From an optimization exercise on the open Yosys and OpenROAD flow, aimed at small area; shortcuts taken in it are not production practice. RTL that was checked went through simulation tests only; none was proved equivalent to the original. Some runs may be left out. An edit can pass the tests and still lose a function that they never use. No functional check of the RTL was part of runs 2, 3 and 8.

==> flow/design.v <==
module decot(numero0, leds);
    input  [3:0] numero0;
    output [6:0] leds;
    wire [3:0] n = numero0;
    assign leds[0] = (~n[0] & ~n[1] & n[2]) | (n[0] & ~n[1] & ~n[2] & ~n[3]);
    assign leds[1] = (n[0] & ~n[1] & n[2]) | (~n[0] & n[1] & n[2]);
    assign leds[2] = ~n[0] & n[1] & ~n[2];
    assign leds[3] = (~n[0] & ~n[1] & n[2]) | (n[0] & n[1] & n[2]) | (n[0] & ~n[1] & ~n[2] & ~n[3]);
    assign leds[4] = n[0] | (~n[1] & n[2]);
    assign leds[5] = (n[0] & n[1]) | (n[1] & ~n[2]) | (n[0] & ~n[2] & ~n[3]);
    assign leds[6] = (n[0] & n[1] & n[2]) | (~n[1] & ~n[2] & ~n[3]);
endmodule
module separa(numero, up, passo);
    input  [15:0] numero;
    input         up;
    output [15:0] passo;
    wire [3:0] d0 = numero[3:0], d1 = numero[7:4], d2 = numero[11:8], d3 = numero[15:12];
    wire w0 = up ? (d0 == 4'd9) : (d0 == 4'd0);
    wire w1 = up ? (d1 == 4'd9) : (d1 == 4'd0);
    wire w2 = up ? (d2 == 4'd9) : (d2 == 4'd0);
    wire c1 = w0, c2 = w0 & w1, c3 = w0 & w1 & w2;
    function [3:0] dig(input [3:0] d, input u, input w);
        dig = w ? (u ? 4'd0 : 4'd9) : (u ? d + 4'd1 : d - 4'd1);
    endfunction
    assign passo[3:0]   = dig(d0, up, w0);
    assign passo[7:4]   = c1 ? dig(d1, up, w1) : d1;
    assign passo[11:8]  = c2 ? dig(d2, up, w2) : d2;
    assign passo[15:12] = c3 ? (up ? d3 + 4'd1 : d3 - 4'd1) : d3;
endmodule
module tecladinho(clk, rst, memlinha, memcoluna, num2, num);
    input clk;
    input rst;
    input [1:4] memlinha;
    output [1:4] memcoluna;
    output reg [15:0] num;
    output reg [15:0] num2;
    reg [2:0] count;
    wire scan = (count == 3'd3);
    always @(posedge clk) begin
        if (rst) count <= 3'd0;
        else     count <= count + 3'd1;
    end
    reg [1:3] col;
    assign memcoluna = {col, 1'b1};
    always @(posedge clk) begin
        if (rst)       col <= 3'b011;
        else if (scan) col <= {col[3], col[1:2]};
    end
    wire r1 = (memlinha == 4'b0111), r2 = (memlinha == 4'b1011);
    wire r3 = (memlinha == 4'b1101), r4 = (memlinha == 4'b1110);
    wire k1 = ~col[1], k2 = ~col[2], k3 = ~col[3];
    wire dig = (r1 | r2 | r3) | (r4 & k2);
    reg [3:0] d;
    always @(*) begin
        d = 4'd0;
        case (1'b1)
            r1: d = k1 ? 4'd1 : k2 ? 4'd2 : 4'd3;
            r2: d = k1 ? 4'd4 : k2 ? 4'd5 : 4'd6;
            r3: d = k1 ? 4'd7 : k2 ? 4'd8 : 4'd9;
            default: d = 4'd0;
        endcase
    end
    wire kin = scan & dig;
    wire latch = scan & k3 & r4;
    always @(posedge clk) begin
        if (rst) begin
            num  <= 16'd0;
            num2 <= 16'd0;
        end else begin
            if (kin)   num  <= {num[11:0], d};
            if (latch) num2 <= num;
        end
    end
endmodule
module main(clk, rst, enable, funcao, reset, para, filete1, filete2, filete3, filete4, membpeg, membsai, fio1, fio2, fio3, fio4);
    input clk;
    input rst;
    input funcao;
    input enable;
    input reset;
    input para;
    input [1:4] membpeg;
    output [6:0] filete1;
    output [6:0] filete2;
    output [6:0] filete3;
    output [6:0] filete4;
    output [6:0] fio1;
    output [6:0] fio2;
    output [6:0] fio3;
    output [6:0] fio4;
    output [1:4] membsai;
    localparam CONF = 2'd0, CRON = 2'd1, TEMP = 2'd2, PARAR = 2'd3;
    wire [15:0] num;    
    wire [15:0] tgt;    
    tecladinho tec(clk, rst, membpeg, membsai, tgt, num);
    reg  [1:0]  estado;
    reg         flag;     
    reg  [15:0] shown;    
    reg  [15:0] run;      
    reg  [6:0]  pulsos;   
    wire conf = (estado == CONF);
    wire cron = (estado == CRON);
    wire temp = (estado == TEMP);
    wire par  = (estado == PARAR);
    wire go   = cron | temp;
    wire press = ~para & flag;
    wire up    = cron | (par & ~funcao);
    wire eqt  = (run == tgt);
    wire ltt  = (run < tgt);
    wire zero = (run == 16'd0);
    wire active = up ? ~eqt : ~zero;
    wire tick   = (pulsos == 7'd99);
    wire stp    = tick & (up ? ltt : ~zero);
    wire [15:0] passo;
    separa st(run, up, passo);
    wire zsel = conf ? (enable & ~funcao) : up;
    wire [15:0] ld = zsel ? 16'd0 : tgt;
    wire [15:0] nat = stp ? passo : (~reset ? ld : run);
    wire [6:0]  pinc = tick ? 7'd0 : pulsos + 7'd1;
    always @(posedge clk) begin
        flag <= para;
        if (conf) begin
            run    <= ld;
            pulsos <= 7'd0;
        end else if (press) begin
            run    <= run;
            pulsos <= pulsos;
        end else if (go) begin
            run    <= nat;
            pulsos <= active ? pinc : (~reset ? 7'd0 : pulsos);
        end else begin
            run    <= ~reset ? ld : (stp ? passo : run);
            pulsos <= ~reset ? 7'd0 : (active ? pinc : pulsos);
        end
    end
    always @(posedge clk) begin
        if (rst) begin
            shown  <= 16'd0;
            estado <= CONF;
        end else begin
            if (conf)
                shown <= ld;
            else if (go)
                shown <= nat;
            else if (press)
                shown <= run;
            else if (~reset)
                shown <= ld;
            if (conf)
                estado <= enable ? (funcao ? TEMP : CRON) : CONF;
            else if (~enable)
                estado <= CONF;
            else if (go)
                estado <= press ? PARAR : estado;
            else if (~reset | press)
                estado <= funcao ? TEMP : CRON;
        end
    end
    decot dig0(shown[3:0],   filete1);
    decot dig1(shown[7:4],   filete2);
    decot dig2(shown[11:8],  filete3);
    decot dig3(shown[15:12], filete4);
    decot dois0(num[3:0],   fio1);
    decot dois1(num[7:4],   fio2);
    decot dois2(num[11:8],  fio3);
    decot dois3(num[15:12], fio4);
endmodule
==> flow/run.sh <==
#!/bin/bash
# synth_recipe.tcl (not shown) runs the flow's synth.tcl, then flattens the netlist and writes it again
# the make line also repeats each setting of config.mk as NAME=value (left out here)
make -C /OpenROAD-flow-scripts/flow DESIGN_CONFIG=/design/flow/config.mk WORK_HOME=/design/flow/orfs CLKGATE_MAP_FILE= SYNTH_SCRIPT=/design/flow/synth_recipe.tcl finish
==> flow/config.mk <==
export PLATFORM = sky130hd
export DESIGN_NAME = main
export DESIGN_NICKNAME = main
export VERILOG_FILES = /design/flow/design.v
export SDC_FILE = /design/flow/constraint.sdc
export NUM_CORES = 4
export LEC_CHECK = 0
export CAP_MARGIN = 20
export CORE_MARGIN = 2
export CORE_UTILIZATION = 40
export SLEW_MARGIN = 20
==> flow/constraint.sdc <==
create_clock -name core_clock -period 13.0 [get_ports {clk}]
set_input_delay 2.6000 -clock core_clock [delete_from_list [all_inputs] [get_ports {clk}]]
set_output_delay 2.6000 -clock core_clock [all_outputs]
set_load 0.01 [all_outputs]
==> metrics.json, run 1 <==
{
  "outcome": {
    "status": "finished clean"
  },
  "finish": {
    "fin_nets": 884,
    "final_core_utilization_pct": 48.4,
    "antenna_cells": 0,
    "fill_cells": 1512,
    "synthToLayoutAreaGrowth_pct": 17.0,
    "drive_gt1_share_pct": 6.75
  },
  "synthesis": {
    "post_synth.cell_area_avg_sq_um": 7.72,
    "post_synth_edffs": 16,
    "synthesis.yosys.warnings": 3,
    "synthFlopType": "sky130_fd_sc_hd__dfxtp_1",
    "synth_area_sq_um": 6330,
    "synth.net_count": 864,
    "synthesis.instances": 820,
    "ys_seq_area_share_pct": 27.8,
    "netlist-cell-type-count": 78,
    "share_of_async_settable_or_async_resettable_flops_after_synthesis_pct": 0,
    "yosys_register_bits": 80
  },
  "detailed_routing": {
    "post-route-drc-count": 0,
    "routed_via_density": 5.85,
    "wl_per_cell_microns": 17.3,
    "drt_first_iter_violations": 476,
    "antenna_violating_nets_post_route": 0
  },
  "clock_network": {
    "worstSkewPairLatency_ns": 0.35,
    "postCtsResizedCells": 0,
    "count_of_hold_fix_buffers_inserted_at_cts": 0,
    "cts_post_setup_buffers_inserted": 0,
    "clock_pin_slew_worst_setup_and_hold_paths_ns": 0.06,
    "h_tree_levels": 3,
    "numCtsBuffers": 9
  },
  "timing": {
    "grt_setup_unrepaired": "false",
    "final-max-slew-violation-count": 0,
    "finalClockSkew_ns": 0.0123,
    "final-setup-viol-count": 0,
    "timing.final.crit_period_ns": 5.93,
    "relSlewSlack_pct": 28.6,
    "maxClockFrequency_mhz": 169,
    "worst_pin_slew_ns": 1.07,
    "tns_ns": 0,
    "final_cycle_share_pct": 45.6
  },
  "global_route": {
    "grt_first_pass_wirelength_microns": 29600,
    "grt.overflow.total": 0,
    "grt_util_all_layers_pct": 22.2,
    "grt_antenna_before_repair": 0,
    "first_global_vias": 5784
  },
  "floorplan": {
    "initial_utilization_pct": 41.3,
    "dieWidth_microns": 130,
    "design.die.area_sq_um": 16900,
    "top_level_ports": 70,
    "placeableCoreArea_sq_um": 15300,
    "die_h_microns": 130
  },
  "placement": {
    "post-dp-hpwl_microns": 12500,
    "port_buffers": 68
  },
  "setup_path": {
    "crit_type": "primary input to flop",
    "maximum_fanout_along_the_worst_path": 23,
    "end_kind": "flop",
    "start_kind": "primary input",
    "worst-endpoint-required_ns": 12.89
  }
}
## run 1: area by class of cell
class | count | area, sq um | area share, %
Timing Repair Buffer | 79 | 767 | 10.4
Sequential cell | 80 | 1760 | 23.8
Inverter | 36 | 135 | 1.82
Clock buffer | 11 | 264 | 3.56
Clock inverter | 5 | 38.8 | 0.524
Tap cell | 211 | 264 | 3.56
Multi-Input combinational cell | 634 | 4180 | 56.4
## run 1: cell usage after synthesis, drive strengths merged, types with 3 or more instances
cell,instances,area share (%)
o211ai,10,1.2
a211oi,7,0.83
mux2i,39,6.2
a2bb2oi,8,1.1
o22ai,5,0.49
a31o,10,1.4
a21oi,53,4.4
buf,10,0.91
nand3,23,1.8
xor2,17,2.4
nand4,6,0.69
a32oi,4,0.55
clkbuf,60,3.6
nor2,112,6.6
nand2,66,4.1
nand2b,12,1.2
o311ai,4,0.55
ha,30,5.9
nor4,6,0.69
o21ai,44,3.5
dfxtp,64,20
a221oi,8,1.1
mux2,3,0.59
nor3,30,2.5
a21o,13,1.5
a21boi,11,1.3
xnor2,7,0.97
nor3b,5,0.59
o32ai,3,0.71
and2,12,1.2
inv,36,2.1
and3,11,1.1
edfxtp,16,7.6
nor2b,6,0.59
a31oi,8,0.79
a211o,5,0.69
fa,4,1.3
o21a,8,0.95
o221ai,11,1.5
o31ai,4,0.69
## run 1: state kept, by name (all words and copies together), names as in the netlist
name       count
estado         2
flag           1
pulsos         7
run           16
shown         16
tec.col        3
tec.count      3
tec.num       16
tec.num2      16
## run 1: cells by family after synthesis
| kind of cell | Yosys count | synth area share (%) |
|---|---|---|
| simple gates | 303 | 22.8 |
| compound gates | 230 | 25.4 |
| buf+inv | 106 | 6.60 |
| flops | 80 | 27.8 |
| mux | 42 | 6.76 |
| fa+ha+maj | 34 | 7.19 |
| xor+xnor | 24 | 3.32 |
| other cells | 1 | 0.0592 |
## run 1: per-stage QoR
step                      instance area, sq um  hold slack (ns)  setup slack (ns)
after floorplan                           6330            0.399              8.09
after global placement                    7090            0.407              6.85
after detailed placement                  7090            0.425              6.71
after CTS                                 7400            0.434              7.08
after global routing                      7410            0.455              6.72
final                                     7410            0.431              7.07
## run 1: cells in the final DEF (no fill, tap or decap), drive strengths merged, types with 12 or more instances in the layout
cell type / n
ha: 30
edfxtp: 16
nor2: 112
o21ai: 44
xor2: 17
a21o: 13
clkdlybuf4s50: 68
nand2: 66
nor3: 30
mux2i: 39
and2: 12
nand2b: 12
nand3: 23
a21oi: 53
inv: 36
dfxtp: 64
## run 1: final timing paths
path	slack, ns	cells after the start	endpoint	start
worst max-delay path	7.07	9	run[14]	funcao
worst min-delay path	0.43	1	tec.count[0]	tec.count[0]
worst max register to register	9.08	8	run[14]	run[13]
worst min register to register	0.43	1	tec.count[0]	tec.count[0]
## run 1: layer usage
layer	vias up	wire length (microns)	track usage [%]
li1	3011	-	-
met2	227	8150	35.1
met5	-	0	0
met3	24	1370	3.49
met1	2916	8350	30.7
met4	0	362	7.97
## run 1: worst max-delay path: stages
cell                              delay [ns]
sky130_fd_sc_hd__clkdlybuf4s50_1        0.49
sky130_fd_sc_hd__or2b_1                 0.31
sky130_fd_sc_hd__nand2_2                0.24
sky130_fd_sc_hd__inv_2                  0.24
sky130_fd_sc_hd__o211ai_1               0.23
sky130_fd_sc_hd__o31a_1                 0.83
sky130_fd_sc_hd__nand2_1                0.15
sky130_fd_sc_hd__o21ai_0                0.18
sky130_fd_sc_hd__nand2_1                0.53
**Run 1: metal 1**

(4 px per micron) Supply wires on this layer in grey. Cells faint in the background.
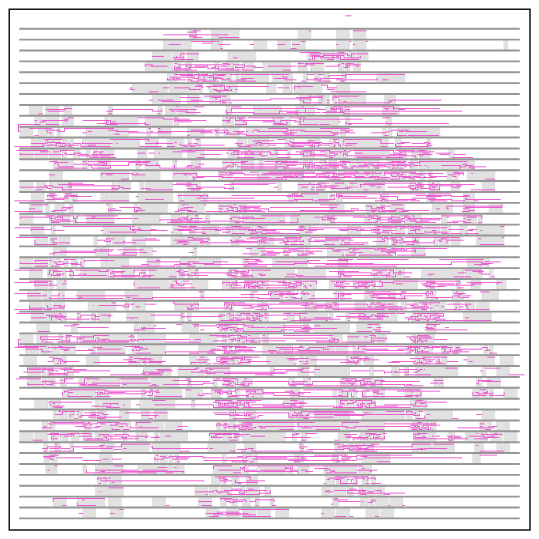
The longest straight run is 40.9 microns. The layer carries 8350 microns of wire. The layer holds 46% of the routed length. The wires run mostly horizontal. 816 nets have wire on it.
GRT met1 Usage: 30.7%
total via count after detailed routing: 6178

**Run 1: metal 2**

(4 px per micron)
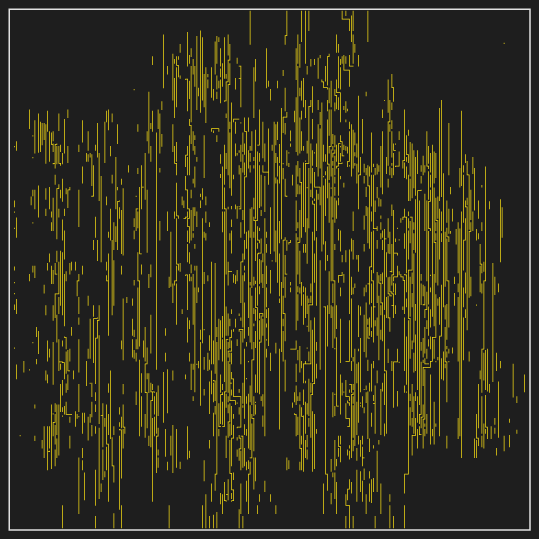
732 nets have wire on it. The wires run mostly vertical.
final WL: 18200 microns
met2 track demand over resource in global routing: 35.1%

**Run 1: signal wires on met3**

(4 px per micron)
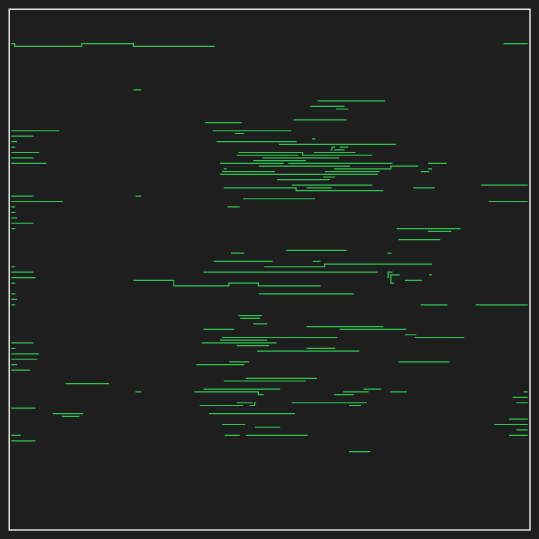
101 nets have wire on it. The layer carries 1370 microns of wire. The layer holds 7.5% of the routed length.
met3 capacity usage during global routing: 3.49%

**Run 1: signal wires on met4**

(4 px per micron) Supply wires on this layer in grey.
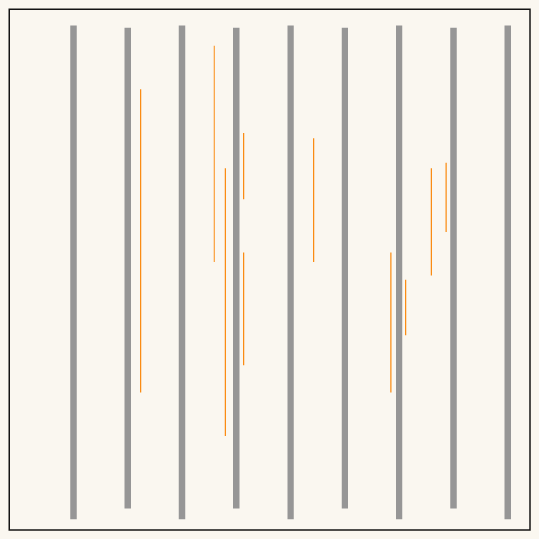
The wires run mostly vertical. The layer holds 2.0% of the routed length. The layer carries 362 microns of wire.

**Run 1: top view of the die**

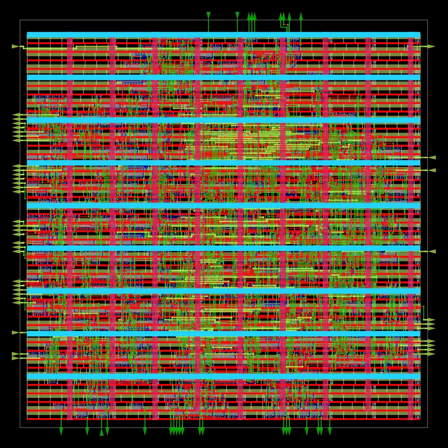

--- run 2 (changed files replaced; the others as in run 1) ---
==> flow/design.v <==
module decot(numero0, leds);
    input  [3:0] numero0;
    output [6:0] leds;
    wire [3:0] n = numero0;
    assign leds[0] = ((n[0] & ~n[1] & ~n[3]));
    assign leds[1] = ((n[1] & n[2]));
    assign leds[2] = ((~n[0] & n[1] & ~n[2] & ~n[3]));
    assign leds[3] = ((n[0] & ~n[1]));
    assign leds[4] = ~((~n[0] & ~n[2]) | (n[0] & n[1] & n[2]));
    assign leds[5] = ((n[0] & ~n[1] & ~n[2]) | (n[1] & ~n[2] & ~n[3]));
    assign leds[6] = ((~n[1] & ~n[2]));
endmodule
module separa(numero, up, passo);
    input  [15:0] numero;
    input         up;
    output [15:0] passo;
    function [4:0] tg(input [3:0] d, input up);
        begin
            tg[0] = ~((~d[1] & d[2] & ~up) | (~d[1] & d[3] & ~up) | (d[0] & d[1] & ~d[3] & up));
            tg[1] = ((~d[1] & d[2]) | (~d[1] & d[3]) | (~d[0] & ~up) | (d[0] & up));
            tg[2] = ((~d[1] & d[2] & ~up) | (~d[1] & d[3] & ~up) | (d[0] & d[1] & ~d[3] & up));
            tg[3] = ~((~d[0] & d[1]) | (~d[1] & d[2]) | (d[0] & ~d[2] & ~d[3]) | (d[1] & ~up) | (~d[1] & up));
            tg[4] = ((~d[0] & ~d[1] & ~up) | (d[0] & d[1] & d[3] & up));
        end
    endfunction
    wire [4:0] t0 = tg(numero[3:0], up), t1 = tg(numero[7:4], up);
    wire [4:0] t2 = tg(numero[11:8], up), t3 = tg(numero[15:12], up);
    wire c1 = t0[4], c2 = c1 & t1[4], c3 = c2 & t2[4];
    assign passo[3:0]   = numero[3:0]   ^ t0[3:0];
    assign passo[7:4]   = numero[7:4]   ^ (t1[3:0] & {4{c1}});
    assign passo[11:8]  = numero[11:8]  ^ (t2[3:0] & {4{c2}});
    assign passo[15:12] = numero[15:12] ^ (t3[3:0] & {4{c3}});
endmodule
module tecladinho(clk, rst, memlinha, memcoluna, num2, num);
    input clk;
    input rst;
    input [1:4] memlinha;
    output [1:4] memcoluna;
    output reg [15:0] num;
    output reg [15:0] num2;
    reg [2:0] count;
    wire scan = (count == 3'd3);
    always @(posedge clk) begin
        if (rst) count <= 3'd0;
        else     count <= count + 3'd1;
    end
    reg [1:3] col;
    assign memcoluna = {col, 1'b1};
    always @(posedge clk) begin
        if (rst)       col <= 3'b011;
        else if (scan) col <= {col[3], col[1:2]};
    end
    wire r1 = (memlinha == 4'b0111), r2 = (memlinha == 4'b1011);
    wire r3 = (memlinha == 4'b1101), r4 = (memlinha == 4'b1110);
    wire dig = r1 | r2 | r3 | (r4 & ~col[2]);
    wire [3:0] d = {r3, r2, col[1] & ~r4, col[2] & ~r4};
    wire kin = scan & dig;
    wire latch = scan & ~col[3] & r4;
    always @(posedge clk) begin
        if (rst) begin
            num  <= 16'd0;
            num2 <= 16'd0;
        end else begin
            if (kin)   num  <= {num[11:0], d};
            if (latch) num2 <= num;
        end
    end
endmodule
module main(clk, rst, enable, funcao, reset, para, filete1, filete2, filete3, filete4, membpeg, membsai, fio1, fio2, fio3, fio4);
    input clk;
    input rst;
    input funcao;
    input enable;
    input reset;
    input para;
    input [1:4] membpeg;
    output [6:0] filete1;
    output [6:0] filete2;
    output [6:0] filete3;
    output [6:0] filete4;
    output [6:0] fio1;
    output [6:0] fio2;
    output [6:0] fio3;
    output [6:0] fio4;
    output [1:4] membsai;
    localparam CONF = 2'd0, CRON = 2'd1, TEMP = 2'd2, PARAR = 2'd3;
    wire [15:0] num;    
    wire [15:0] tgt;    
    tecladinho tec(clk, rst, membpeg, membsai, tgt, num);
    reg  [1:0]  estado;
    reg         flag;     
    reg  [15:0] shown;    
    reg  [15:0] run;      
    reg  [6:0]  pulsos;   
    wire conf = (estado == CONF);
    wire cron = (estado == CRON);
    wire par  = (estado == PARAR);
    wire go   = ~conf & ~par;
    wire press = ~para & flag;
    wire up    = cron | (par & ~funcao);
    wire [15:0] x = run ^ tgt;
    wire [16:0] l;
    assign l[0] = 1'b0;
    genvar i;
    generate for (i = 0; i < 16; i = i + 1) begin : cmp
        assign l[i+1] = x[i] ? tgt[i] : l[i];
    end endgenerate
    wire ltt  = l[16];
    wire neq  = |x;
    wire nz   = |run;
    wire active = up ? neq : nz;
    localparam [6:0] P_START = 7'b0010001;
    wire tick = pulsos[6] & ~pulsos[5] & pulsos[3] & ~pulsos[2] & ~pulsos[1];
    wire [6:0] padv = tick ? P_START : {pulsos[5:0], pulsos[6] ^ pulsos[0]};
    wire stp    = tick & (up ? ltt : nz);
    wire [15:0] passo;
    separa st(run, up, passo);
    wire zsel = conf ? (enable & ~funcao) : up;
    wire [15:0] ld = zsel ? 16'd0 : tgt;
    wire [15:0] nat = stp ? passo : (~reset ? ld : run);
    always @(posedge clk) begin
        flag <= para;
        if (conf) begin
            run    <= ld;
            pulsos <= P_START;
        end else if (press) begin
            run    <= run;
            pulsos <= pulsos;
        end else if (go) begin
            run    <= nat;
            pulsos <= active ? padv : (~reset ? P_START : pulsos);
        end else begin
            run    <= ~reset ? ld : (stp ? passo : run);
            pulsos <= ~reset ? P_START : (active ? padv : pulsos);
        end
    end
    always @(posedge clk) begin
        if (rst) begin
            shown  <= 16'd0;
            estado <= CONF;
        end else begin
            if (conf)
                shown <= ld;
            else if (go)
                shown <= nat;
            else if (press)
                shown <= run;
            else if (~reset)
                shown <= ld;
            if (conf)
                estado <= enable ? (funcao ? TEMP : CRON) : CONF;
            else if (~enable)
                estado <= CONF;
            else if (go)
                estado <= press ? PARAR : estado;
            else if (~reset | press)
                estado <= funcao ? TEMP : CRON;
        end
    end
    decot dig0(shown[3:0],   filete1);
    decot dig1(shown[7:4],   filete2);
    decot dig2(shown[11:8],  filete3);
    decot dig3(shown[15:12], filete4);
    decot dois0(num[3:0],   fio1);
    decot dois1(num[7:4],   fio2);
    decot dois2(num[11:8],  fio3);
    decot dois3(num[15:12], fio4);
endmodule
==> flow/config.mk <==
export PLATFORM = sky130hd
export DESIGN_NAME = main
export DESIGN_NICKNAME = main
export VERILOG_FILES = /design/flow/design.v
export SDC_FILE = /design/flow/constraint.sdc
export NUM_CORES = 4
export LEC_CHECK = 0
export ABC_AREA = 1
export CAP_MARGIN = 20
export CORE_MARGIN = 2
export CORE_UTILIZATION = 40
export SLEW_MARGIN = 20
**Run 2: top view of the die**

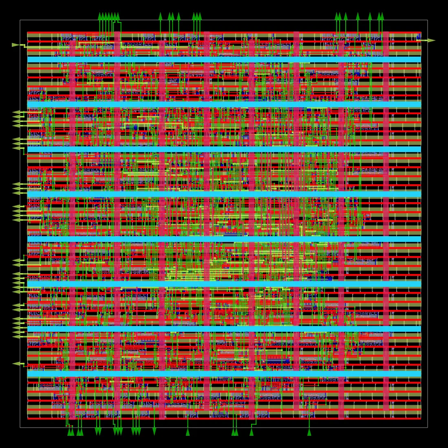
ports placed on the boundary: 70
die extent in x: 123 microns
Die Area: 15200 sq um
vertical die dimension: 123 microns

==> metrics.json, run 2 <==
{
  "timing": {
    "final-max-slew-violation-count": 0,
    "final_cycle_share_pct": 42.8,
    "grt_setup_unrepaired": "false",
    "worst_pin_slew_ns": 0.917,
    "finalClockSkew_ns": 0.00984,
    "timing.final.crit_period_ns": 5.57,
    "fin_hold_ws_ns": 0.425,
    "maxClockFrequency_mhz": 180,
    "final-setup-viol-count": 0,
    "tns_ns": 0,
    "relSlewSlack_pct": 38.7,
    "final-hold-violation-count": 0
  },
  "finish": {
    "synthToLayoutAreaGrowth_pct": 17.4,
    "fin_nets": 978,
    "final-instance-count-excl-fill": 1147,
    "sequential_cell_area_sq_um": 1760,
    "layout_common_cells": "258 x sky130_fd_sc_hd__nand2_1, 123 x sky130_fd_sc_hd__inv_1, 88 x sky130_fd_sc_hd__o21ai_0, 88 x sky130_fd_sc_hd__nor2_1, 68 x sky130_fd_sc_hd__clkdlybuf4s50_1",
    "drive_gt1_share_pct": 6.00,
    "fill_cells": 1423,
    "multi_input_comb_area_sq_um": 3190,
    "most_common_cell_after_layout_fill_and_taps_aside": "sky130_fd_sc_hd__nand2_1",
    "antenna_cells": 0
  },
  "detailed_routing": {
    "drt_pre_antenna_iters": 6,
    "wl_per_cell_microns": 15.0,
    "antenna_violating_nets_post_route": 0,
    "drt_first_iter_violations": 628,
    "post-route-drc-count": 0,
    "routed_via_density": 5.22
  },
  "clock_network": {
    "clock_pin_slew_worst_setup_and_hold_paths_ns": 0.06,
    "clkSinkCount": 80,
    "cts.root.buffer_cell": "sky130_fd_sc_hd__clkbuf_16",
    "postCtsResizedCells": 0,
    "cts-root-to-sink-buffers": 2,
    "cts_post_setup_buffers_inserted": 0,
    "numCtsBuffers": 9,
    "worstSkewPairLatency_ns": 0.35,
    "h_tree_levels": 3,
    "clock_tree_from_tritoncts": "built",
    "count_of_hold_fix_buffers_inserted_at_cts": 0
  },
  "synthesis": {
    "post_synth.cell_area_avg_sq_um": 6.23,
    "synth_largest_type_area_fraction_pct": 22.4,
    "post_synth_edffs": 16,
    "netlist-cell-type-count": 42,
    "synth_most_common_cell": "sky130_fd_sc_hd__nand2_1",
    "share_of_async_settable_or_async_resettable_flops_after_synthesis_pct": 0,
    "synthesis.yosys.warnings": 3,
    "ys_seq_area_share_pct": 30.9,
    "yosys.area.top_type": "sky130_fd_sc_hd__dfxtp_1",
    "synthesis.instances": 917,
    "yosys_register_bits": 80,
    "synth.net_count": 933,
    "synth_top_cells_by_area": "sky130_fd_sc_hd__dfxtp_1 22%, sky130_fd_sc_hd__nand2_1 17%, sky130_fd_sc_hd__edfxtp_1 8.4%",
    "synthFlopType": "sky130_fd_sc_hd__dfxtp_1",
    "synth_commonest_cells": "258 x sky130_fd_sc_hd__nand2_1, 123 x sky130_fd_sc_hd__inv_1, 89 x sky130_fd_sc_hd__o21ai_0",
    "synth_area_sq_um": 5710
  },
  "setup_path": {
    "timing.critical_path.arrival_ns": 5.65,
    "regToRegSetupSlack_ns": 9.88,
    "start_kind": "primary input",
    "crit_type": "primary input to flop",
    "end_kind": "flop",
    "maximum_fanout_along_the_worst_path": 26,
    "worst-endpoint-required_ns": 13.08
  },
  "global_route": {
    "first_global_vias": 5394,
    "grt.overflow.total": 0,
    "grt_util_all_layers_pct": 23.7,
    "grt_first_pass_wirelength_microns": 27900,
    "largest_net_degree_at_the_start_of_global_routing": 49,
    "grt_antenna_before_repair": 0
  },
  "floorplan": {
    "initial_utilization_pct": 41.0,
    "placeableCoreArea_sq_um": 13900,
    "std_cell_rows": 43
  },
  "placement": {
    "gp_routability_congestion": 0.939,
    "post-dp-hpwl_microns": 12400,
    "port_buffers": 68,
    "place_inst": 1130
  },
  "outcome": {
    "status": "finished clean"
  },
  "hold_path": {
    "timing.hold.worst.class": "flop to flop"
  },
  "job": {
    "maxCapViolCount": 0
  }
}
**Run 2: metal 1**

(4 px per micron) Supply wires on this layer in grey. Cells faint in the background.
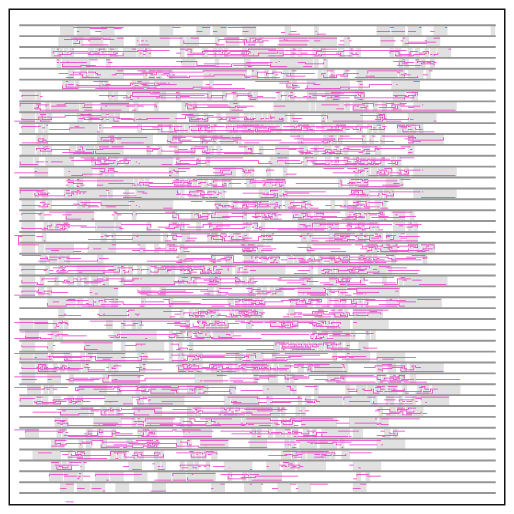
The longest straight run is 36.3 microns. 920 nets have wire on it. The layer carries 7820 microns of wire. The wires run mostly horizontal. The layer holds 45% of the routed length.
GRT met1 Usage: 32.1%
total via count after detailed routing: 5987
final WL: 17200 microns

run 2: changes by cell type in the layout (fill, tap and decap cells not counted), sizes merged, moves of 30 or more:
cell / delta
o21ai: +48
nand2: +196
nand3: +30
inv: +95
mux2i: -39
run 2: area by class of cell:
cell class / count / share of cell area [%]
well taps: 180 / 3.36
flip-flops and latches: 80 / 26.3
repair buffers: 75 / 11.0
clock inverters: 2 / 0.205
clock buffers: 14 / 3.94
multi-input cells: 660 / 47.5
inverters: 136 / 7.69
run 2: worst paths after layout:
| path | to | from | depth (start not counted) |
|---|---|---|---|
| worst max-delay path | run[7] | reset | 7 |
| worst min-delay path | tec.count[0] | tec.count[0] | 1 |
| worst max register to register | run[9] | estado[0] | 13 |
| worst min register to register | tec.count[0] | tec.count[0] | 1 |
run 2: cells by family after synthesis:
group	synth area share [%]
AO/OA/AOI/OAI	20.4
XOR/XNOR	1.69
adder cells (fa/ha/maj)	1.31
buffers and inverters	13.4
flip-flops	30.9
other	0.0657
AND/OR/NAND/NOR	32.3
run 2: through the flow:
stage,setup slack [ns],utilization [%],cell area [sq um]
floorplan,7.81,-,5710
global placement,6.95,46.0,6410
detailed placement,6.82,46.0,6410
CTS,7.18,48.0,6690
global route,7.19,48.1,6700
finish,7.43,48.1,6700
run 2: critical path, stage by stage:
cell                              delay (ns)
sky130_fd_sc_hd__clkdlybuf4s50_1        0.84
sky130_fd_sc_hd__clkinv_1               0.66
sky130_fd_sc_hd__nor2_1                 0.49
sky130_fd_sc_hd__clkinv_1               0.39
sky130_fd_sc_hd__a21oi_1                0.25
sky130_fd_sc_hd__o21ai_1                0.13
sky130_fd_sc_hd__buf_4                  0.27
run 2: layer usage:
metal  vias up  track usage [%]  wire [microns]
li1       3052                -               -
met1      2663             32.1            7820
met2       216             36.7            7490
met3        56             4.15            1150
met4         0             10.7             753
met5         -                0               0
**Run 2: signal wires on met3**

(6 px per micron)
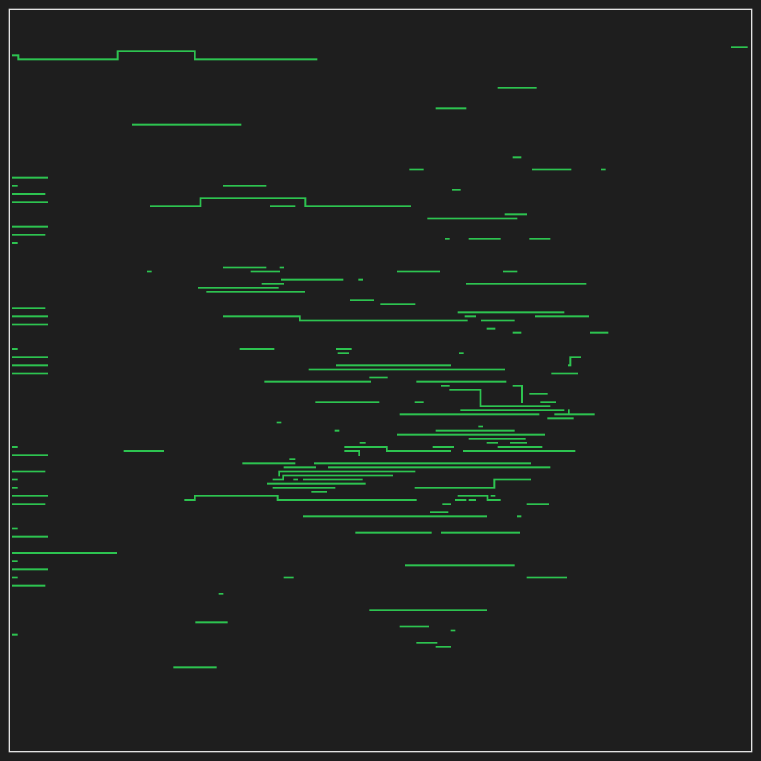

--- run 3 (diff from run 2) ---
==> flow/flow/run.sh (new file) <==
#!/bin/bash
# The standard layout (standard.sh, ORFS), with three settings changed through
# the environment: ports buffered with the smallest buffer, clock tree without
# dummy loads, and power recovery (downsizing off the critical paths) after global
# routing. make's full output goes to standard.log; each ORFS step logs under orfs/logs.
export BUFFER_PORTS_ARGS="-buffer_cell sky130_fd_sc_hd__buf_1"
export CTS_ARGS="-sink_clustering_enable -repair_clock_nets -dont_use_dummy_load -buf_list sky130_fd_sc_hd__clkbuf_8"
export RECOVER_POWER=100
bash standard.sh > standard.log 2>&1
==> flow/standard.sh (new file) <==
#!/bin/bash
# synth_recipe.tcl (not shown) runs the flow's synth.tcl, then flattens the netlist and writes it again
# the make line also repeats each setting of config.mk as NAME=value (left out here)
make -C /OpenROAD-flow-scripts/flow DESIGN_CONFIG=/design/flow/config.mk WORK_HOME=/design/flow/orfs CLKGATE_MAP_FILE= SYNTH_SCRIPT=/design/flow/synth_recipe.tcl "${@:-finish}"
removed: flow/run.sh
**Run 3: signal wires on met3**

(6 px per micron)
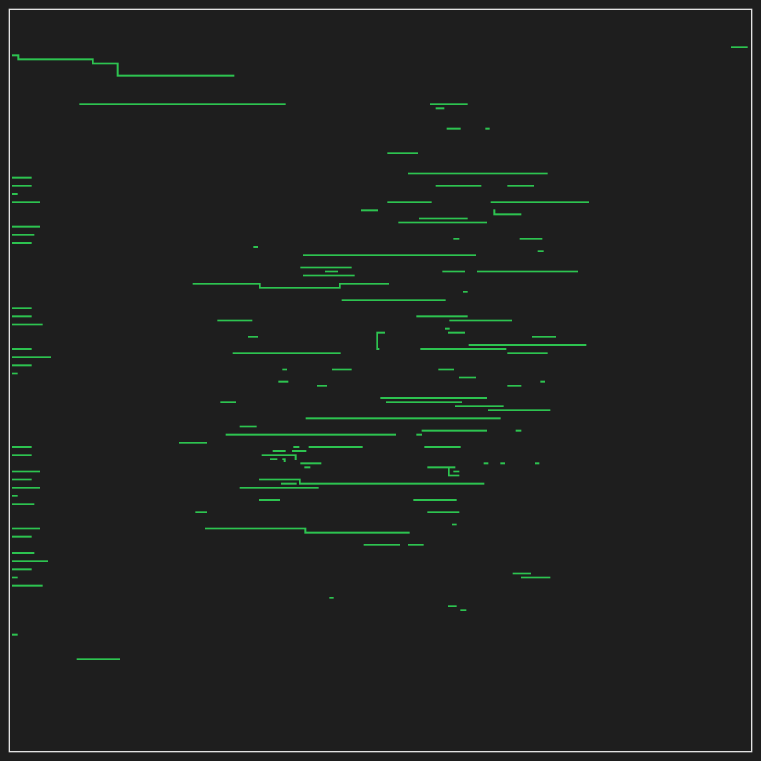
The layer holds 4.8% of the routed length. The wires run mostly horizontal. The layer carries 799 microns of wire. The longest straight run is 34.0 microns.
final WL: 16700 microns
total via count after detailed routing: 5927
met3 capacity usage during global routing: 2.95%

==> metrics.json, run 3 <==
{
  "timing": {
    "timing.final.crit_period_ns": 5.86,
    "final_cycle_share_pct": 45.1,
    "fin_hold_ws_ns": 0.424,
    "maxClockFrequency_mhz": 171,
    "final-setup-viol-count": 0,
    "final-hold-violation-count": 0,
    "relSlewSlack_pct": -11.7,
    "finalClockSkew_ns": 0.0259,
    "tns_ns": 0,
    "grt_setup_unrepaired": "false",
    "fin_ws_ns": 7.14,
    "worst_pin_slew_ns": 1.68,
    "final-max-slew-violation-count": 48
  },
  "setup_path": {
    "timing.critical_path.arrival_ns": 5.77,
    "crit_type": "primary input to flop",
    "critical_path.top_delay_family": "buffers and inverters",
    "crit_end": "run[0]",
    "worst_path_largest_cell_delay_ns": 0.74,
    "maximum_fanout_along_the_worst_path": 26,
    "end_kind": "flop",
    "r2r_start": "estado[1]",
    "critical_path_cell_by_cell": "buf_1 > clkbuf_1 > clkinv_1 > nor2_1 > clkinv_1 > a21oi_1 > o21ai_0 > clkbuf_1",
    "worst-endpoint-required_ns": 12.92,
    "start_kind": "primary input",
    "rr_endpoint": "run[0]",
    "worst-path-stages": 8,
    "regToRegSetupSlack_ns": 9.00,
    "cp.buffers_inverters": 5,
    "worst_r2r_path_depth": 13,
    "crit_path_from": "reset",
    "worst_path_max_delay_cell": "sky130_fd_sc_hd__clkinv_1"
  },
  "detailed_routing": {
    "wl_per_cell_microns": 14.7,
    "routed_via_density": 5.20,
    "drt_first_iter_violations": 500,
    "drt_pre_antenna_iters": 5,
    "post-route-drc-count": 0,
    "antenna_violating_nets_post_route": 0
  },
  "finish": {
    "layout_common_cells": "260 x sky130_fd_sc_hd__nand2_1, 125 x sky130_fd_sc_hd__inv_1, 90 x sky130_fd_sc_hd__o21ai_0, 87 x sky130_fd_sc_hd__nor2_1, 70 x sky130_fd_sc_hd__a21oi_1",
    "drive_gt1_share_pct": 3.96,
    "antenna_cells": 0,
    "fill_cells": 1530,
    "most_common_cell_after_layout_fill_and_taps_aside": "sky130_fd_sc_hd__nand2_1",
    "synthToLayoutAreaGrowth_pct": 6.03,
    "fin_nets": 978,
    "finalInstanceArea_sq_um": 6050
  },
  "synthesis": {
    "synthFlopType": "sky130_fd_sc_hd__dfxtp_1",
    "synth_most_common_cell": "sky130_fd_sc_hd__nand2_1",
    "synthesis.instances": 917,
    "synth.net_count": 933,
    "synthesis.yosys.warnings": 3,
    "netlist-cell-type-count": 42,
    "synth_top_cells_by_area": "sky130_fd_sc_hd__dfxtp_1 22%, sky130_fd_sc_hd__nand2_1 17%, sky130_fd_sc_hd__edfxtp_1 8.4%",
    "share_of_async_settable_or_async_resettable_flops_after_synthesis_pct": 0,
    "yosys_register_bits": 80,
    "post_synth.cell_area_avg_sq_um": 6.23,
    "ys_seq_area_share_pct": 30.9,
    "synth_area_sq_um": 5710,
    "yosys.area.top_type": "sky130_fd_sc_hd__dfxtp_1",
    "synth_largest_type_area_fraction_pct": 22.4,
    "post_synth_edffs": 16,
    "synth_commonest_cells": "258 x sky130_fd_sc_hd__nand2_1, 123 x sky130_fd_sc_hd__inv_1, 89 x sky130_fd_sc_hd__o21ai_0"
  },
  "floorplan": {
    "design.die.area_sq_um": 15200,
    "std_cell_rows": 43,
    "top_level_ports": 70,
    "initial_utilization_pct": 41.0,
    "dieWidth_microns": 123,
    "die_h_microns": 123,
    "placeableCoreArea_sq_um": 13900
  },
  "clock_network": {
    "numCtsBuffers": 9,
    "cts-root-to-sink-buffers": 2,
    "h_tree_levels": 3,
    "clock_tree_from_tritoncts": "built",
    "cts.root.buffer_cell": "sky130_fd_sc_hd__clkbuf_8",
    "clock_pin_slew_worst_setup_and_hold_paths_ns": 0.06,
    "postCtsResizedCells": 0,
    "worstSkewPairLatency_ns": 0.36,
    "count_of_hold_fix_buffers_inserted_at_cts": 0,
    "clkSinkCount": 80,
    "cts_post_setup_buffers_inserted": 0
  },
  "hold_path": {
    "timing.hold.worst.class": "flop to flop"
  },
  "global_route": {
    "largest_net_degree_at_the_start_of_global_routing": 48,
    "grt.overflow.total": 0,
    "grt_antenna_before_repair": 0,
    "grt_first_pass_wirelength_microns": 26700,
    "grt_util_all_layers_pct": 22.4,
    "first_global_vias": 5257
  },
  "placement": {
    "port_buffers": 68,
    "gp_routability_congestion": 0.972,
    "preCtsSetupSlack_ns": 7.53,
    "detailed_place.area_sq_um": 6000,
    "post-dp-hpwl_microns": 12100
  },
  "outcome": {
    "check.faults": "max-capacitance violations, max-slew violations",
    "status": "finished with violations"
  },
  "job": {
    "maxCapViolCount": 1
  }
}
**Run 3: metal 2**

(4 px per micron)
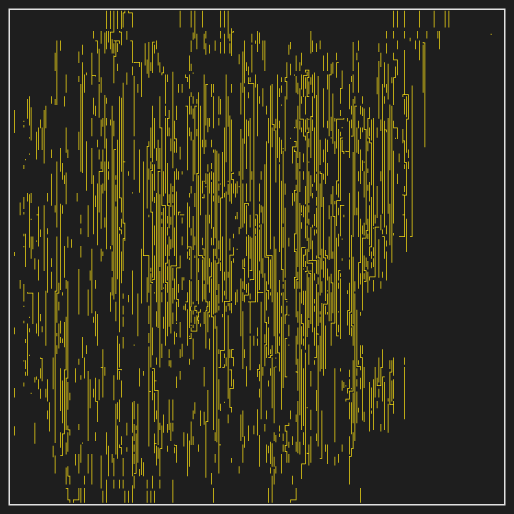
The longest straight run is 49.0 microns. The layer holds 45% of the routed length. The wires run mostly vertical.
met2 track demand over resource in global routing: 36.8%

run 3: per-stage QoR:
stage               cells  utilization, %
floorplan             917               -
global placement     1131            43.0
detailed placement   1131            43.0
CTS                  1140            43.9
global route         1140            43.4
finish               1140            43.4
run 3: worst min path at each step:
stage / startpoint / end / depth (start not counted)
2_1_floorplan: tec.count[0] / tec.count[0] / 1
3_3_place_gp: tec.count[0] / tec.count[0] / 1
3_5_place_dp: tec.count[0] / tec.count[0] / 1
4_1_cts: tec.count[0] / tec.count[0] / 1
5_1_grt: tec.count[0] / tec.count[0] / 1
6_report: tec.count[0] / tec.count[0] / 1
run 3: layer usage:
metal  wire length [microns]  GRT usage [%]
met1                    7650           29.0
met2                    7590           36.8
met3                     798           2.95
met4                     684           10.4
met5                       0              0
run 3: kinds of logic (layout without fill, tap and decap cells):
group                    Yosys count  count (layout)  share of synthesized area, %
other                              1               1                        0.0657
flip-flops                        80              80                          30.9
XOR/XNOR                          11              11                          1.69
AO/OA/AOI/OAI                    207             207                          20.4
adder cells (fa/ha/maj)            6               6                          1.31
AND/OR/NAND/NOR                  435             435                          32.3
buffers and inverters            177             220                          13.4
run 3: area by class of cell:
cell class,count,area (sq um),share of cell area (%)
repair buffers,75,297,4.90
multi-input cells,660,3130,51.7
inverters,136,515,8.51
clock buffers,9,124,2.05
well taps,180,225,3.72
flip-flops and latches,80,1760,29.1
run 3: worst register-to-register path, cell delays in order, from the launching register on:
cell and delay [ns]:
sky130_fd_sc_hd__dfxtp_1 0.31, sky130_fd_sc_hd__inv_1 0.11, sky130_fd_sc_hd__ha_1 0.15, sky130_fd_sc_hd__inv_1 0.04, sky130_fd_sc_hd__nand2_1 0.39, sky130_fd_sc_hd__inv_1 0.35
sky130_fd_sc_hd__nand2_1 0.24, sky130_fd_sc_hd__nor2_1 0.06, sky130_fd_sc_hd__nand4_1 0.13, sky130_fd_sc_hd__o211ai_1 0.10, sky130_fd_sc_hd__inv_1 0.55, sky130_fd_sc_hd__a21oi_1 0.14
sky130_fd_sc_hd__o21ai_0 0.16, sky130_fd_sc_hd__clkbuf_1 0.87
**Run 3: signal wires on met4**

(4 px per micron) Supply wires on this layer in grey.
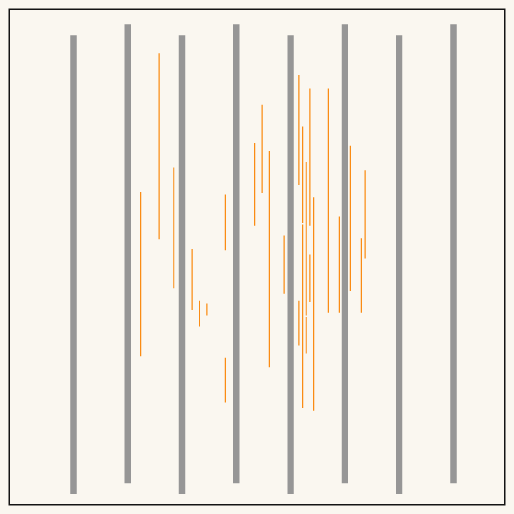

## Run 4: files that changed since run 3, shown whole
removed: flow/flow/run.sh
removed: flow/standard.sh
==> flow/design.v <==
module decot(numero0, leds);
    input  [3:0] numero0;
    output [6:0] leds;
    wire [3:0] n = numero0;
    assign leds[0] = ((n[0] & ~n[1] & ~n[3]));
    assign leds[1] = ((n[1] & n[2]));
    assign leds[2] = ((~n[0] & n[1] & ~n[2] & ~n[3]));
    assign leds[3] = ((n[0] & ~n[1]));
    assign leds[4] = ~((~n[0] & ~n[2]) | (n[0] & n[1] & n[2]));
    assign leds[5] = ((n[0] & ~n[1] & ~n[2]) | (n[1] & ~n[2] & ~n[3]));
    assign leds[6] = ((~n[1] & ~n[2]));
endmodule
module separa(numero, up, passo);
    input  [15:0] numero;
    input         up;
    output [15:0] passo;
    function [4:0] tg(input [3:0] d, input up);
        begin
            tg[0] = ~((~d[1] & d[2] & ~up) | (~d[1] & d[3] & ~up) | (d[0] & d[1] & ~d[3] & up));
            tg[1] = ((~d[1] & d[2]) | (~d[1] & d[3]) | (~d[0] & ~up) | (d[0] & up));
            tg[2] = ((~d[1] & d[2] & ~up) | (~d[1] & d[3] & ~up) | (d[0] & d[1] & ~d[3] & up));
            tg[3] = ~((~d[0] & d[1]) | (~d[1] & d[2]) | (d[0] & ~d[2] & ~d[3]) | (d[1] & ~up) | (~d[1] & up));
            tg[4] = ((~d[0] & ~d[1] & ~up) | (d[0] & d[1] & d[3] & up));
        end
    endfunction
    wire [4:0] t0 = tg(numero[3:0], up), t1 = tg(numero[7:4], up);
    wire [4:0] t2 = tg(numero[11:8], up), t3 = tg(numero[15:12], up);
    wire c1 = t0[4], c2 = c1 & t1[4], c3 = c2 & t2[4];
    assign passo = numero ^ {t3[3:0] & {4{c3}}, t2[3:0] & {4{c2}}, t1[3:0] & {4{c1}}, t0[3:0]};
endmodule
module tecladinho(clk, rst, memlinha, memcoluna, num2, num);
    input clk;
    input rst;
    input [1:4] memlinha;
    output [1:4] memcoluna;
    output reg [15:0] num;
    output reg [15:0] num2;
    reg [2:0] count;
    wire scan = (count == 3'd3);
    always @(posedge clk) begin
        if (rst) count <= 3'd0;
        else     count <= count + 3'd1;
    end
    reg [1:3] col;
    assign memcoluna = {col, 1'b1};
    always @(posedge clk) begin
        if (rst)       col <= 3'b011;
        else if (scan) col <= {col[3], col[1:2]};
    end
    wire r1 = (memlinha == 4'b0111), r2 = (memlinha == 4'b1011);
    wire r3 = (memlinha == 4'b1101), r4 = (memlinha == 4'b1110);
    wire dig = r1 | r2 | r3 | (r4 & ~col[2]);
    wire [3:0] d = {r3, r2, col[1] & ~r4, col[2] & ~r4};
    wire kin   = ~rst & scan & dig;
    wire latch = ~rst & scan & ~col[3] & r4;
    wire hnum  = ~rst & ~kin;
    wire htgt  = ~rst & ~latch;
    always @(posedge clk) begin
        num  <= ({16{kin}} & {num[11:0], d}) | ({16{hnum}} & num);
        num2 <= ({16{latch}} & num) | ({16{htgt}} & num2);
    end
endmodule
module main(clk, rst, enable, funcao, reset, para, filete1, filete2, filete3, filete4, membpeg, membsai, fio1, fio2, fio3, fio4);
    input clk;
    input rst;
    input funcao;
    input enable;
    input reset;
    input para;
    input [1:4] membpeg;
    output [6:0] filete1;
    output [6:0] filete2;
    output [6:0] filete3;
    output [6:0] filete4;
    output [6:0] fio1;
    output [6:0] fio2;
    output [6:0] fio3;
    output [6:0] fio4;
    output [1:4] membsai;
    localparam CONF = 2'd0, CRON = 2'd1, TEMP = 2'd2, PARAR = 2'd3;
    wire [15:0] num;    
    wire [15:0] tgt;    
    tecladinho tec(clk, rst, membpeg, membsai, tgt, num);
    reg  [1:0]  estado;
    reg         flag;     
    reg  [15:0] shown;    
    reg  [15:0] run;      
    reg  [6:0]  pulsos;   
    wire conf = (estado == CONF);
    wire cron = (estado == CRON);
    wire par  = (estado == PARAR);
    wire go   = ~conf & ~par;
    wire press = ~para & flag;
    wire up    = cron | (par & ~funcao);
    wire [15:0] x = run ^ tgt;
    wire [16:0] l;
    assign l[0] = 1'b0;
    genvar i;
    generate for (i = 0; i < 16; i = i + 1) begin : cmp
        assign l[i+1] = x[i] ? tgt[i] : l[i];
    end endgenerate
    wire ltt  = l[16];
    wire neq  = |x;
    wire nz   = |run;
    wire active = up ? neq : nz;
    localparam [6:0] P_START = 7'b0010001;
    wire tick = pulsos[6] & ~pulsos[5] & pulsos[3] & ~pulsos[2] & ~pulsos[1];
    wire stp  = tick & (up ? ltt : nz);
    wire [15:0] passo;
    separa st(run, up, passo);
    wire zsel = conf ? (enable & ~funcao) : up;
    wire hp  = ~conf & press;             
    wire rL  = conf | (~hp & ~reset & (par | ~stp));
    wire rP  = ~conf & ~press & stp & (go | reset);
    wire rR  = ~rL & ~rP;
    wire sL  = ~rst & (conf | (~reset & (par ? ~press : ~stp)));
    wire sP  = ~rst & go & stp;
    wire sR  = ~rst & ((go & ~stp & reset) | (par & press));
    wire sH  = ~rst & par & ~press & reset;
    wire pA  = ~hp & ~conf & active & (go | reset);
    wire pS  = conf | (~hp & ~reset & (par | ~active)) | (pA & tick);
    wire pV  = pA & ~tick;
    wire pH  = ~pS & ~pA;
    wire [6:0] pshift = {pulsos[5:0], pulsos[6] ^ pulsos[0]};
    always @(posedge clk) begin
        flag   <= para;
        run    <= ({16{rL & ~zsel}} & tgt) | ({16{rP}} & passo) | ({16{rR}} & run);
        shown  <= ({16{sL & ~zsel}} & tgt) | ({16{sP}} & passo) | ({16{sR}} & run) | ({16{sH}} & shown);
        pulsos <= ({7{pS}} & P_START) | ({7{pV}} & pshift) | ({7{pH}} & pulsos);
    end
    always @(posedge clk) begin
        if (rst)
            estado <= CONF;
        else if (conf)
            estado <= enable ? (funcao ? TEMP : CRON) : CONF;
        else if (~enable)
            estado <= CONF;
        else if (go)
            estado <= press ? PARAR : estado;
        else if (~reset | press)
            estado <= funcao ? TEMP : CRON;
    end
    decot dig0(shown[3:0],   filete1);
    decot dig1(shown[7:4],   filete2);
    decot dig2(shown[11:8],  filete3);
    decot dig3(shown[15:12], filete4);
    decot dois0(num[3:0],   fio1);
    decot dois1(num[7:4],   fio2);
    decot dois2(num[11:8],  fio3);
    decot dois3(num[15:12], fio4);
endmodule
==> flow/run.sh <==
#!/bin/bash
# synth_recipe.tcl (not shown) runs the flow's synth.tcl, then flattens the netlist and writes it again
# the make line also repeats each setting of config.mk as NAME=value (left out here)
make -C /OpenROAD-flow-scripts/flow DESIGN_CONFIG=/design/flow/config.mk WORK_HOME=/design/flow/orfs CLKGATE_MAP_FILE= SYNTH_SCRIPT=/design/flow/synth_recipe.tcl finish
**Run 4: signal wires on met4**

(4 px per micron) Supply wires on this layer in grey.
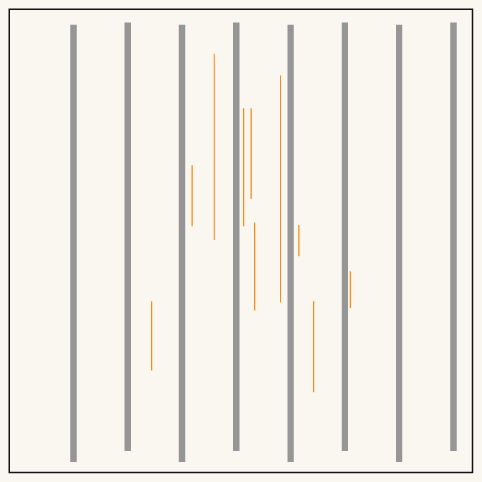
The longest straight run is 56.4 microns. The wires run mostly vertical. The layer carries 247 microns of wire.
total via count after detailed routing: 4973
final WL: 13400 microns

==> metrics.json, run 4 <==
{
  "setup_path": {
    "worst-endpoint-required_ns": 13.28,
    "maximum_fanout_along_the_worst_path": 19,
    "crit_type": "primary input to flop",
    "timing.critical_path.arrival_ns": 5.58,
    "worst_r2r_path_depth": 9,
    "start_kind": "primary input",
    "end_kind": "flop"
  },
  "global_route": {
    "grt.overflow.total": 0,
    "grt_first_pass_wirelength_microns": 23000,
    "grt_antenna_before_repair": 0,
    "first_global_vias": 4869,
    "largest_net_degree_at_the_start_of_global_routing": 24,
    "grt_util_all_layers_pct": 21.3
  },
  "detailed_routing": {
    "drt_pre_antenna_iters": 5,
    "drt_first_iter_violations": 265,
    "m1WireLength_microns": 6390,
    "detailroute.wirelength.met3_microns": 854,
    "antenna_violating_nets_post_route": 0,
    "wl_per_cell_microns": 13.8,
    "routed_via_density": 5.14,
    "top_layer_used": "met4",
    "route.met2.wl_microns": 5900,
    "post-route-drc-count": 0
  },
  "synthesis": {
    "synth_area_sq_um": 4970,
    "synthesis.instances": 747,
    "ys_seq_area_share_pct": 32.2,
    "yosys.area.top_type": "sky130_fd_sc_hd__dfxtp_1",
    "synth_largest_type_area_fraction_pct": 32.2,
    "yosys_register_bits": 80,
    "synth_most_common_cell": "sky130_fd_sc_hd__nand2_1",
    "share_of_async_settable_or_async_resettable_flops_after_synthesis_pct": 0,
    "synth_commonest_cells": "132 x sky130_fd_sc_hd__nand2_1, 119 x sky130_fd_sc_hd__inv_1, 80 x sky130_fd_sc_hd__dfxtp_1, 80 x sky130_fd_sc_hd__nand3_1, 79 x sky130_fd_sc_hd__nor2_1",
    "post_synth.cell_area_avg_sq_um": 6.65,
    "synthesis.yosys.warnings": 3,
    "synth.net_count": 763,
    "post_synth_edffs": 0,
    "synth_top_cells_by_area": "sky130_fd_sc_hd__dfxtp_1 32%, sky130_fd_sc_hd__nand2_1 10%, sky130_fd_sc_hd__inv_1 9.0%",
    "netlist-cell-type-count": 41,
    "synthFlopType": "sky130_fd_sc_hd__dfxtp_1"
  },
  "finish": {
    "layout_common_cells": "132 x sky130_fd_sc_hd__nand2_1, 119 x sky130_fd_sc_hd__inv_1, 80 x sky130_fd_sc_hd__nand3_1, 80 x sky130_fd_sc_hd__dfxtp_1, 79 x sky130_fd_sc_hd__nor2_1",
    "fill_cells": 1260,
    "drive_gt1_share_pct": 9.13,
    "antenna_cells": 0,
    "most_common_cell_after_layout_fill_and_taps_aside": "sky130_fd_sc_hd__nand2_1",
    "fin_nets": 811,
    "synthToLayoutAreaGrowth_pct": 21.6,
    "finalInstanceArea_sq_um": 6040
  },
  "clock_network": {
    "clock_pin_slew_worst_setup_and_hold_paths_ns": 0.06,
    "count_of_hold_fix_buffers_inserted_at_cts": 0,
    "clkSinkCount": 80,
    "numCtsBuffers": 9,
    "worstSkewPairLatency_ns": 0.34,
    "clock_tree_from_tritoncts": "built",
    "cts_post_setup_buffers_inserted": 0,
    "postCtsResizedCells": 0,
    "cts-root-to-sink-buffers": 2,
    "h_tree_levels": 3,
    "cts.root.buffer_cell": "sky130_fd_sc_hd__clkbuf_16"
  },
  "outcome": {
    "status": "finished clean"
  },
  "floorplan": {
    "die_h_microns": 115,
    "dieWidth_microns": 115,
    "initial_utilization_pct": 41.2,
    "design.die.area_sq_um": 13300,
    "std_cell_rows": 40,
    "placeableCoreArea_sq_um": 12100,
    "top_level_ports": 70
  },
  "timing": {
    "worst_pin_slew_ns": 1.03,
    "tns_ns": 0,
    "relSlewSlack_pct": 31.5,
    "final-max-slew-violation-count": 0,
    "maxClockFrequency_mhz": 189,
    "fin_ws_ns": 7.71,
    "final-setup-viol-count": 0,
    "timing.final.crit_period_ns": 5.29,
    "final_cycle_share_pct": 40.7,
    "finalClockSkew_ns": 0.00634,
    "grt_setup_unrepaired": "false",
    "final-hold-violation-count": 0
  },
  "placement": {
    "port_buffers": 68,
    "gp_routability_congestion": 0.980,
    "post-dp-hpwl_microns": 10100,
    "preCtsSetupSlack_ns": 7.39,
    "detailed_place.area_sq_um": 5700
  },
  "hold_path": {
    "timing.hold.worst_path_depth": 1,
    "timing.hold.worst.class": "flop to flop"
  },
  "job": {
    "maxCapViolCount": 0
  }
}
**Run 4: metal 1**

(4 px per micron) Supply wires on this layer in grey. Cells faint in the background.
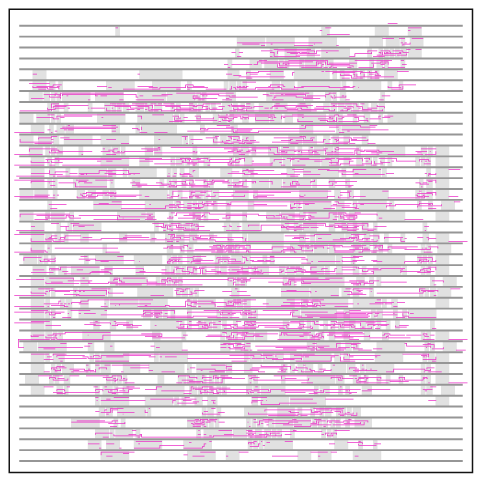
752 nets have wire on it. The layer carries 6390 microns of wire. The layer holds 48% of the routed length. The wires run mostly horizontal. The longest straight run is 34.5 microns.
GRT met1 Usage: 29.1%

run 4: cell count changes after synthesis, sizes merged, moves of 8 or more:
cell,previous run,this run
nand2,262,142
a21oi,76,17
nand3,53,102
o21ai,92,43
nand4,8,34
o22ai,13,34
dfxtp,64,80
edfxtp,16,0
o211ai,19,4
clkbuf,27,16
nor3,15,6
nor2,88,80
run 4: final cells by class:
type / instances / area, sq um / share of cell area [%]
Multi-Input combinational cell: 499 / 2670 / 44.3
Sequential cell: 80 / 1600 / 26.5
Timing Repair Buffer: 71 / 703 / 11.6
Inverter: 134 / 508 / 8.41
Clock buffer: 9 / 225 / 3.73
Tap cell: 168 / 210 / 3.48
Clock inverter: 7 / 119 / 1.97
run 4: final timing paths:
| kind | start | to | slack [ns] |
|---|---|---|---|
| worst max-delay path | funcao | shown[2] | 7.71 |
| worst min-delay path | tec.count[0] | tec.count[0] | 0.42 |
| worst min register to register | tec.count[0] | tec.count[0] | 0.42 |
| worst max register to register | estado[0] | shown[2] | 9.56 |
run 4: per-stage QoR:
step	util (%)	std cells	hold WS [ns]
2_1_floorplan	-	747	0.390
3_3_place_gp	47.2	952	0.399
3_5_place_dp	47.2	952	0.407
4_1_cts	50.1	968	0.420
5_1_grt	50.1	968	0.440
6_report	50.1	968	0.418
run 4: logic make-up after synthesis:
kind of cell    share of synthesized area [%]
simple gates                             36.8
buf+inv                                  14.1
compound gates                           12.8
flops                                    32.2
xor+xnor                                 2.47
fa+ha+maj                                1.51
other cells                            0.0755
run 4: worst max-delay path: stages:
cell	delay (ns)
sky130_fd_sc_hd__clkdlybuf4s50_1	0.51
sky130_fd_sc_hd__inv_2	0.06
sky130_fd_sc_hd__a21oi_4	0.29
sky130_fd_sc_hd__inv_4	0.16
sky130_fd_sc_hd__a21oi_2	0.84
sky130_fd_sc_hd__inv_2	0.03
sky130_fd_sc_hd__nor2_1	0.79
sky130_fd_sc_hd__nand3_1	0.18
sky130_fd_sc_hd__nand3_1	0.11
run 4: metal layers:
metal  GRT usage [%]  vias up
li1                -     2545
met1            29.1     2236
met2            33.7      168
met3            4.08       24
met4            7.87        0
met5               0        -
**Run 4: top view of the die**

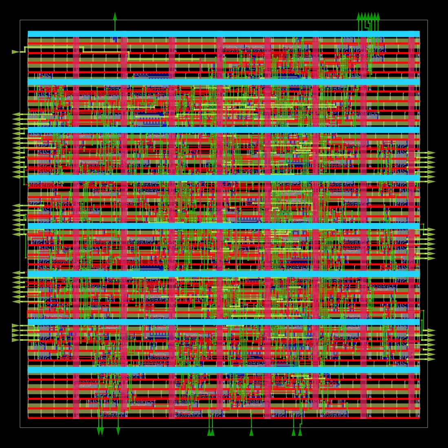

--- run 5 (diff from run 4) ---
==> flow/flow/run.sh (new file) <==
#!/bin/bash
# The standard layout (standard.sh, ORFS) with two settings changed through
# the environment: ports buffered with the smallest buffer, and a clock tree of
# clkbuf_8 without dummy loads. make's full output goes to standard.log; each
# ORFS step writes its own log under orfs/logs.
export BUFFER_PORTS_ARGS="-buffer_cell sky130_fd_sc_hd__buf_1"
export CTS_ARGS="-sink_clustering_enable -repair_clock_nets -dont_use_dummy_load -buf_list sky130_fd_sc_hd__clkbuf_8"
bash standard.sh > standard.log 2>&1
==> flow/standard.sh (new file) <==
#!/bin/bash
# synth_recipe.tcl (not shown) runs the flow's synth.tcl, then flattens the netlist and writes it again
# the make line also repeats each setting of config.mk as NAME=value (left out here)
make -C /OpenROAD-flow-scripts/flow DESIGN_CONFIG=/design/flow/config.mk WORK_HOME=/design/flow/orfs CLKGATE_MAP_FILE= SYNTH_SCRIPT=/design/flow/synth_recipe.tcl "${@:-finish}"
--- a/flow/config.mk
+++ b/flow/config.mk
@@ -5,7 +5,7 @@
 export SDC_FILE = /design/flow/constraint.sdc
 export NUM_CORES = 4
 export LEC_CHECK = 0
-export ABC_AREA = 1
+export ABC_AREA = 0
 export CAP_MARGIN = 20
 export CORE_MARGIN = 2
 export CORE_UTILIZATION = 40
removed: flow/run.sh
**Run 5: top view of the die**

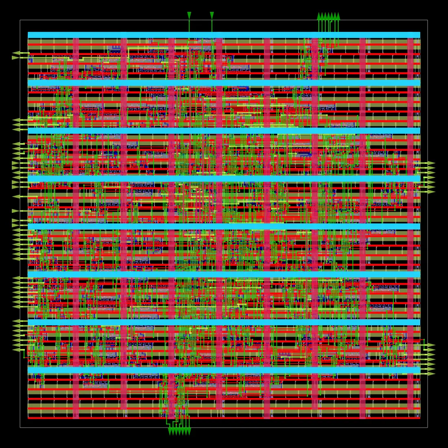
vertical die dimension: 116 microns
final core utilization: 44.8%
die extent in x: 116 microns
post-route design area: 5430 sq um

**Run 5: metal 1**

(4 px per micron) Supply wires on this layer in grey. Cells faint in the background.
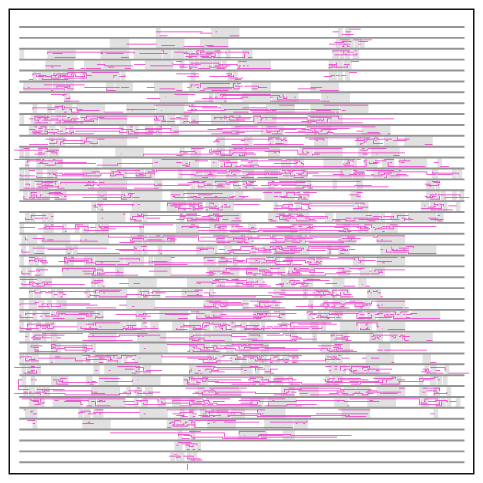
The longest straight run is 29.4 microns. The layer holds 47% of the routed length. 624 nets have wire on it.
total via count after detailed routing: 4866
final WL: 13600 microns
GRT met1 Usage: 28.5%

==> metrics.json, run 5 <==
{
  "outcome": {
    "status": "finished clean"
  },
  "timing": {
    "grt_setup_unrepaired": "false",
    "final-max-slew-violation-count": 0,
    "relSlewSlack_pct": 25.8,
    "fin_hold_ws_ns": 0.429,
    "final-setup-viol-count": 0,
    "finalClockSkew_ns": 0.0278
  },
  "floorplan": {
    "top_level_ports": 70,
    "placeableCoreArea_sq_um": 12100,
    "std_cell_rows": 40
  },
  "clock_network": {
    "cts-root-to-sink-buffers": 2,
    "worstSkewPairLatency_ns": 0.38,
    "cts.root.buffer_cell": "sky130_fd_sc_hd__clkbuf_8",
    "h_tree_levels": 3
  },
  "job": {
    "maxCapViolCount": 0
  },
  "setup_path": {
    "worst-endpoint-required_ns": 13.30,
    "timing.critical_path.arrival_ns": 5.40,
    "end_kind": "flop",
    "worst_path_largest_cell_delay_ns": 0.81
  },
  "synthesis": {
    "yosys_register_bits": 80,
    "synthFlopType": "sky130_fd_sc_hd__dfxtp_1",
    "yosys.area_share.xor_xnor_pct": 1.40,
    "yosys-mux-area-fraction_pct": 0.651,
    "post_synth_edffs": 0,
    "main_combinational_cell_family_by_area_after_synthesis": "simple AND/OR/NAND/NOR gates",
    "synth_commonest_cells": "80 x sky130_fd_sc_hd__dfxtp_1, 59 x sky130_fd_sc_hd__nand2_1, 47 x sky130_fd_sc_hd__nor2_1",
    "synth_fa_ha_area_share_pct": 2.10,
    "netlist-cell-type-count": 68
  },
  "finish": {
    "fin_nets": 690,
    "synthToLayoutAreaGrowth_pct": 8.64,
    "layout_common_cells": "80 x sky130_fd_sc_hd__dfxtp_1, 68 x sky130_fd_sc_hd__buf_1, 59 x sky130_fd_sc_hd__nand2_1, 47 x sky130_fd_sc_hd__nor2_1, 46 x sky130_fd_sc_hd__o21ai_0",
    "antenna_cells": 0
  },
  "detailed_routing": {
    "post-route-drc-count": 0,
    "antenna_violating_nets_post_route": 0,
    "drt_first_iter_violations": 267
  },
  "global_route": {
    "first_global_vias": 4536,
    "largest_net_degree_at_the_start_of_global_routing": 47
  },
  "placement": {
    "port_buffers": 68
  }
}
## run 5: cell count changes after synthesis, moves of 32 or more
cell	previous run	this run
sky130_fd_sc_hd__inv_1	119	38
sky130_fd_sc_hd__nand2_1	132	59
sky130_fd_sc_hd__nand3_1	80	9
sky130_fd_sc_hd__nand2b_1	0	38
sky130_fd_sc_hd__a221o_1	0	32
sky130_fd_sc_hd__nor2_1	79	47
## run 5: routing by layer
metal	vias up	track usage, %
met1	2286	28.5
met2	150	32.9
met4	0	10.7
met5	-	0
met3	37	4.13
li1	2393	-
## run 5: area by class of cell
type	instances	area (sq um)	share of cell area, %
flip-flops and latches	80	1600	29.5
clock buffers	9	124	2.28
multi-input cells	470	3050	56.2
well taps	168	210	3.87
repair buffers	73	293	5.39
inverters	40	150	2.77
## run 5: cell families (layout without fill, tap and decap cells)
kind of cell | after synthesis | after routing
other cells | 1 | 1
buf+inv | 88 | 122
flops | 80 | 80
simple gates | 261 | 261
xor+xnor | 8 | 8
fa+ha+maj | 9 | 9
mux | 2 | 2
compound gates | 189 | 189
## run 5: final timing paths
kind	slack (ns)	startpoint	end	cells after the start
worst max register to register	9.66	estado[0]	shown[3]	7
worst max-delay path	7.90	funcao	shown[3]	7
worst min-delay path	0.43	tec.count[0]	tec.count[0]	1
worst min register to register	0.43	tec.count[0]	tec.count[0]	1
## run 5: per-stage QoR
stage	util (%)	cells
3_5_place_dp	43.8	831
5_1_grt	44.8	840
6_report	44.8	840
2_1_floorplan	-	638
3_3_place_gp	43.7	831
4_1_cts	44.8	840
**Run 5: metal 2**

(4 px per micron)
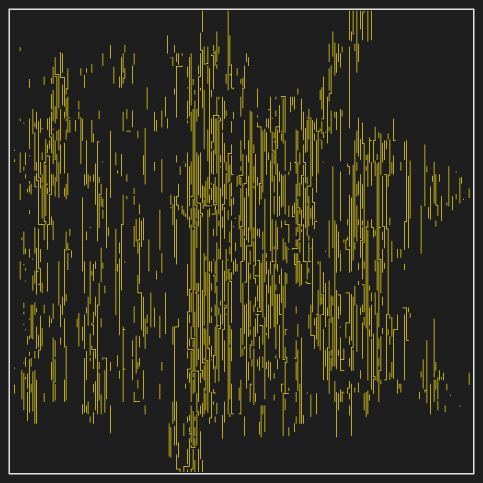

--- run 6 (diff from run 5) ---
--- a/flow/config.mk
+++ b/flow/config.mk
@@ -5,7 +5,7 @@
 export SDC_FILE = /design/flow/constraint.sdc
 export NUM_CORES = 4
 export LEC_CHECK = 0
-export ABC_AREA = 0
+export ABC_AREA = 1
 export CAP_MARGIN = 20
 export CORE_MARGIN = 2
 export CORE_UTILIZATION = 40
**Run 6: metal 2**

(4 px per micron)
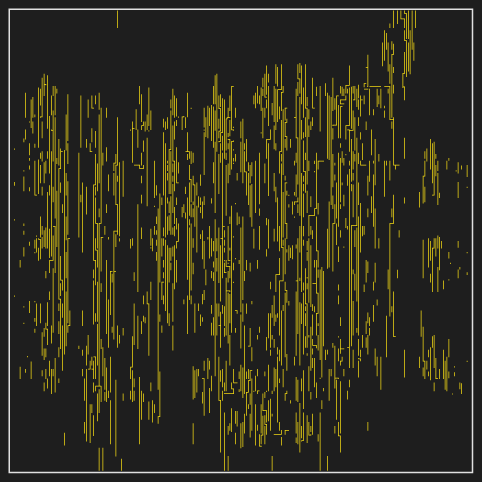
The layer carries 5650 microns of wire. The wires run mostly vertical. The longest straight run is 51.0 microns. 626 nets have wire on it. The layer holds 44% of the routed length.
met2 track demand over resource in global routing: 30.7%
total via count after detailed routing: 4883

**Run 6: metal 1**

(4 px per micron) Supply wires on this layer in grey. Cells faint in the background.
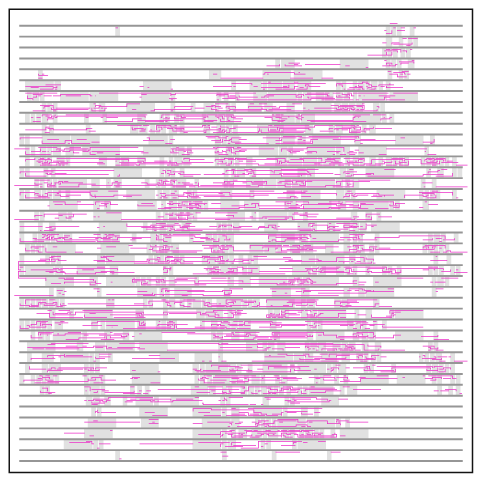
The layer holds 50% of the routed length. The layer carries 6470 microns of wire. 736 nets have wire on it. The longest straight run is 33.8 microns. The wires run mostly horizontal.
GRT met1 Usage: 28.2%
final WL: 13000 microns

==> metrics.json, run 6 <==
{
  "placement": {
    "post-dp-hpwl_microns": 10100,
    "port_buffers": 68,
    "detailed_place.area_sq_um": 5270
  },
  "timing": {
    "worst_pin_slew_ns": 1.07,
    "relSlewSlack_pct": 28.4,
    "timing.final.crit_period_ns": 5.01
  },
  "synthesis": {
    "share_of_async_settable_or_async_resettable_flops_after_synthesis_pct": 0,
    "synth_largest_type_area_fraction_pct": 32.2,
    "synthesis.instances": 747,
    "post_synth.cell_area_avg_sq_um": 6.65,
    "synthesis.yosys.warnings": 3,
    "post_synth_edffs": 0,
    "synth_most_common_cell": "sky130_fd_sc_hd__nand2_1",
    "synth_top_cells_by_area": "sky130_fd_sc_hd__dfxtp_1 32%, sky130_fd_sc_hd__nand2_1 10%, sky130_fd_sc_hd__inv_1 9.0%",
    "yosys.area.top_type": "sky130_fd_sc_hd__dfxtp_1"
  },
  "global_route": {
    "grt.overflow.total": 0,
    "grt_antenna_before_repair": 0,
    "largest_net_degree_at_the_start_of_global_routing": 24,
    "grt_first_pass_wirelength_microns": 21300,
    "first_global_vias": 4455
  },
  "setup_path": {
    "worst_path_max_delay_cell": "sky130_fd_sc_hd__a21oi_2",
    "crit_path_from": "funcao",
    "start_kind": "primary input",
    "regToRegSetupSlack_ns": 9.50,
    "rr_endpoint": "shown[6]",
    "end_kind": "flop",
    "maximum_fanout_along_the_worst_path": 19,
    "worst-endpoint-required_ns": 13.27
  },
  "outcome": {
    "status": "finished clean"
  },
  "detailed_routing": {
    "post-route-drc-count": 0,
    "drt_pre_antenna_iters": 7,
    "routed_via_density": 5.08,
    "antenna_violating_nets_post_route": 0
  },
  "clock_network": {
    "clock_tree_from_tritoncts": "built",
    "worstSkewPairLatency_ns": 0.35,
    "postCtsResizedCells": 0,
    "numCtsBuffers": 9,
    "count_of_hold_fix_buffers_inserted_at_cts": 0
  },
  "hold_path": {
    "timing.hold.worst.class": "flop to flop",
    "timing.hold.worst_path_depth": 1
  },
  "floorplan": {
    "dieWidth_microns": 115,
    "placeableCoreArea_sq_um": 12100
  },
  "finish": {
    "sequential_cell_area_sq_um": 1600,
    "fin_nets": 811,
    "drive_gt1_share_pct": 8.32,
    "finalInstanceArea_sq_um": 5400,
    "synthToLayoutAreaGrowth_pct": 8.56
  },
  "job": {
    "maxCapViolCount": 0
  }
}
run 6: final cells by class:
class | instances | area share (%)
inverters | 134 | 9.42
multi-input cells | 499 | 49.6
well taps | 168 | 3.90
clock buffers | 9 | 2.30
repair buffers | 71 | 5.15
flip-flops and latches | 80 | 29.7
run 6: how the worst max path moves through the flow:
stage / end / slack, ns
finish: shown[6] / 7.99
floorplan: shown[10] / 8.96
global placement: shown[11] / 7.82
detailed placement: shown[6] / 7.72
CTS: shown[6] / 8.08
global route: shown[3] / 7.75
run 6: routing by layer:
| layer | vias to the layer above | part of all wire, % |
|---|---|---|
| li1 | 2530 | - |
| met1 | 2192 | 50 |
| met2 | 153 | 43 |
| met3 | 8 | 5.9 |
| met4 | 0 | 0.88 |
| met5 | - | 0 |
run 6: through the flow:
step | setup WS, ns | cells | hold WS, ns
floorplan | 8.96 | 747 | 0.390
global placement | 7.82 | 952 | 0.401
detailed placement | 7.72 | 952 | 0.410
CTS | 8.08 | 961 | 0.425
global route | 7.75 | 961 | 0.446
finish | 7.99 | 961 | 0.423
run 6: logic make-up after synthesis:
logic type / synth area share [%]
AO/OA/AOI/OAI: 12.8
XOR/XNOR: 2.47
adder cells (fa/ha/maj): 1.51
buffers and inverters: 14.1
flip-flops: 32.2
other: 0.0755
AND/OR/NAND/NOR: 36.8
run 6: critical path: cells and delay by family:
family / cells / cell delay (ns)
simple gates: 3 / 1.12
compound gates: 2 / 1.15
buf+inv: 4 / 0.41
**Run 6: congestion heat map**

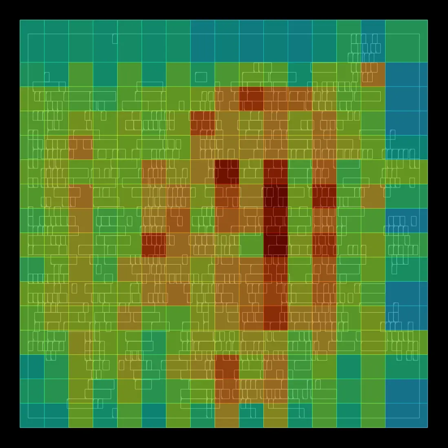

--- run 7 (diff from run 6) ---
==> flow/flow/run.sh (replaced) <==
#!/bin/bash
# The standard layout (standard.sh, ORFS) with these changes, made through
# the environment:
#  - after floorplan, the combinational logic is resynthesised for area with
#    OpenROAD's restructure (flow/restructure.tcl; ABC's log in rmp/abc.log);
#  - ports are buffered with the smallest buffer;
#  - the clock tree uses clkbuf_8 and no dummy loads.
# make's full output goes to standard.log; each ORFS step writes its own log
# under orfs/logs.
export POST_FLOORPLAN_TCL="$PWD/flow/restructure.tcl"
export FLOW_RMP_DIR="$PWD/rmp"
export BUFFER_PORTS_ARGS="-buffer_cell sky130_fd_sc_hd__buf_1"
export CTS_ARGS="-sink_clustering_enable -repair_clock_nets -dont_use_dummy_load -buf_list sky130_fd_sc_hd__clkbuf_8"
bash standard.sh > standard.log 2>&1
==> flow/flow/restructure.tcl (new file) <==
# Sourced by ORFS at the end of floorplan (POST_FLOORPLAN_TCL): area-oriented
# resynthesis of the combinational logic between the registers (OpenROAD's
# restructure, which runs ABC). Registers, ports and the clock are untouched.
set tielo [join $::env(TIELO_CELL_AND_PORT) /]
set tiehi [join $::env(TIEHI_CELL_AND_PORT) /]
file mkdir $::env(FLOW_RMP_DIR)
report_design_area
restructure -target area -liberty_file [lindex $::env(LIB_FILES) 0] \
  -tielo_port $tielo -tiehi_port $tiehi \
  -work_dir $::env(FLOW_RMP_DIR) -abc_logfile $::env(FLOW_RMP_DIR)/abc.log
report_design_area
**Run 7: congestion heat map**

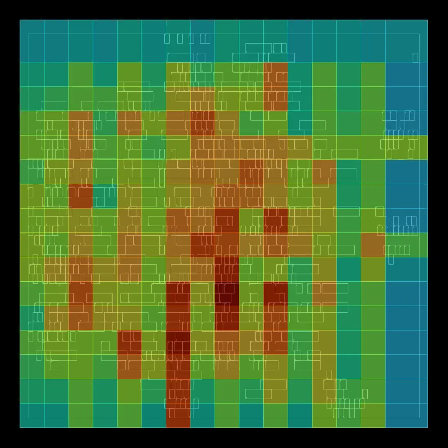
met2 track demand over resource in global routing: 28.4%
gr usage total: 17.9%

**Run 7: metal 2**

(4 px per micron)
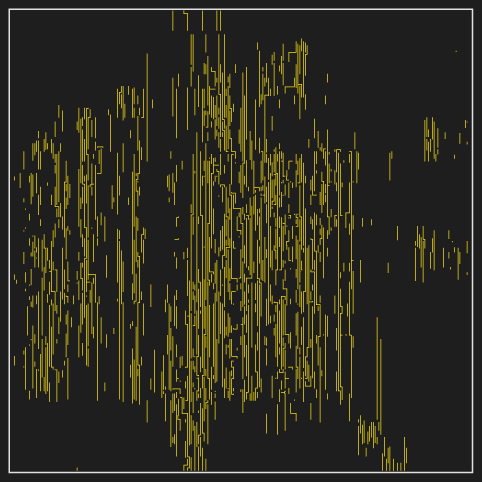
The wires run mostly vertical. The layer carries 5280 microns of wire. 524 nets have wire on it.
total via count after detailed routing: 4276
final WL: 11800 microns

==> metrics.json, run 7 <==
{
  "detailed_routing": {
    "antenna_violating_nets_post_route": 0,
    "wl_per_cell_microns": 15.3,
    "drt_pre_antenna_iters": 8,
    "drt_first_iter_violations": 471,
    "routed_via_density": 5.55
  },
  "clock_network": {
    "clock_tree_from_tritoncts": "built",
    "cts-root-to-sink-buffers": 2,
    "cts.root.buffer_cell": "sky130_fd_sc_hd__clkbuf_8",
    "h_tree_levels": 3,
    "worstSkewPairLatency_ns": 0.35,
    "numCtsBuffers": 9,
    "clkSinkCount": 80,
    "clock_pin_slew_worst_setup_and_hold_paths_ns": 0.07,
    "count_of_hold_fix_buffers_inserted_at_cts": 0,
    "cts_post_setup_buffers_inserted": 0,
    "postCtsResizedCells": 0
  },
  "synthesis": {
    "synth_commonest_cells": "132 x sky130_fd_sc_hd__nand2_1, 119 x sky130_fd_sc_hd__inv_1, 80 x sky130_fd_sc_hd__dfxtp_1, 80 x sky130_fd_sc_hd__nand3_1, 79 x sky130_fd_sc_hd__nor2_1",
    "post_synth.cell_area_avg_sq_um": 6.65,
    "yosys.area.top_type": "sky130_fd_sc_hd__dfxtp_1",
    "synthFlopType": "sky130_fd_sc_hd__dfxtp_1",
    "yosys_register_bits": 80,
    "ys_seq_area_share_pct": 32.2,
    "synth_largest_type_area_fraction_pct": 32.2,
    "post_synth_edffs": 0,
    "synth_area_sq_um": 4970,
    "synth_most_common_cell": "sky130_fd_sc_hd__nand2_1",
    "synth.net_count": 763,
    "synth_top_cells_by_area": "sky130_fd_sc_hd__dfxtp_1 32%, sky130_fd_sc_hd__nand2_1 10%, sky130_fd_sc_hd__inv_1 9.0%",
    "synthesis.yosys.warnings": 3,
    "netlist-cell-type-count": 41,
    "share_of_async_settable_or_async_resettable_flops_after_synthesis_pct": 0
  },
  "setup_path": {
    "crit_type": "primary input to flop",
    "end_kind": "flop",
    "crit_path_frequent_cell": "sky130_fd_sc_hd__clkinv_1",
    "worst_path_max_delay_cell": "sky130_fd_sc_hd__nor2_1",
    "cp.buffers_inverters": 6,
    "critical_path.top_delay_family": "simple AND/OR/NAND/NOR gates",
    "worst-path-stages": 14,
    "maximum_fanout_along_the_worst_path": 17,
    "worst-endpoint-required_ns": 13.28,
    "rr_endpoint": "run[4]",
    "timing.critical_path.arrival_ns": 5.81,
    "worst_path_largest_cell_delay_ns": 0.66,
    "critical_path_cell_by_cell": "buf_1 > clkinv_1 > o21ai_0 > buf_4 > clkinv_1 > nor3_1 > nand4_1 > o211ai_1 > nor2_1 > o21a_1 > nor2_1 > buf_6 > a222oi_1 > clkinv_1",
    "worst_r2r_path_depth": 22,
    "start_kind": "primary input"
  },
  "finish": {
    "fin_nets": 615,
    "final-instance-count-excl-fill": 771,
    "most_common_cell_after_layout_fill_and_taps_aside": "sky130_fd_sc_hd__clkinv_1",
    "antenna_cells": 0,
    "fill_cells": 1269,
    "final_core_utilization_pct": 38.4,
    "drive_gt1_share_pct": 2.49,
    "synthToLayoutAreaGrowth_pct": -6.87,
    "layout_common_cells": "108 x sky130_fd_sc_hd__clkinv_1, 89 x sky130_fd_sc_hd__nor2_1, 80 x sky130_fd_sc_hd__dfxtp_1, 68 x sky130_fd_sc_hd__buf_1, 53 x sky130_fd_sc_hd__o22ai_1"
  },
  "placement": {
    "gp_routability_congestion": 0.914,
    "post-dp-hpwl_microns": 9030,
    "place_inst": 762,
    "port_buffers": 68
  },
  "timing": {
    "fin_hold_ws_ns": 0.441,
    "final-max-slew-violation-count": 0,
    "relSlewSlack_pct": 28.8,
    "final-setup-viol-count": 0,
    "tns_ns": 0,
    "timing.final.crit_period_ns": 5.53,
    "maxClockFrequency_mhz": 181,
    "final_cycle_share_pct": 42.5,
    "grt_setup_unrepaired": "false",
    "final-hold-violation-count": 0,
    "finalClockSkew_ns": 0.0254,
    "worst_pin_slew_ns": 1.06
  },
  "global_route": {
    "first_global_vias": 3837,
    "grt_first_pass_wirelength_microns": 19100,
    "grt_antenna_before_repair": 0,
    "largest_net_degree_at_the_start_of_global_routing": 33,
    "grt.overflow.total": 0
  },
  "floorplan": {
    "design.die.area_sq_um": 13300,
    "initial_utilization_pct": 41.2,
    "top_level_ports": 70,
    "placeableCoreArea_sq_um": 12100,
    "std_cell_rows": 40,
    "die_h_microns": 115,
    "dieWidth_microns": 115
  },
  "hold_path": {
    "hold_end": "tec.count[0]",
    "timing.hold.worst.start": "tec.count[0]",
    "timing.hold.worst.class": "flop to flop",
    "timing.hold.worst_path_depth": 1
  },
  "outcome": {
    "status": "finished clean"
  }
}
## run 7: cell counts after synthesis
No cell type changed its count.
## run 7: stage by stage
step,setup WS [ns],instance area (sq um)
detailed placement,7.20,4500
floorplan,8.96,4970
CTS,7.56,4630
finish,7.47,4630
global route,7.24,4630
global placement,7.08,4480
## run 7: worst register-to-register path, stage by stage (launching register included)
cell	delay, ns
sky130_fd_sc_hd__dfxtp_1	0.45
sky130_fd_sc_hd__clkinv_1	0.20
sky130_fd_sc_hd__o22ai_1	0.26
sky130_fd_sc_hd__clkinv_1	0.09
sky130_fd_sc_hd__a21oi_1	0.17
sky130_fd_sc_hd__nor2_1	0.06
sky130_fd_sc_hd__nor2_1	0.09
sky130_fd_sc_hd__nor2_1	0.05
sky130_fd_sc_hd__nor2_1	0.10
sky130_fd_sc_hd__nor2_1	0.05
sky130_fd_sc_hd__nor2_1	0.09
sky130_fd_sc_hd__nor2_1	0.05
sky130_fd_sc_hd__nor2_1	0.11
sky130_fd_sc_hd__nor3_1	0.06
sky130_fd_sc_hd__nor2_1	0.11
sky130_fd_sc_hd__a21oi_1	0.05
sky130_fd_sc_hd__o211ai_1	0.32
sky130_fd_sc_hd__nor2_1	0.11
sky130_fd_sc_hd__o21a_1	0.41
sky130_fd_sc_hd__nor2_1	0.66
sky130_fd_sc_hd__buf_6	0.23
sky130_fd_sc_hd__a222oi_1	0.08
sky130_fd_sc_hd__clkinv_1	0.08
## run 7: final cells by class
cell class / instances / area, sq um / area share (%)
clock buffers: 9 / 124 / 2.68
inverters: 108 / 405 / 8.76
multi-input cells: 333 / 1990 / 42.9
flip-flops and latches: 80 / 1600 / 34.6
well taps: 168 / 210 / 4.54
repair buffers: 73 / 300 / 6.49
## run 7: layer usage
metal / part of all wire, % / global-route usage (%) / wire length, microns
met5: 0 / 0 / 0
met1: 46 / 24.6 / 5450
met4: 1.3 / 6.27 / 159
met2: 45 / 28.4 / 5280
met3: 7.9 / 3.09 / 939
## run 7: worst max path at each step
| stage | slack, ns | end | startpoint |
|---|---|---|---|
| 4_1_cts | 7.56 | run[4] | funcao |
| 5_1_grt | 7.24 | run[4] | funcao |
| 6_report | 7.47 | run[4] | funcao |
| 2_1_floorplan | 8.96 | shown[10] | funcao |
| 3_5_place_dp | 7.20 | run[7] | funcao |
| 3_3_place_gp | 7.08 | run[15] | funcao |
## run 7: logic make-up (layout without fill, tap and decap cells)
| family | count (synthesis) | count (layout) | synth area share [%] |
|---|---|---|---|
| AND/OR/NAND/NOR | 371 | 148 | 36.8 |
| buffers and inverters | 168 | 190 | 14.1 |
| AO/OA/AOI/OAI | 107 | 176 | 12.8 |
| flip-flops | 80 | 80 | 32.2 |
| XOR/XNOR | 14 | 7 | 2.47 |
| adder cells (fa/ha/maj) | 6 | 0 | 1.51 |
| other | 1 | 2 | 0.0755 |
**Run 7: signal wires on met3**

(6 px per micron)
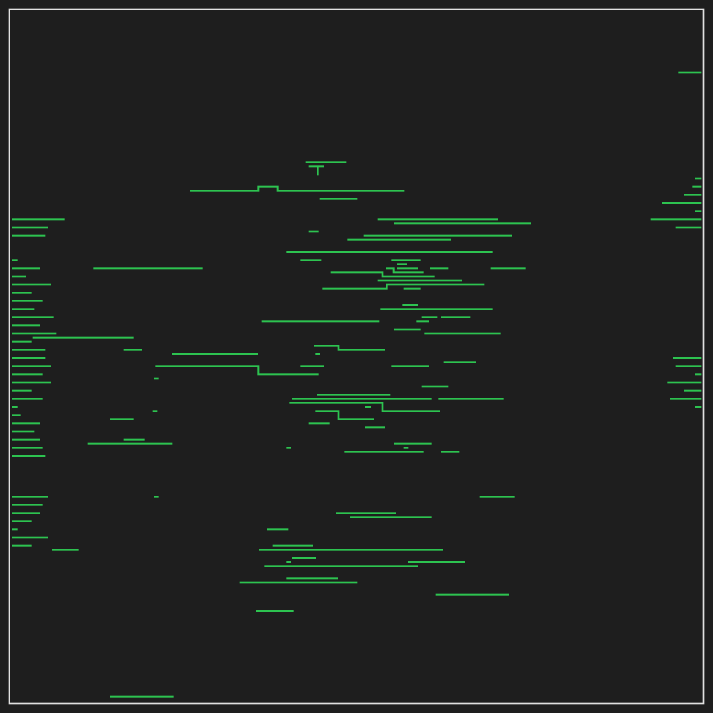

==> run 8: a larger rewrite; changed files in full <==
removed: flow/flow/run.sh
removed: flow/flow/restructure.tcl
removed: flow/standard.sh
==> flow/design.v <==
module decot(numero0,leds);
    output reg [6:0]leds;      
    input [3:0]numero0;
    always@(*)begin
        case(numero0)
            14'd0 : leds = 7'b1000000;
            14'd1 : leds = 7'b1111001;
            14'd2 : leds = 7'b0100100;
            14'd3 : leds = 7'b0110000;
            14'd4 : leds = 7'b0011001;
            14'd5 : leds = 7'b0010010;
            14'd6 : leds = 7'b0000010;
            14'd7 : leds = 7'b1111000;
            14'd8 : leds = 7'b0000000;
            14'd9 : leds = 7'b0010000;
            default : leds = 7'b1111111;
        endcase
    end  
endmodule
module separa( numero , numero0 , numero1 , numero2 , numero3);  
    input [13:0]numero;      
    output reg [3:0]numero0;
    output reg [3:0]numero1;
    output reg [3:0]numero2;
    output reg [3:0]numero3;
    reg [13:0]aux;
    always@(*)begin
        numero3 = numero/1000;
        aux = numero%1000;
        numero2 = aux/100;
        aux = aux%100;
        numero1 = aux/10;
        aux= aux%10;
        numero0 = aux;
    end
endmodule
module tecladinho(clk,rst,memlinha,memcoluna,num2,num);
    output reg [1:4]memcoluna;
    input [1:4]memlinha;
    output reg [13:0]num;
    output reg [13:0]num2;
    input clk;
    input rst;
    reg clk2;
    reg [1:0] count;
    parameter SCAN_HALF = 2'd3;
    wire scan = (count==SCAN_HALF) && !clk2;
    always@(posedge clk)begin
        if(rst)begin
            clk2<=1'b0;
            count<=2'd0;
        end
        else if(count==SCAN_HALF)begin
            clk2<=~clk2;
            count<=2'd0;
        end
        else begin
            count<=count+1'b1;
        end
    end
    always@(posedge clk)begin
        if(rst)
            memcoluna<=4'b0111;
        else if(scan)begin
            if(memcoluna==4'b0111)
                memcoluna<=4'b1011;
            else if(memcoluna==4'b1011)
                memcoluna<=4'b1101;
            else if(memcoluna==4'b1101)
                memcoluna<=4'b0111;
        end
    end
    always@(posedge clk)begin
        if(rst)begin
            num<=14'd0;
            num2<=14'd0;
        end
        else if(scan)begin
            if(memcoluna==4'b0111)begin
                if(memlinha==4'b0111)begin
                    num<=(num*10+1)%10000;
                end
                else if(memlinha==4'b1011)begin
                    num<=(num*10+4)%10000;
                end
                else if(memlinha==4'b1101)begin
                    num<=(num*10+7)%10000;
                end
            end
            else if(memcoluna==4'b1011)begin
                if(memlinha==4'b0111)begin
                    num<=(num*10+2)%10000;
                end
                else if(memlinha==4'b1011)begin
                    num<=(num*10+5)%10000;
                end
                else if(memlinha==4'b1101)begin
                    num<=(num*10+8)%10000;
                end
                else if(memlinha==4'b1110)begin
                    num<=(num*10)%10000;
                end
            end
            else if(memcoluna==4'b1101)begin
                if(memlinha==4'b0111)begin
                    num<=(num*10+3)%10000;
                end
                else if(memlinha==4'b1011)begin
                    num<=(num*10+6)%10000;
                end
                else if(memlinha==4'b1101)begin
                    num<=(num*10+9)%10000;
                end
                else if(memlinha==4'b1110)begin
                    num2<=num;
                end
            end
        end
    end
endmodule
module main( clk , rst , enable , funcao , reset , para , filete1 , filete2 , filete3 , filete4 , membpeg ,membsai,fio1,fio2,fio3,fio4);
    input clk;  
    input rst;  
    input funcao;  
    input enable;  
    input reset;  
    input para;  
    input [1:4]membpeg;  
    parameter CONF = 4'b0000, CRON = 4'b0001, TEMP = 4'b0010, PARAR = 4'b0011;
    parameter PULSE_MAX = 7'd99;
    output  [6:0]filete1;
    output  [6:0]filete2;
    output  [6:0]filete3;
    output  [6:0]filete4;
    output  [6:0]fio1;
    output  [6:0]fio2;
    output  [6:0]fio3;
    output  [6:0]fio4;
    output  [1:4]membsai;
    reg [3:0]estado;
    reg [13:0]counter,counterAux;
    reg [6:0] pulsos,pulsosAux;
    reg [13:0]numero;
    wire [13:0]pegui;
    wire [3:0]n0;
    wire [3:0]n1;
    wire [3:0]n2;
    wire [3:0]n3;
    wire [3:0]mempegfilt;
    reg flag;
    reg flag2;
    wire [13:0]pegui2;
    wire [3:0]m0,m1,m2,m3;
	tecladinho tec(clk,rst,membpeg,membsai,pegui,pegui2);
	separa princ(counter,n0,n1,n2,n3);
	separa dois(pegui2,m0,m1,m2,m3);
	decot dois0(m0,fio1);
	decot dois1(m1,fio2);
	decot dois2(m2,fio3);
	decot dois3(m3,fio4);
	decot dig0(n0,filete1);
	decot dig1(n1,filete2);
	decot dig2(n2,filete3);
	decot dig3(n3,filete4);
    always@ (posedge clk) begin
      if (rst) begin
        estado <= CONF;
        flag2 <= 1'b1;
      end else begin
				if(reset == 0)begin
					if( (estado == CRON) || (estado == PARAR && funcao == 0))begin
						if(estado == PARAR)
							estado <= CRON;
					end
					else if( (estado == TEMP) || (estado == PARAR && funcao == 1))begin
						if(estado == PARAR)
							estado <= TEMP;              
					end  
				end
        if (!para && flag2) begin  
            if(  (estado == CRON) || (estado == TEMP) )begin
                estado <= PARAR;
            end
            else if(estado == PARAR) begin
                estado <= funcao + 1'd1;  
            end			
        end
       if(!para && flag2)
		flag2<=0;
		else if(para && !flag2)
			flag2<=1;
        case(estado)
            CONF: begin
                if( enable==1 && funcao == 0)begin
                    estado <= CRON;
                end
                else if(enable == 1 && funcao == 1 )begin
                    estado <= TEMP;
                end
            end
            TEMP:begin
                if(enable==1'd0) begin
                    estado <= CONF;
                end
            end
            CRON:begin
                if(enable==1'd0)begin
                    estado<=CONF;
                end
            end
            PARAR:begin
                if(enable==1'd0)begin
                    estado<=CONF;
                end
            end 
        endcase
      end
    end
    always@ (posedge clk ) begin
      if (rst) begin
        counter <= 14'd0;
        pulsos <= 7'd0;
        counterAux <= 14'd0;
        flag <= 1'b1;
        pulsosAux <= 7'd0;
      end else begin
        if(!reset)begin
            if( (estado == CRON) || (estado == PARAR && funcao == 0))begin
                pulsos <= 7'd0;
                counter <= 14'd0;
                pulsosAux <= 7'd0;
                counterAux <= 14'd0;
            end
            else if( (estado == TEMP) || (estado == PARAR && funcao == 1))begin        
                pulsos <= 7'd0;
                counter <= pegui;
                pulsosAux <= 7'd0;
                counterAux <= 14'd0;      
            end  
        end
        if (!para && flag) begin
            if(  (estado == CRON) || (estado == TEMP) )begin
                counterAux <= counter;
                pulsosAux <= pulsos;
            end
            else if(estado == PARAR) begin
                counter <= counterAux;
                pulsos <= pulsosAux;
            end
        end
   	if(!para && flag)
		flag<=0;
		else if(para && !flag)
			flag<=1;
        case(estado)
            CONF: begin
				counter <=pegui;
                if(enable==1'd1 && funcao==1'd1)begin
                    counter <= pegui;
                    pulsos <= 7'd0;
                end
                else if(enable==1'd1 && funcao==1'd0)begin
                    counter <= 14'd0;
                    pulsos <= 7'd0;
                end
            end
            TEMP:begin
				if(counter != 0)begin
					if(pulsos == PULSE_MAX) begin
						pulsos <= 7'd0;
						if(counter > 0)begin
							counter <= counter - 1'd1;
						end
					end
					else
						pulsos <= pulsos + 1'd1;
				end
            end
            CRON: begin
				if(counter != pegui) begin
					if(pulsos == PULSE_MAX) begin
							pulsos <= 7'd0;
							if(counter < pegui )begin
								counter <= counter+1'd1;
							end
					end
					else
						pulsos <= pulsos + 1'd1;
				end
            end
            PARAR:begin
                if(funcao == 0 && counterAux != pegui) begin
                    if(pulsosAux == PULSE_MAX) begin
                        pulsosAux <= 7'd0;
                        if(counterAux < pegui)begin
                            counterAux <= counterAux +1'd1;
                        end
                    end
                    else
                        pulsosAux <= pulsosAux + 1'd1;
                end
                if(funcao == 1 && counterAux != 0) begin  
                    if(pulsosAux == PULSE_MAX) begin
                        pulsosAux <= 7'd0;
                        if(counterAux > 0)begin
                            counterAux <= counterAux - 1'd1;
                        end
                    end
                        else
                            pulsosAux <= pulsosAux + 1'd1;    
                end
            end
        endcase
      end
    end
    endmodule
==> flow/run.sh <==
#!/bin/bash
# synth_recipe.tcl (not shown) runs the flow's synth.tcl, then flattens the netlist and writes it again
# the make line also repeats each setting of config.mk as NAME=value (left out here)
make -C /OpenROAD-flow-scripts/flow DESIGN_CONFIG=/design/flow/config.mk WORK_HOME=/design/flow/orfs CLKGATE_MAP_FILE= SYNTH_SCRIPT=/design/flow/synth_recipe.tcl finish
==> flow/config.mk <==
export PLATFORM = sky130hd
export DESIGN_NAME = main
export DESIGN_NICKNAME = main
export VERILOG_FILES = /design/flow/design.v
export SDC_FILE = /design/flow/constraint.sdc
export NUM_CORES = 4
export LEC_CHECK = 0
export CAP_MARGIN = 20
export CORE_MARGIN = 2
export CORE_UTILIZATION = 40
export SLEW_MARGIN = 20
**Run 8: signal wires on met3**

(3 px per micron)
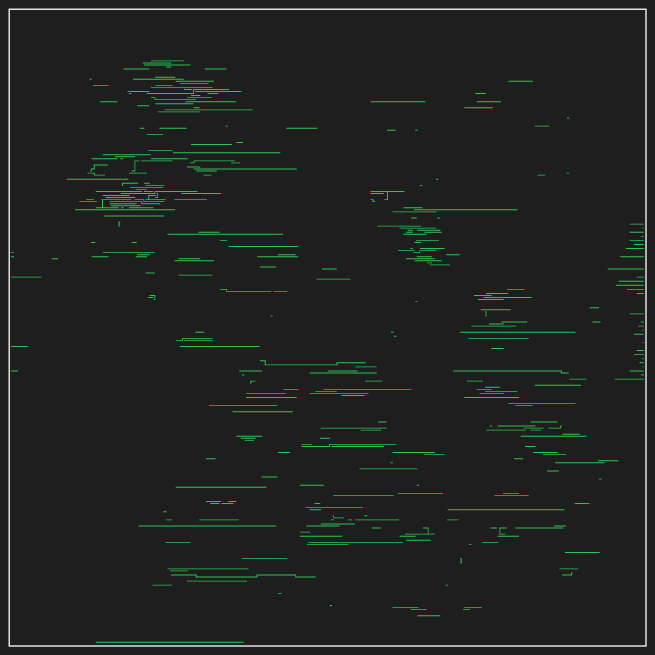
The layer holds 5.1% of the routed length. The wires run mostly horizontal. 239 nets have wire on it.
met3 capacity usage during global routing: 1.97%
total via count after detailed routing: 19600
final WL: 55600 microns

==> metrics.json, run 8 <==
{
  "outcome": {
    "status": "finished clean"
  },
  "job": {
    "maxCapViolCount": 0
  },
  "setup_path": {
    "crit_path_frequent_cell": "sky130_fd_sc_hd__nor2_1",
    "end_kind": "output pin",
    "maximum_fanout_along_the_worst_path": 9,
    "worst-endpoint-required_ns": 10.40,
    "timing.critical_path.arrival_ns": 9.95,
    "worst_r2r_path_depth": 33,
    "start_kind": "flop",
    "worst_path_max_delay_cell": "sky130_fd_sc_hd__or4b_4",
    "crit_type": "flop to output pin",
    "worst_path_largest_cell_delay_ns": 0.60
  },
  "synthesis": {
    "synth_largest_type_area_fraction_pct": 9.51,
    "synth.net_count": 2638,
    "share_of_async_settable_or_async_resettable_flops_after_synthesis_pct": 0,
    "yosys_register_bits": 82,
    "ys_seq_area_share_pct": 9.51,
    "synth_area_sq_um": 17300,
    "synthesis.yosys.warnings": 4,
    "synth_top_cells_by_area": "sky130_fd_sc_hd__dfxtp_1 9.5%, sky130_fd_sc_hd__ha_1 8.1%, sky130_fd_sc_hd__nor2_1 5.7%",
    "yosys.area.top_type": "sky130_fd_sc_hd__dfxtp_1",
    "post_synth.cell_area_avg_sq_um": 6.87,
    "synth_commonest_cells": "263 x sky130_fd_sc_hd__nor2_1, 226 x sky130_fd_sc_hd__nand2_1, 165 x sky130_fd_sc_hd__a21oi_1",
    "post_synth_edffs": 0,
    "netlist-cell-type-count": 127,
    "synthFlopType": "sky130_fd_sc_hd__dfxtp_1",
    "synth_most_common_cell": "sky130_fd_sc_hd__nor2_1",
    "synthesis.instances": 2515
  },
  "floorplan": {
    "design.die.area_sq_um": 44900,
    "placeableCoreArea_sq_um": 42900,
    "die_h_microns": 212,
    "dieWidth_microns": 212,
    "initial_utilization_pct": 40.3,
    "std_cell_rows": 76,
    "top_level_ports": 70
  },
  "timing": {
    "fin_hold_ws_ns": 0.426,
    "worst_pin_slew_ns": 1.10,
    "fin_ws_ns": 0.445,
    "timing.final.crit_period_ns": 12.55,
    "relSlewSlack_pct": 25.8,
    "tns_ns": 0,
    "final-max-slew-violation-count": 0,
    "finalClockSkew_ns": 0.00958,
    "final-setup-viol-count": 0,
    "final-hold-violation-count": 0,
    "maxClockFrequency_mhz": 79.7,
    "final_cycle_share_pct": 96.6
  },
  "finish": {
    "synthToLayoutAreaGrowth_pct": 13.5,
    "most_common_cell_after_layout_fill_and_taps_aside": "sky130_fd_sc_hd__nor2_1",
    "layout_common_cells": "259 x sky130_fd_sc_hd__nor2_1, 223 x sky130_fd_sc_hd__nand2_1, 163 x sky130_fd_sc_hd__a21oi_1, 127 x sky130_fd_sc_hd__o21ai_0, 111 x sky130_fd_sc_hd__ha_1",
    "final_core_utilization_pct": 45.7,
    "fill_cells": 4343,
    "antenna_cells": 0,
    "fin_nets": 2666,
    "drive_gt1_share_pct": 12.3
  },
  "global_route": {
    "first_global_vias": 17800,
    "largest_net_degree_at_the_start_of_global_routing": 84,
    "grt_util_all_layers_pct": 23.9,
    "grt_first_pass_wirelength_microns": 90900,
    "grt_antenna_before_repair": 0,
    "grt.overflow.total": 0
  },
  "clock_network": {
    "h_tree_levels": 3,
    "count_of_hold_fix_buffers_inserted_at_cts": 0,
    "cts-root-to-sink-buffers": 2,
    "clkSinkCount": 82,
    "cts.root.buffer_cell": "sky130_fd_sc_hd__clkbuf_16",
    "worstSkewPairLatency_ns": 0.36,
    "clock_tree_from_tritoncts": "built",
    "clock_pin_slew_worst_setup_and_hold_paths_ns": 0.07,
    "numCtsBuffers": 9
  },
  "hold_path": {
    "timing.hold.worst.class": "flop to flop",
    "timing.hold.worst_path_depth": 1
  },
  "detailed_routing": {
    "routed_via_density": 6.27,
    "post-route-drc-count": 0,
    "wl_per_cell_microns": 17.8,
    "antenna_violating_nets_post_route": 0,
    "drt_pre_antenna_iters": 8,
    "drt_first_iter_violations": 1520
  },
  "placement": {
    "port_buffers": 68,
    "post-dp-hpwl_microns": 41600,
    "gp_routability_congestion": 0.930,
    "preCtsSetupSlack_ns": -0.104
  }
}
**Run 8: metal 2**

(3 px per micron)
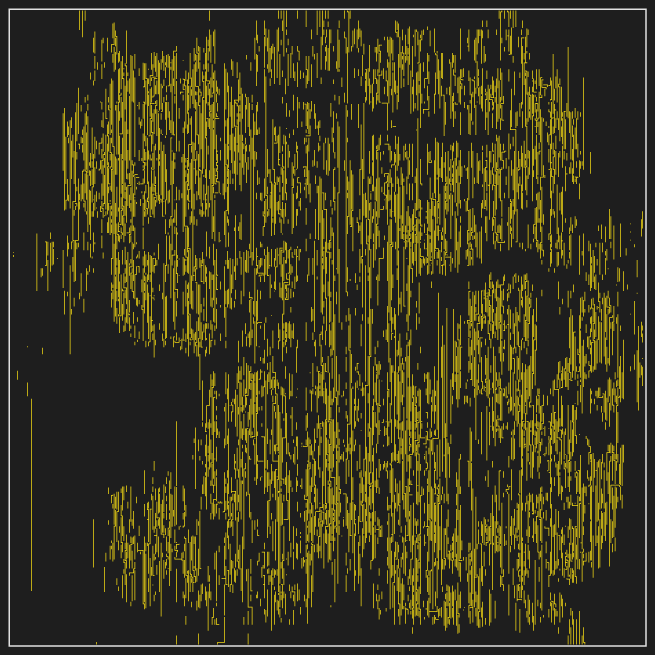
The layer carries 25.7 mm of wire. The layer holds 46% of the routed length. 2207 nets have wire on it.
met2 track demand over resource in global routing: 40.0%

-- run 8: cell count changes after synthesis, sizes merged, moves of 60 or more --
cell    previous run  this run
a21oi             17       170
xnor2              0        86
clkbuf            16       123
ha                 6       112
a211oi             1        62
nor3               6       101
o21ai             43       159
mux2i              0        75
nand2            142       228
nor2              80       269
a31oi              1        61
-- run 8: metrics by stage --
step           area, sq um  instances
2_1_floorplan        17300       2515
3_3_place_gp         18700       3096
3_5_place_dp         18700       3096
4_1_cts              19100       3118
5_1_grt              19600       3133
6_report             19600       3133
-- run 8: layer usage --
metal / part of all wire, % / global-route usage (%) / up-vias
met2: 46 / 40.0 / 629
li1: - / - / 9621
met5: 0 / 0 / -
met1: 47 / 33.1 / 9304
met3: 5.1 / 1.97 / 80
met4: 2.0 / 6.22 / 0
-- run 8: area by class of cell --
cell class | instances | area [sq um] | share of cell area (%)
multi-input combinational | 2179 | 15100 | 77.0
sequential | 82 | 1650 | 8.40
timing repair buffer | 166 | 1420 | 7.25
tap | 585 | 732 | 3.74
inverter | 105 | 397 | 2.02
clock buffer | 12 | 256 | 1.31
clock inverter | 4 | 50.0 | 0.255
-- run 8: kinds of logic (layout without fill, tap and decap cells) --
group / Yosys count / after routing / synth area share (%)
compound gates: 871 / 872 / 35.9
xor+xnor: 116 / 116 / 6.12
fa+ha+maj: 119 / 119 / 8.59
buf+inv: 256 / 287 / 6.06
flops: 82 / 82 / 9.51
mux: 89 / 89 / 5.28
other cells: 1 / 1 / 0.0217
simple gates: 981 / 982 / 28.5
-- run 8: final timing paths --
check | start | end | slack [ns]
setup / recovery | counter[8] | filete1[0] | 0.45
hold / removal | tec.count[0] | tec.count[0] | 0.43
setup reg to reg | tec.num[0] | tec.num[7] | 2.13
hold reg to reg | tec.count[0] | tec.count[0] | 0.43
-- run 8: critical path, delay by kind of cell, from the launching register on --
kind,cells,cell delay [ns]
and+or+nand+nor,13,3.70
AOI/OAI and AO/OA,15,3.64
buffers and inverters,3,0.75
adders and majority gates,2,0.53
xor gates and xnor gates,2,0.39
DFF,1,0.31
muxes,1,0.26
-- run 8: what timing repair did --
action                     in CTS  in global routing
gates resized for setup        23                 76
pin swaps                       3                 16
gates cloned                    0                  2
setup endpoints to repair      19                 28
setup buffers                   6                 13

-- what the ideal ports hide --
In the flow no input, the clock included, has a driving cell. The finished layouts below were timed again as built, in two steps.
Step 1, drivers: a clkbuf_16 drives clk and a buf_2 each remaining input, both assumed.
Step 2 moves the port delays by t, midway between the first and last clock arrival at a register: inputs arrive t later, outputs are due t later. That takes back most of the time a late clock gives input paths.
Three values: ideal, step 1, step 2; two values: the first two.
run | t (ns) | setup WS [ns] | worst hold slack (ns) | clock arrival spread, ns | slew at the worst register clock pin (ns)
run 1 | 0.384 | 7.070 / 7.085 / 6.701 | 0.431 / 0.431 / 0.431 | 0.012 / 0.012 | 0.07 / 0.07
run 2 | 0.387 | 7.433 / 7.455 / 7.068 | 0.425 / 0.425 / 0.425 | 0.010 / 0.010 | 0.06 / 0.06
run 3 | 0.388 | 7.142 / 7.156 / 6.769 | 0.424 / 0.424 / 0.424 | 0.028 / 0.027 | 0.09 / 0.09
run 4 | 0.379 | 7.710 / 7.721 / 7.343 | 0.418 / 0.418 / 0.418 | 0.006 / 0.007 | 0.06 / 0.06
run 5 | 0.403 | 7.898 / 7.900 / 7.497 | 0.429 / 0.429 / 0.429 | 0.027 / 0.027 | 0.09 / 0.09
run 6 | 0.366 | 7.992 / 7.994 / 7.628 | 0.423 / 0.423 / 0.423 | 0.022 / 0.022 | 0.09 / 0.09
run 7 | 0.366 | 7.470 / 7.478 / 7.112 | 0.441 / 0.441 / 0.441 | 0.026 / 0.025 | 0.08 / 0.08
run 8 | 0.400 | 0.445 / 0.398 / 0.798 | 0.426 / 0.426 / 0.426 | 0.009 / 0.010 | 0.07 / 0.07
The setup slack of run 5, which loses most, moves by +0.002 ns with the drivers and by -0.401 ns with both steps.
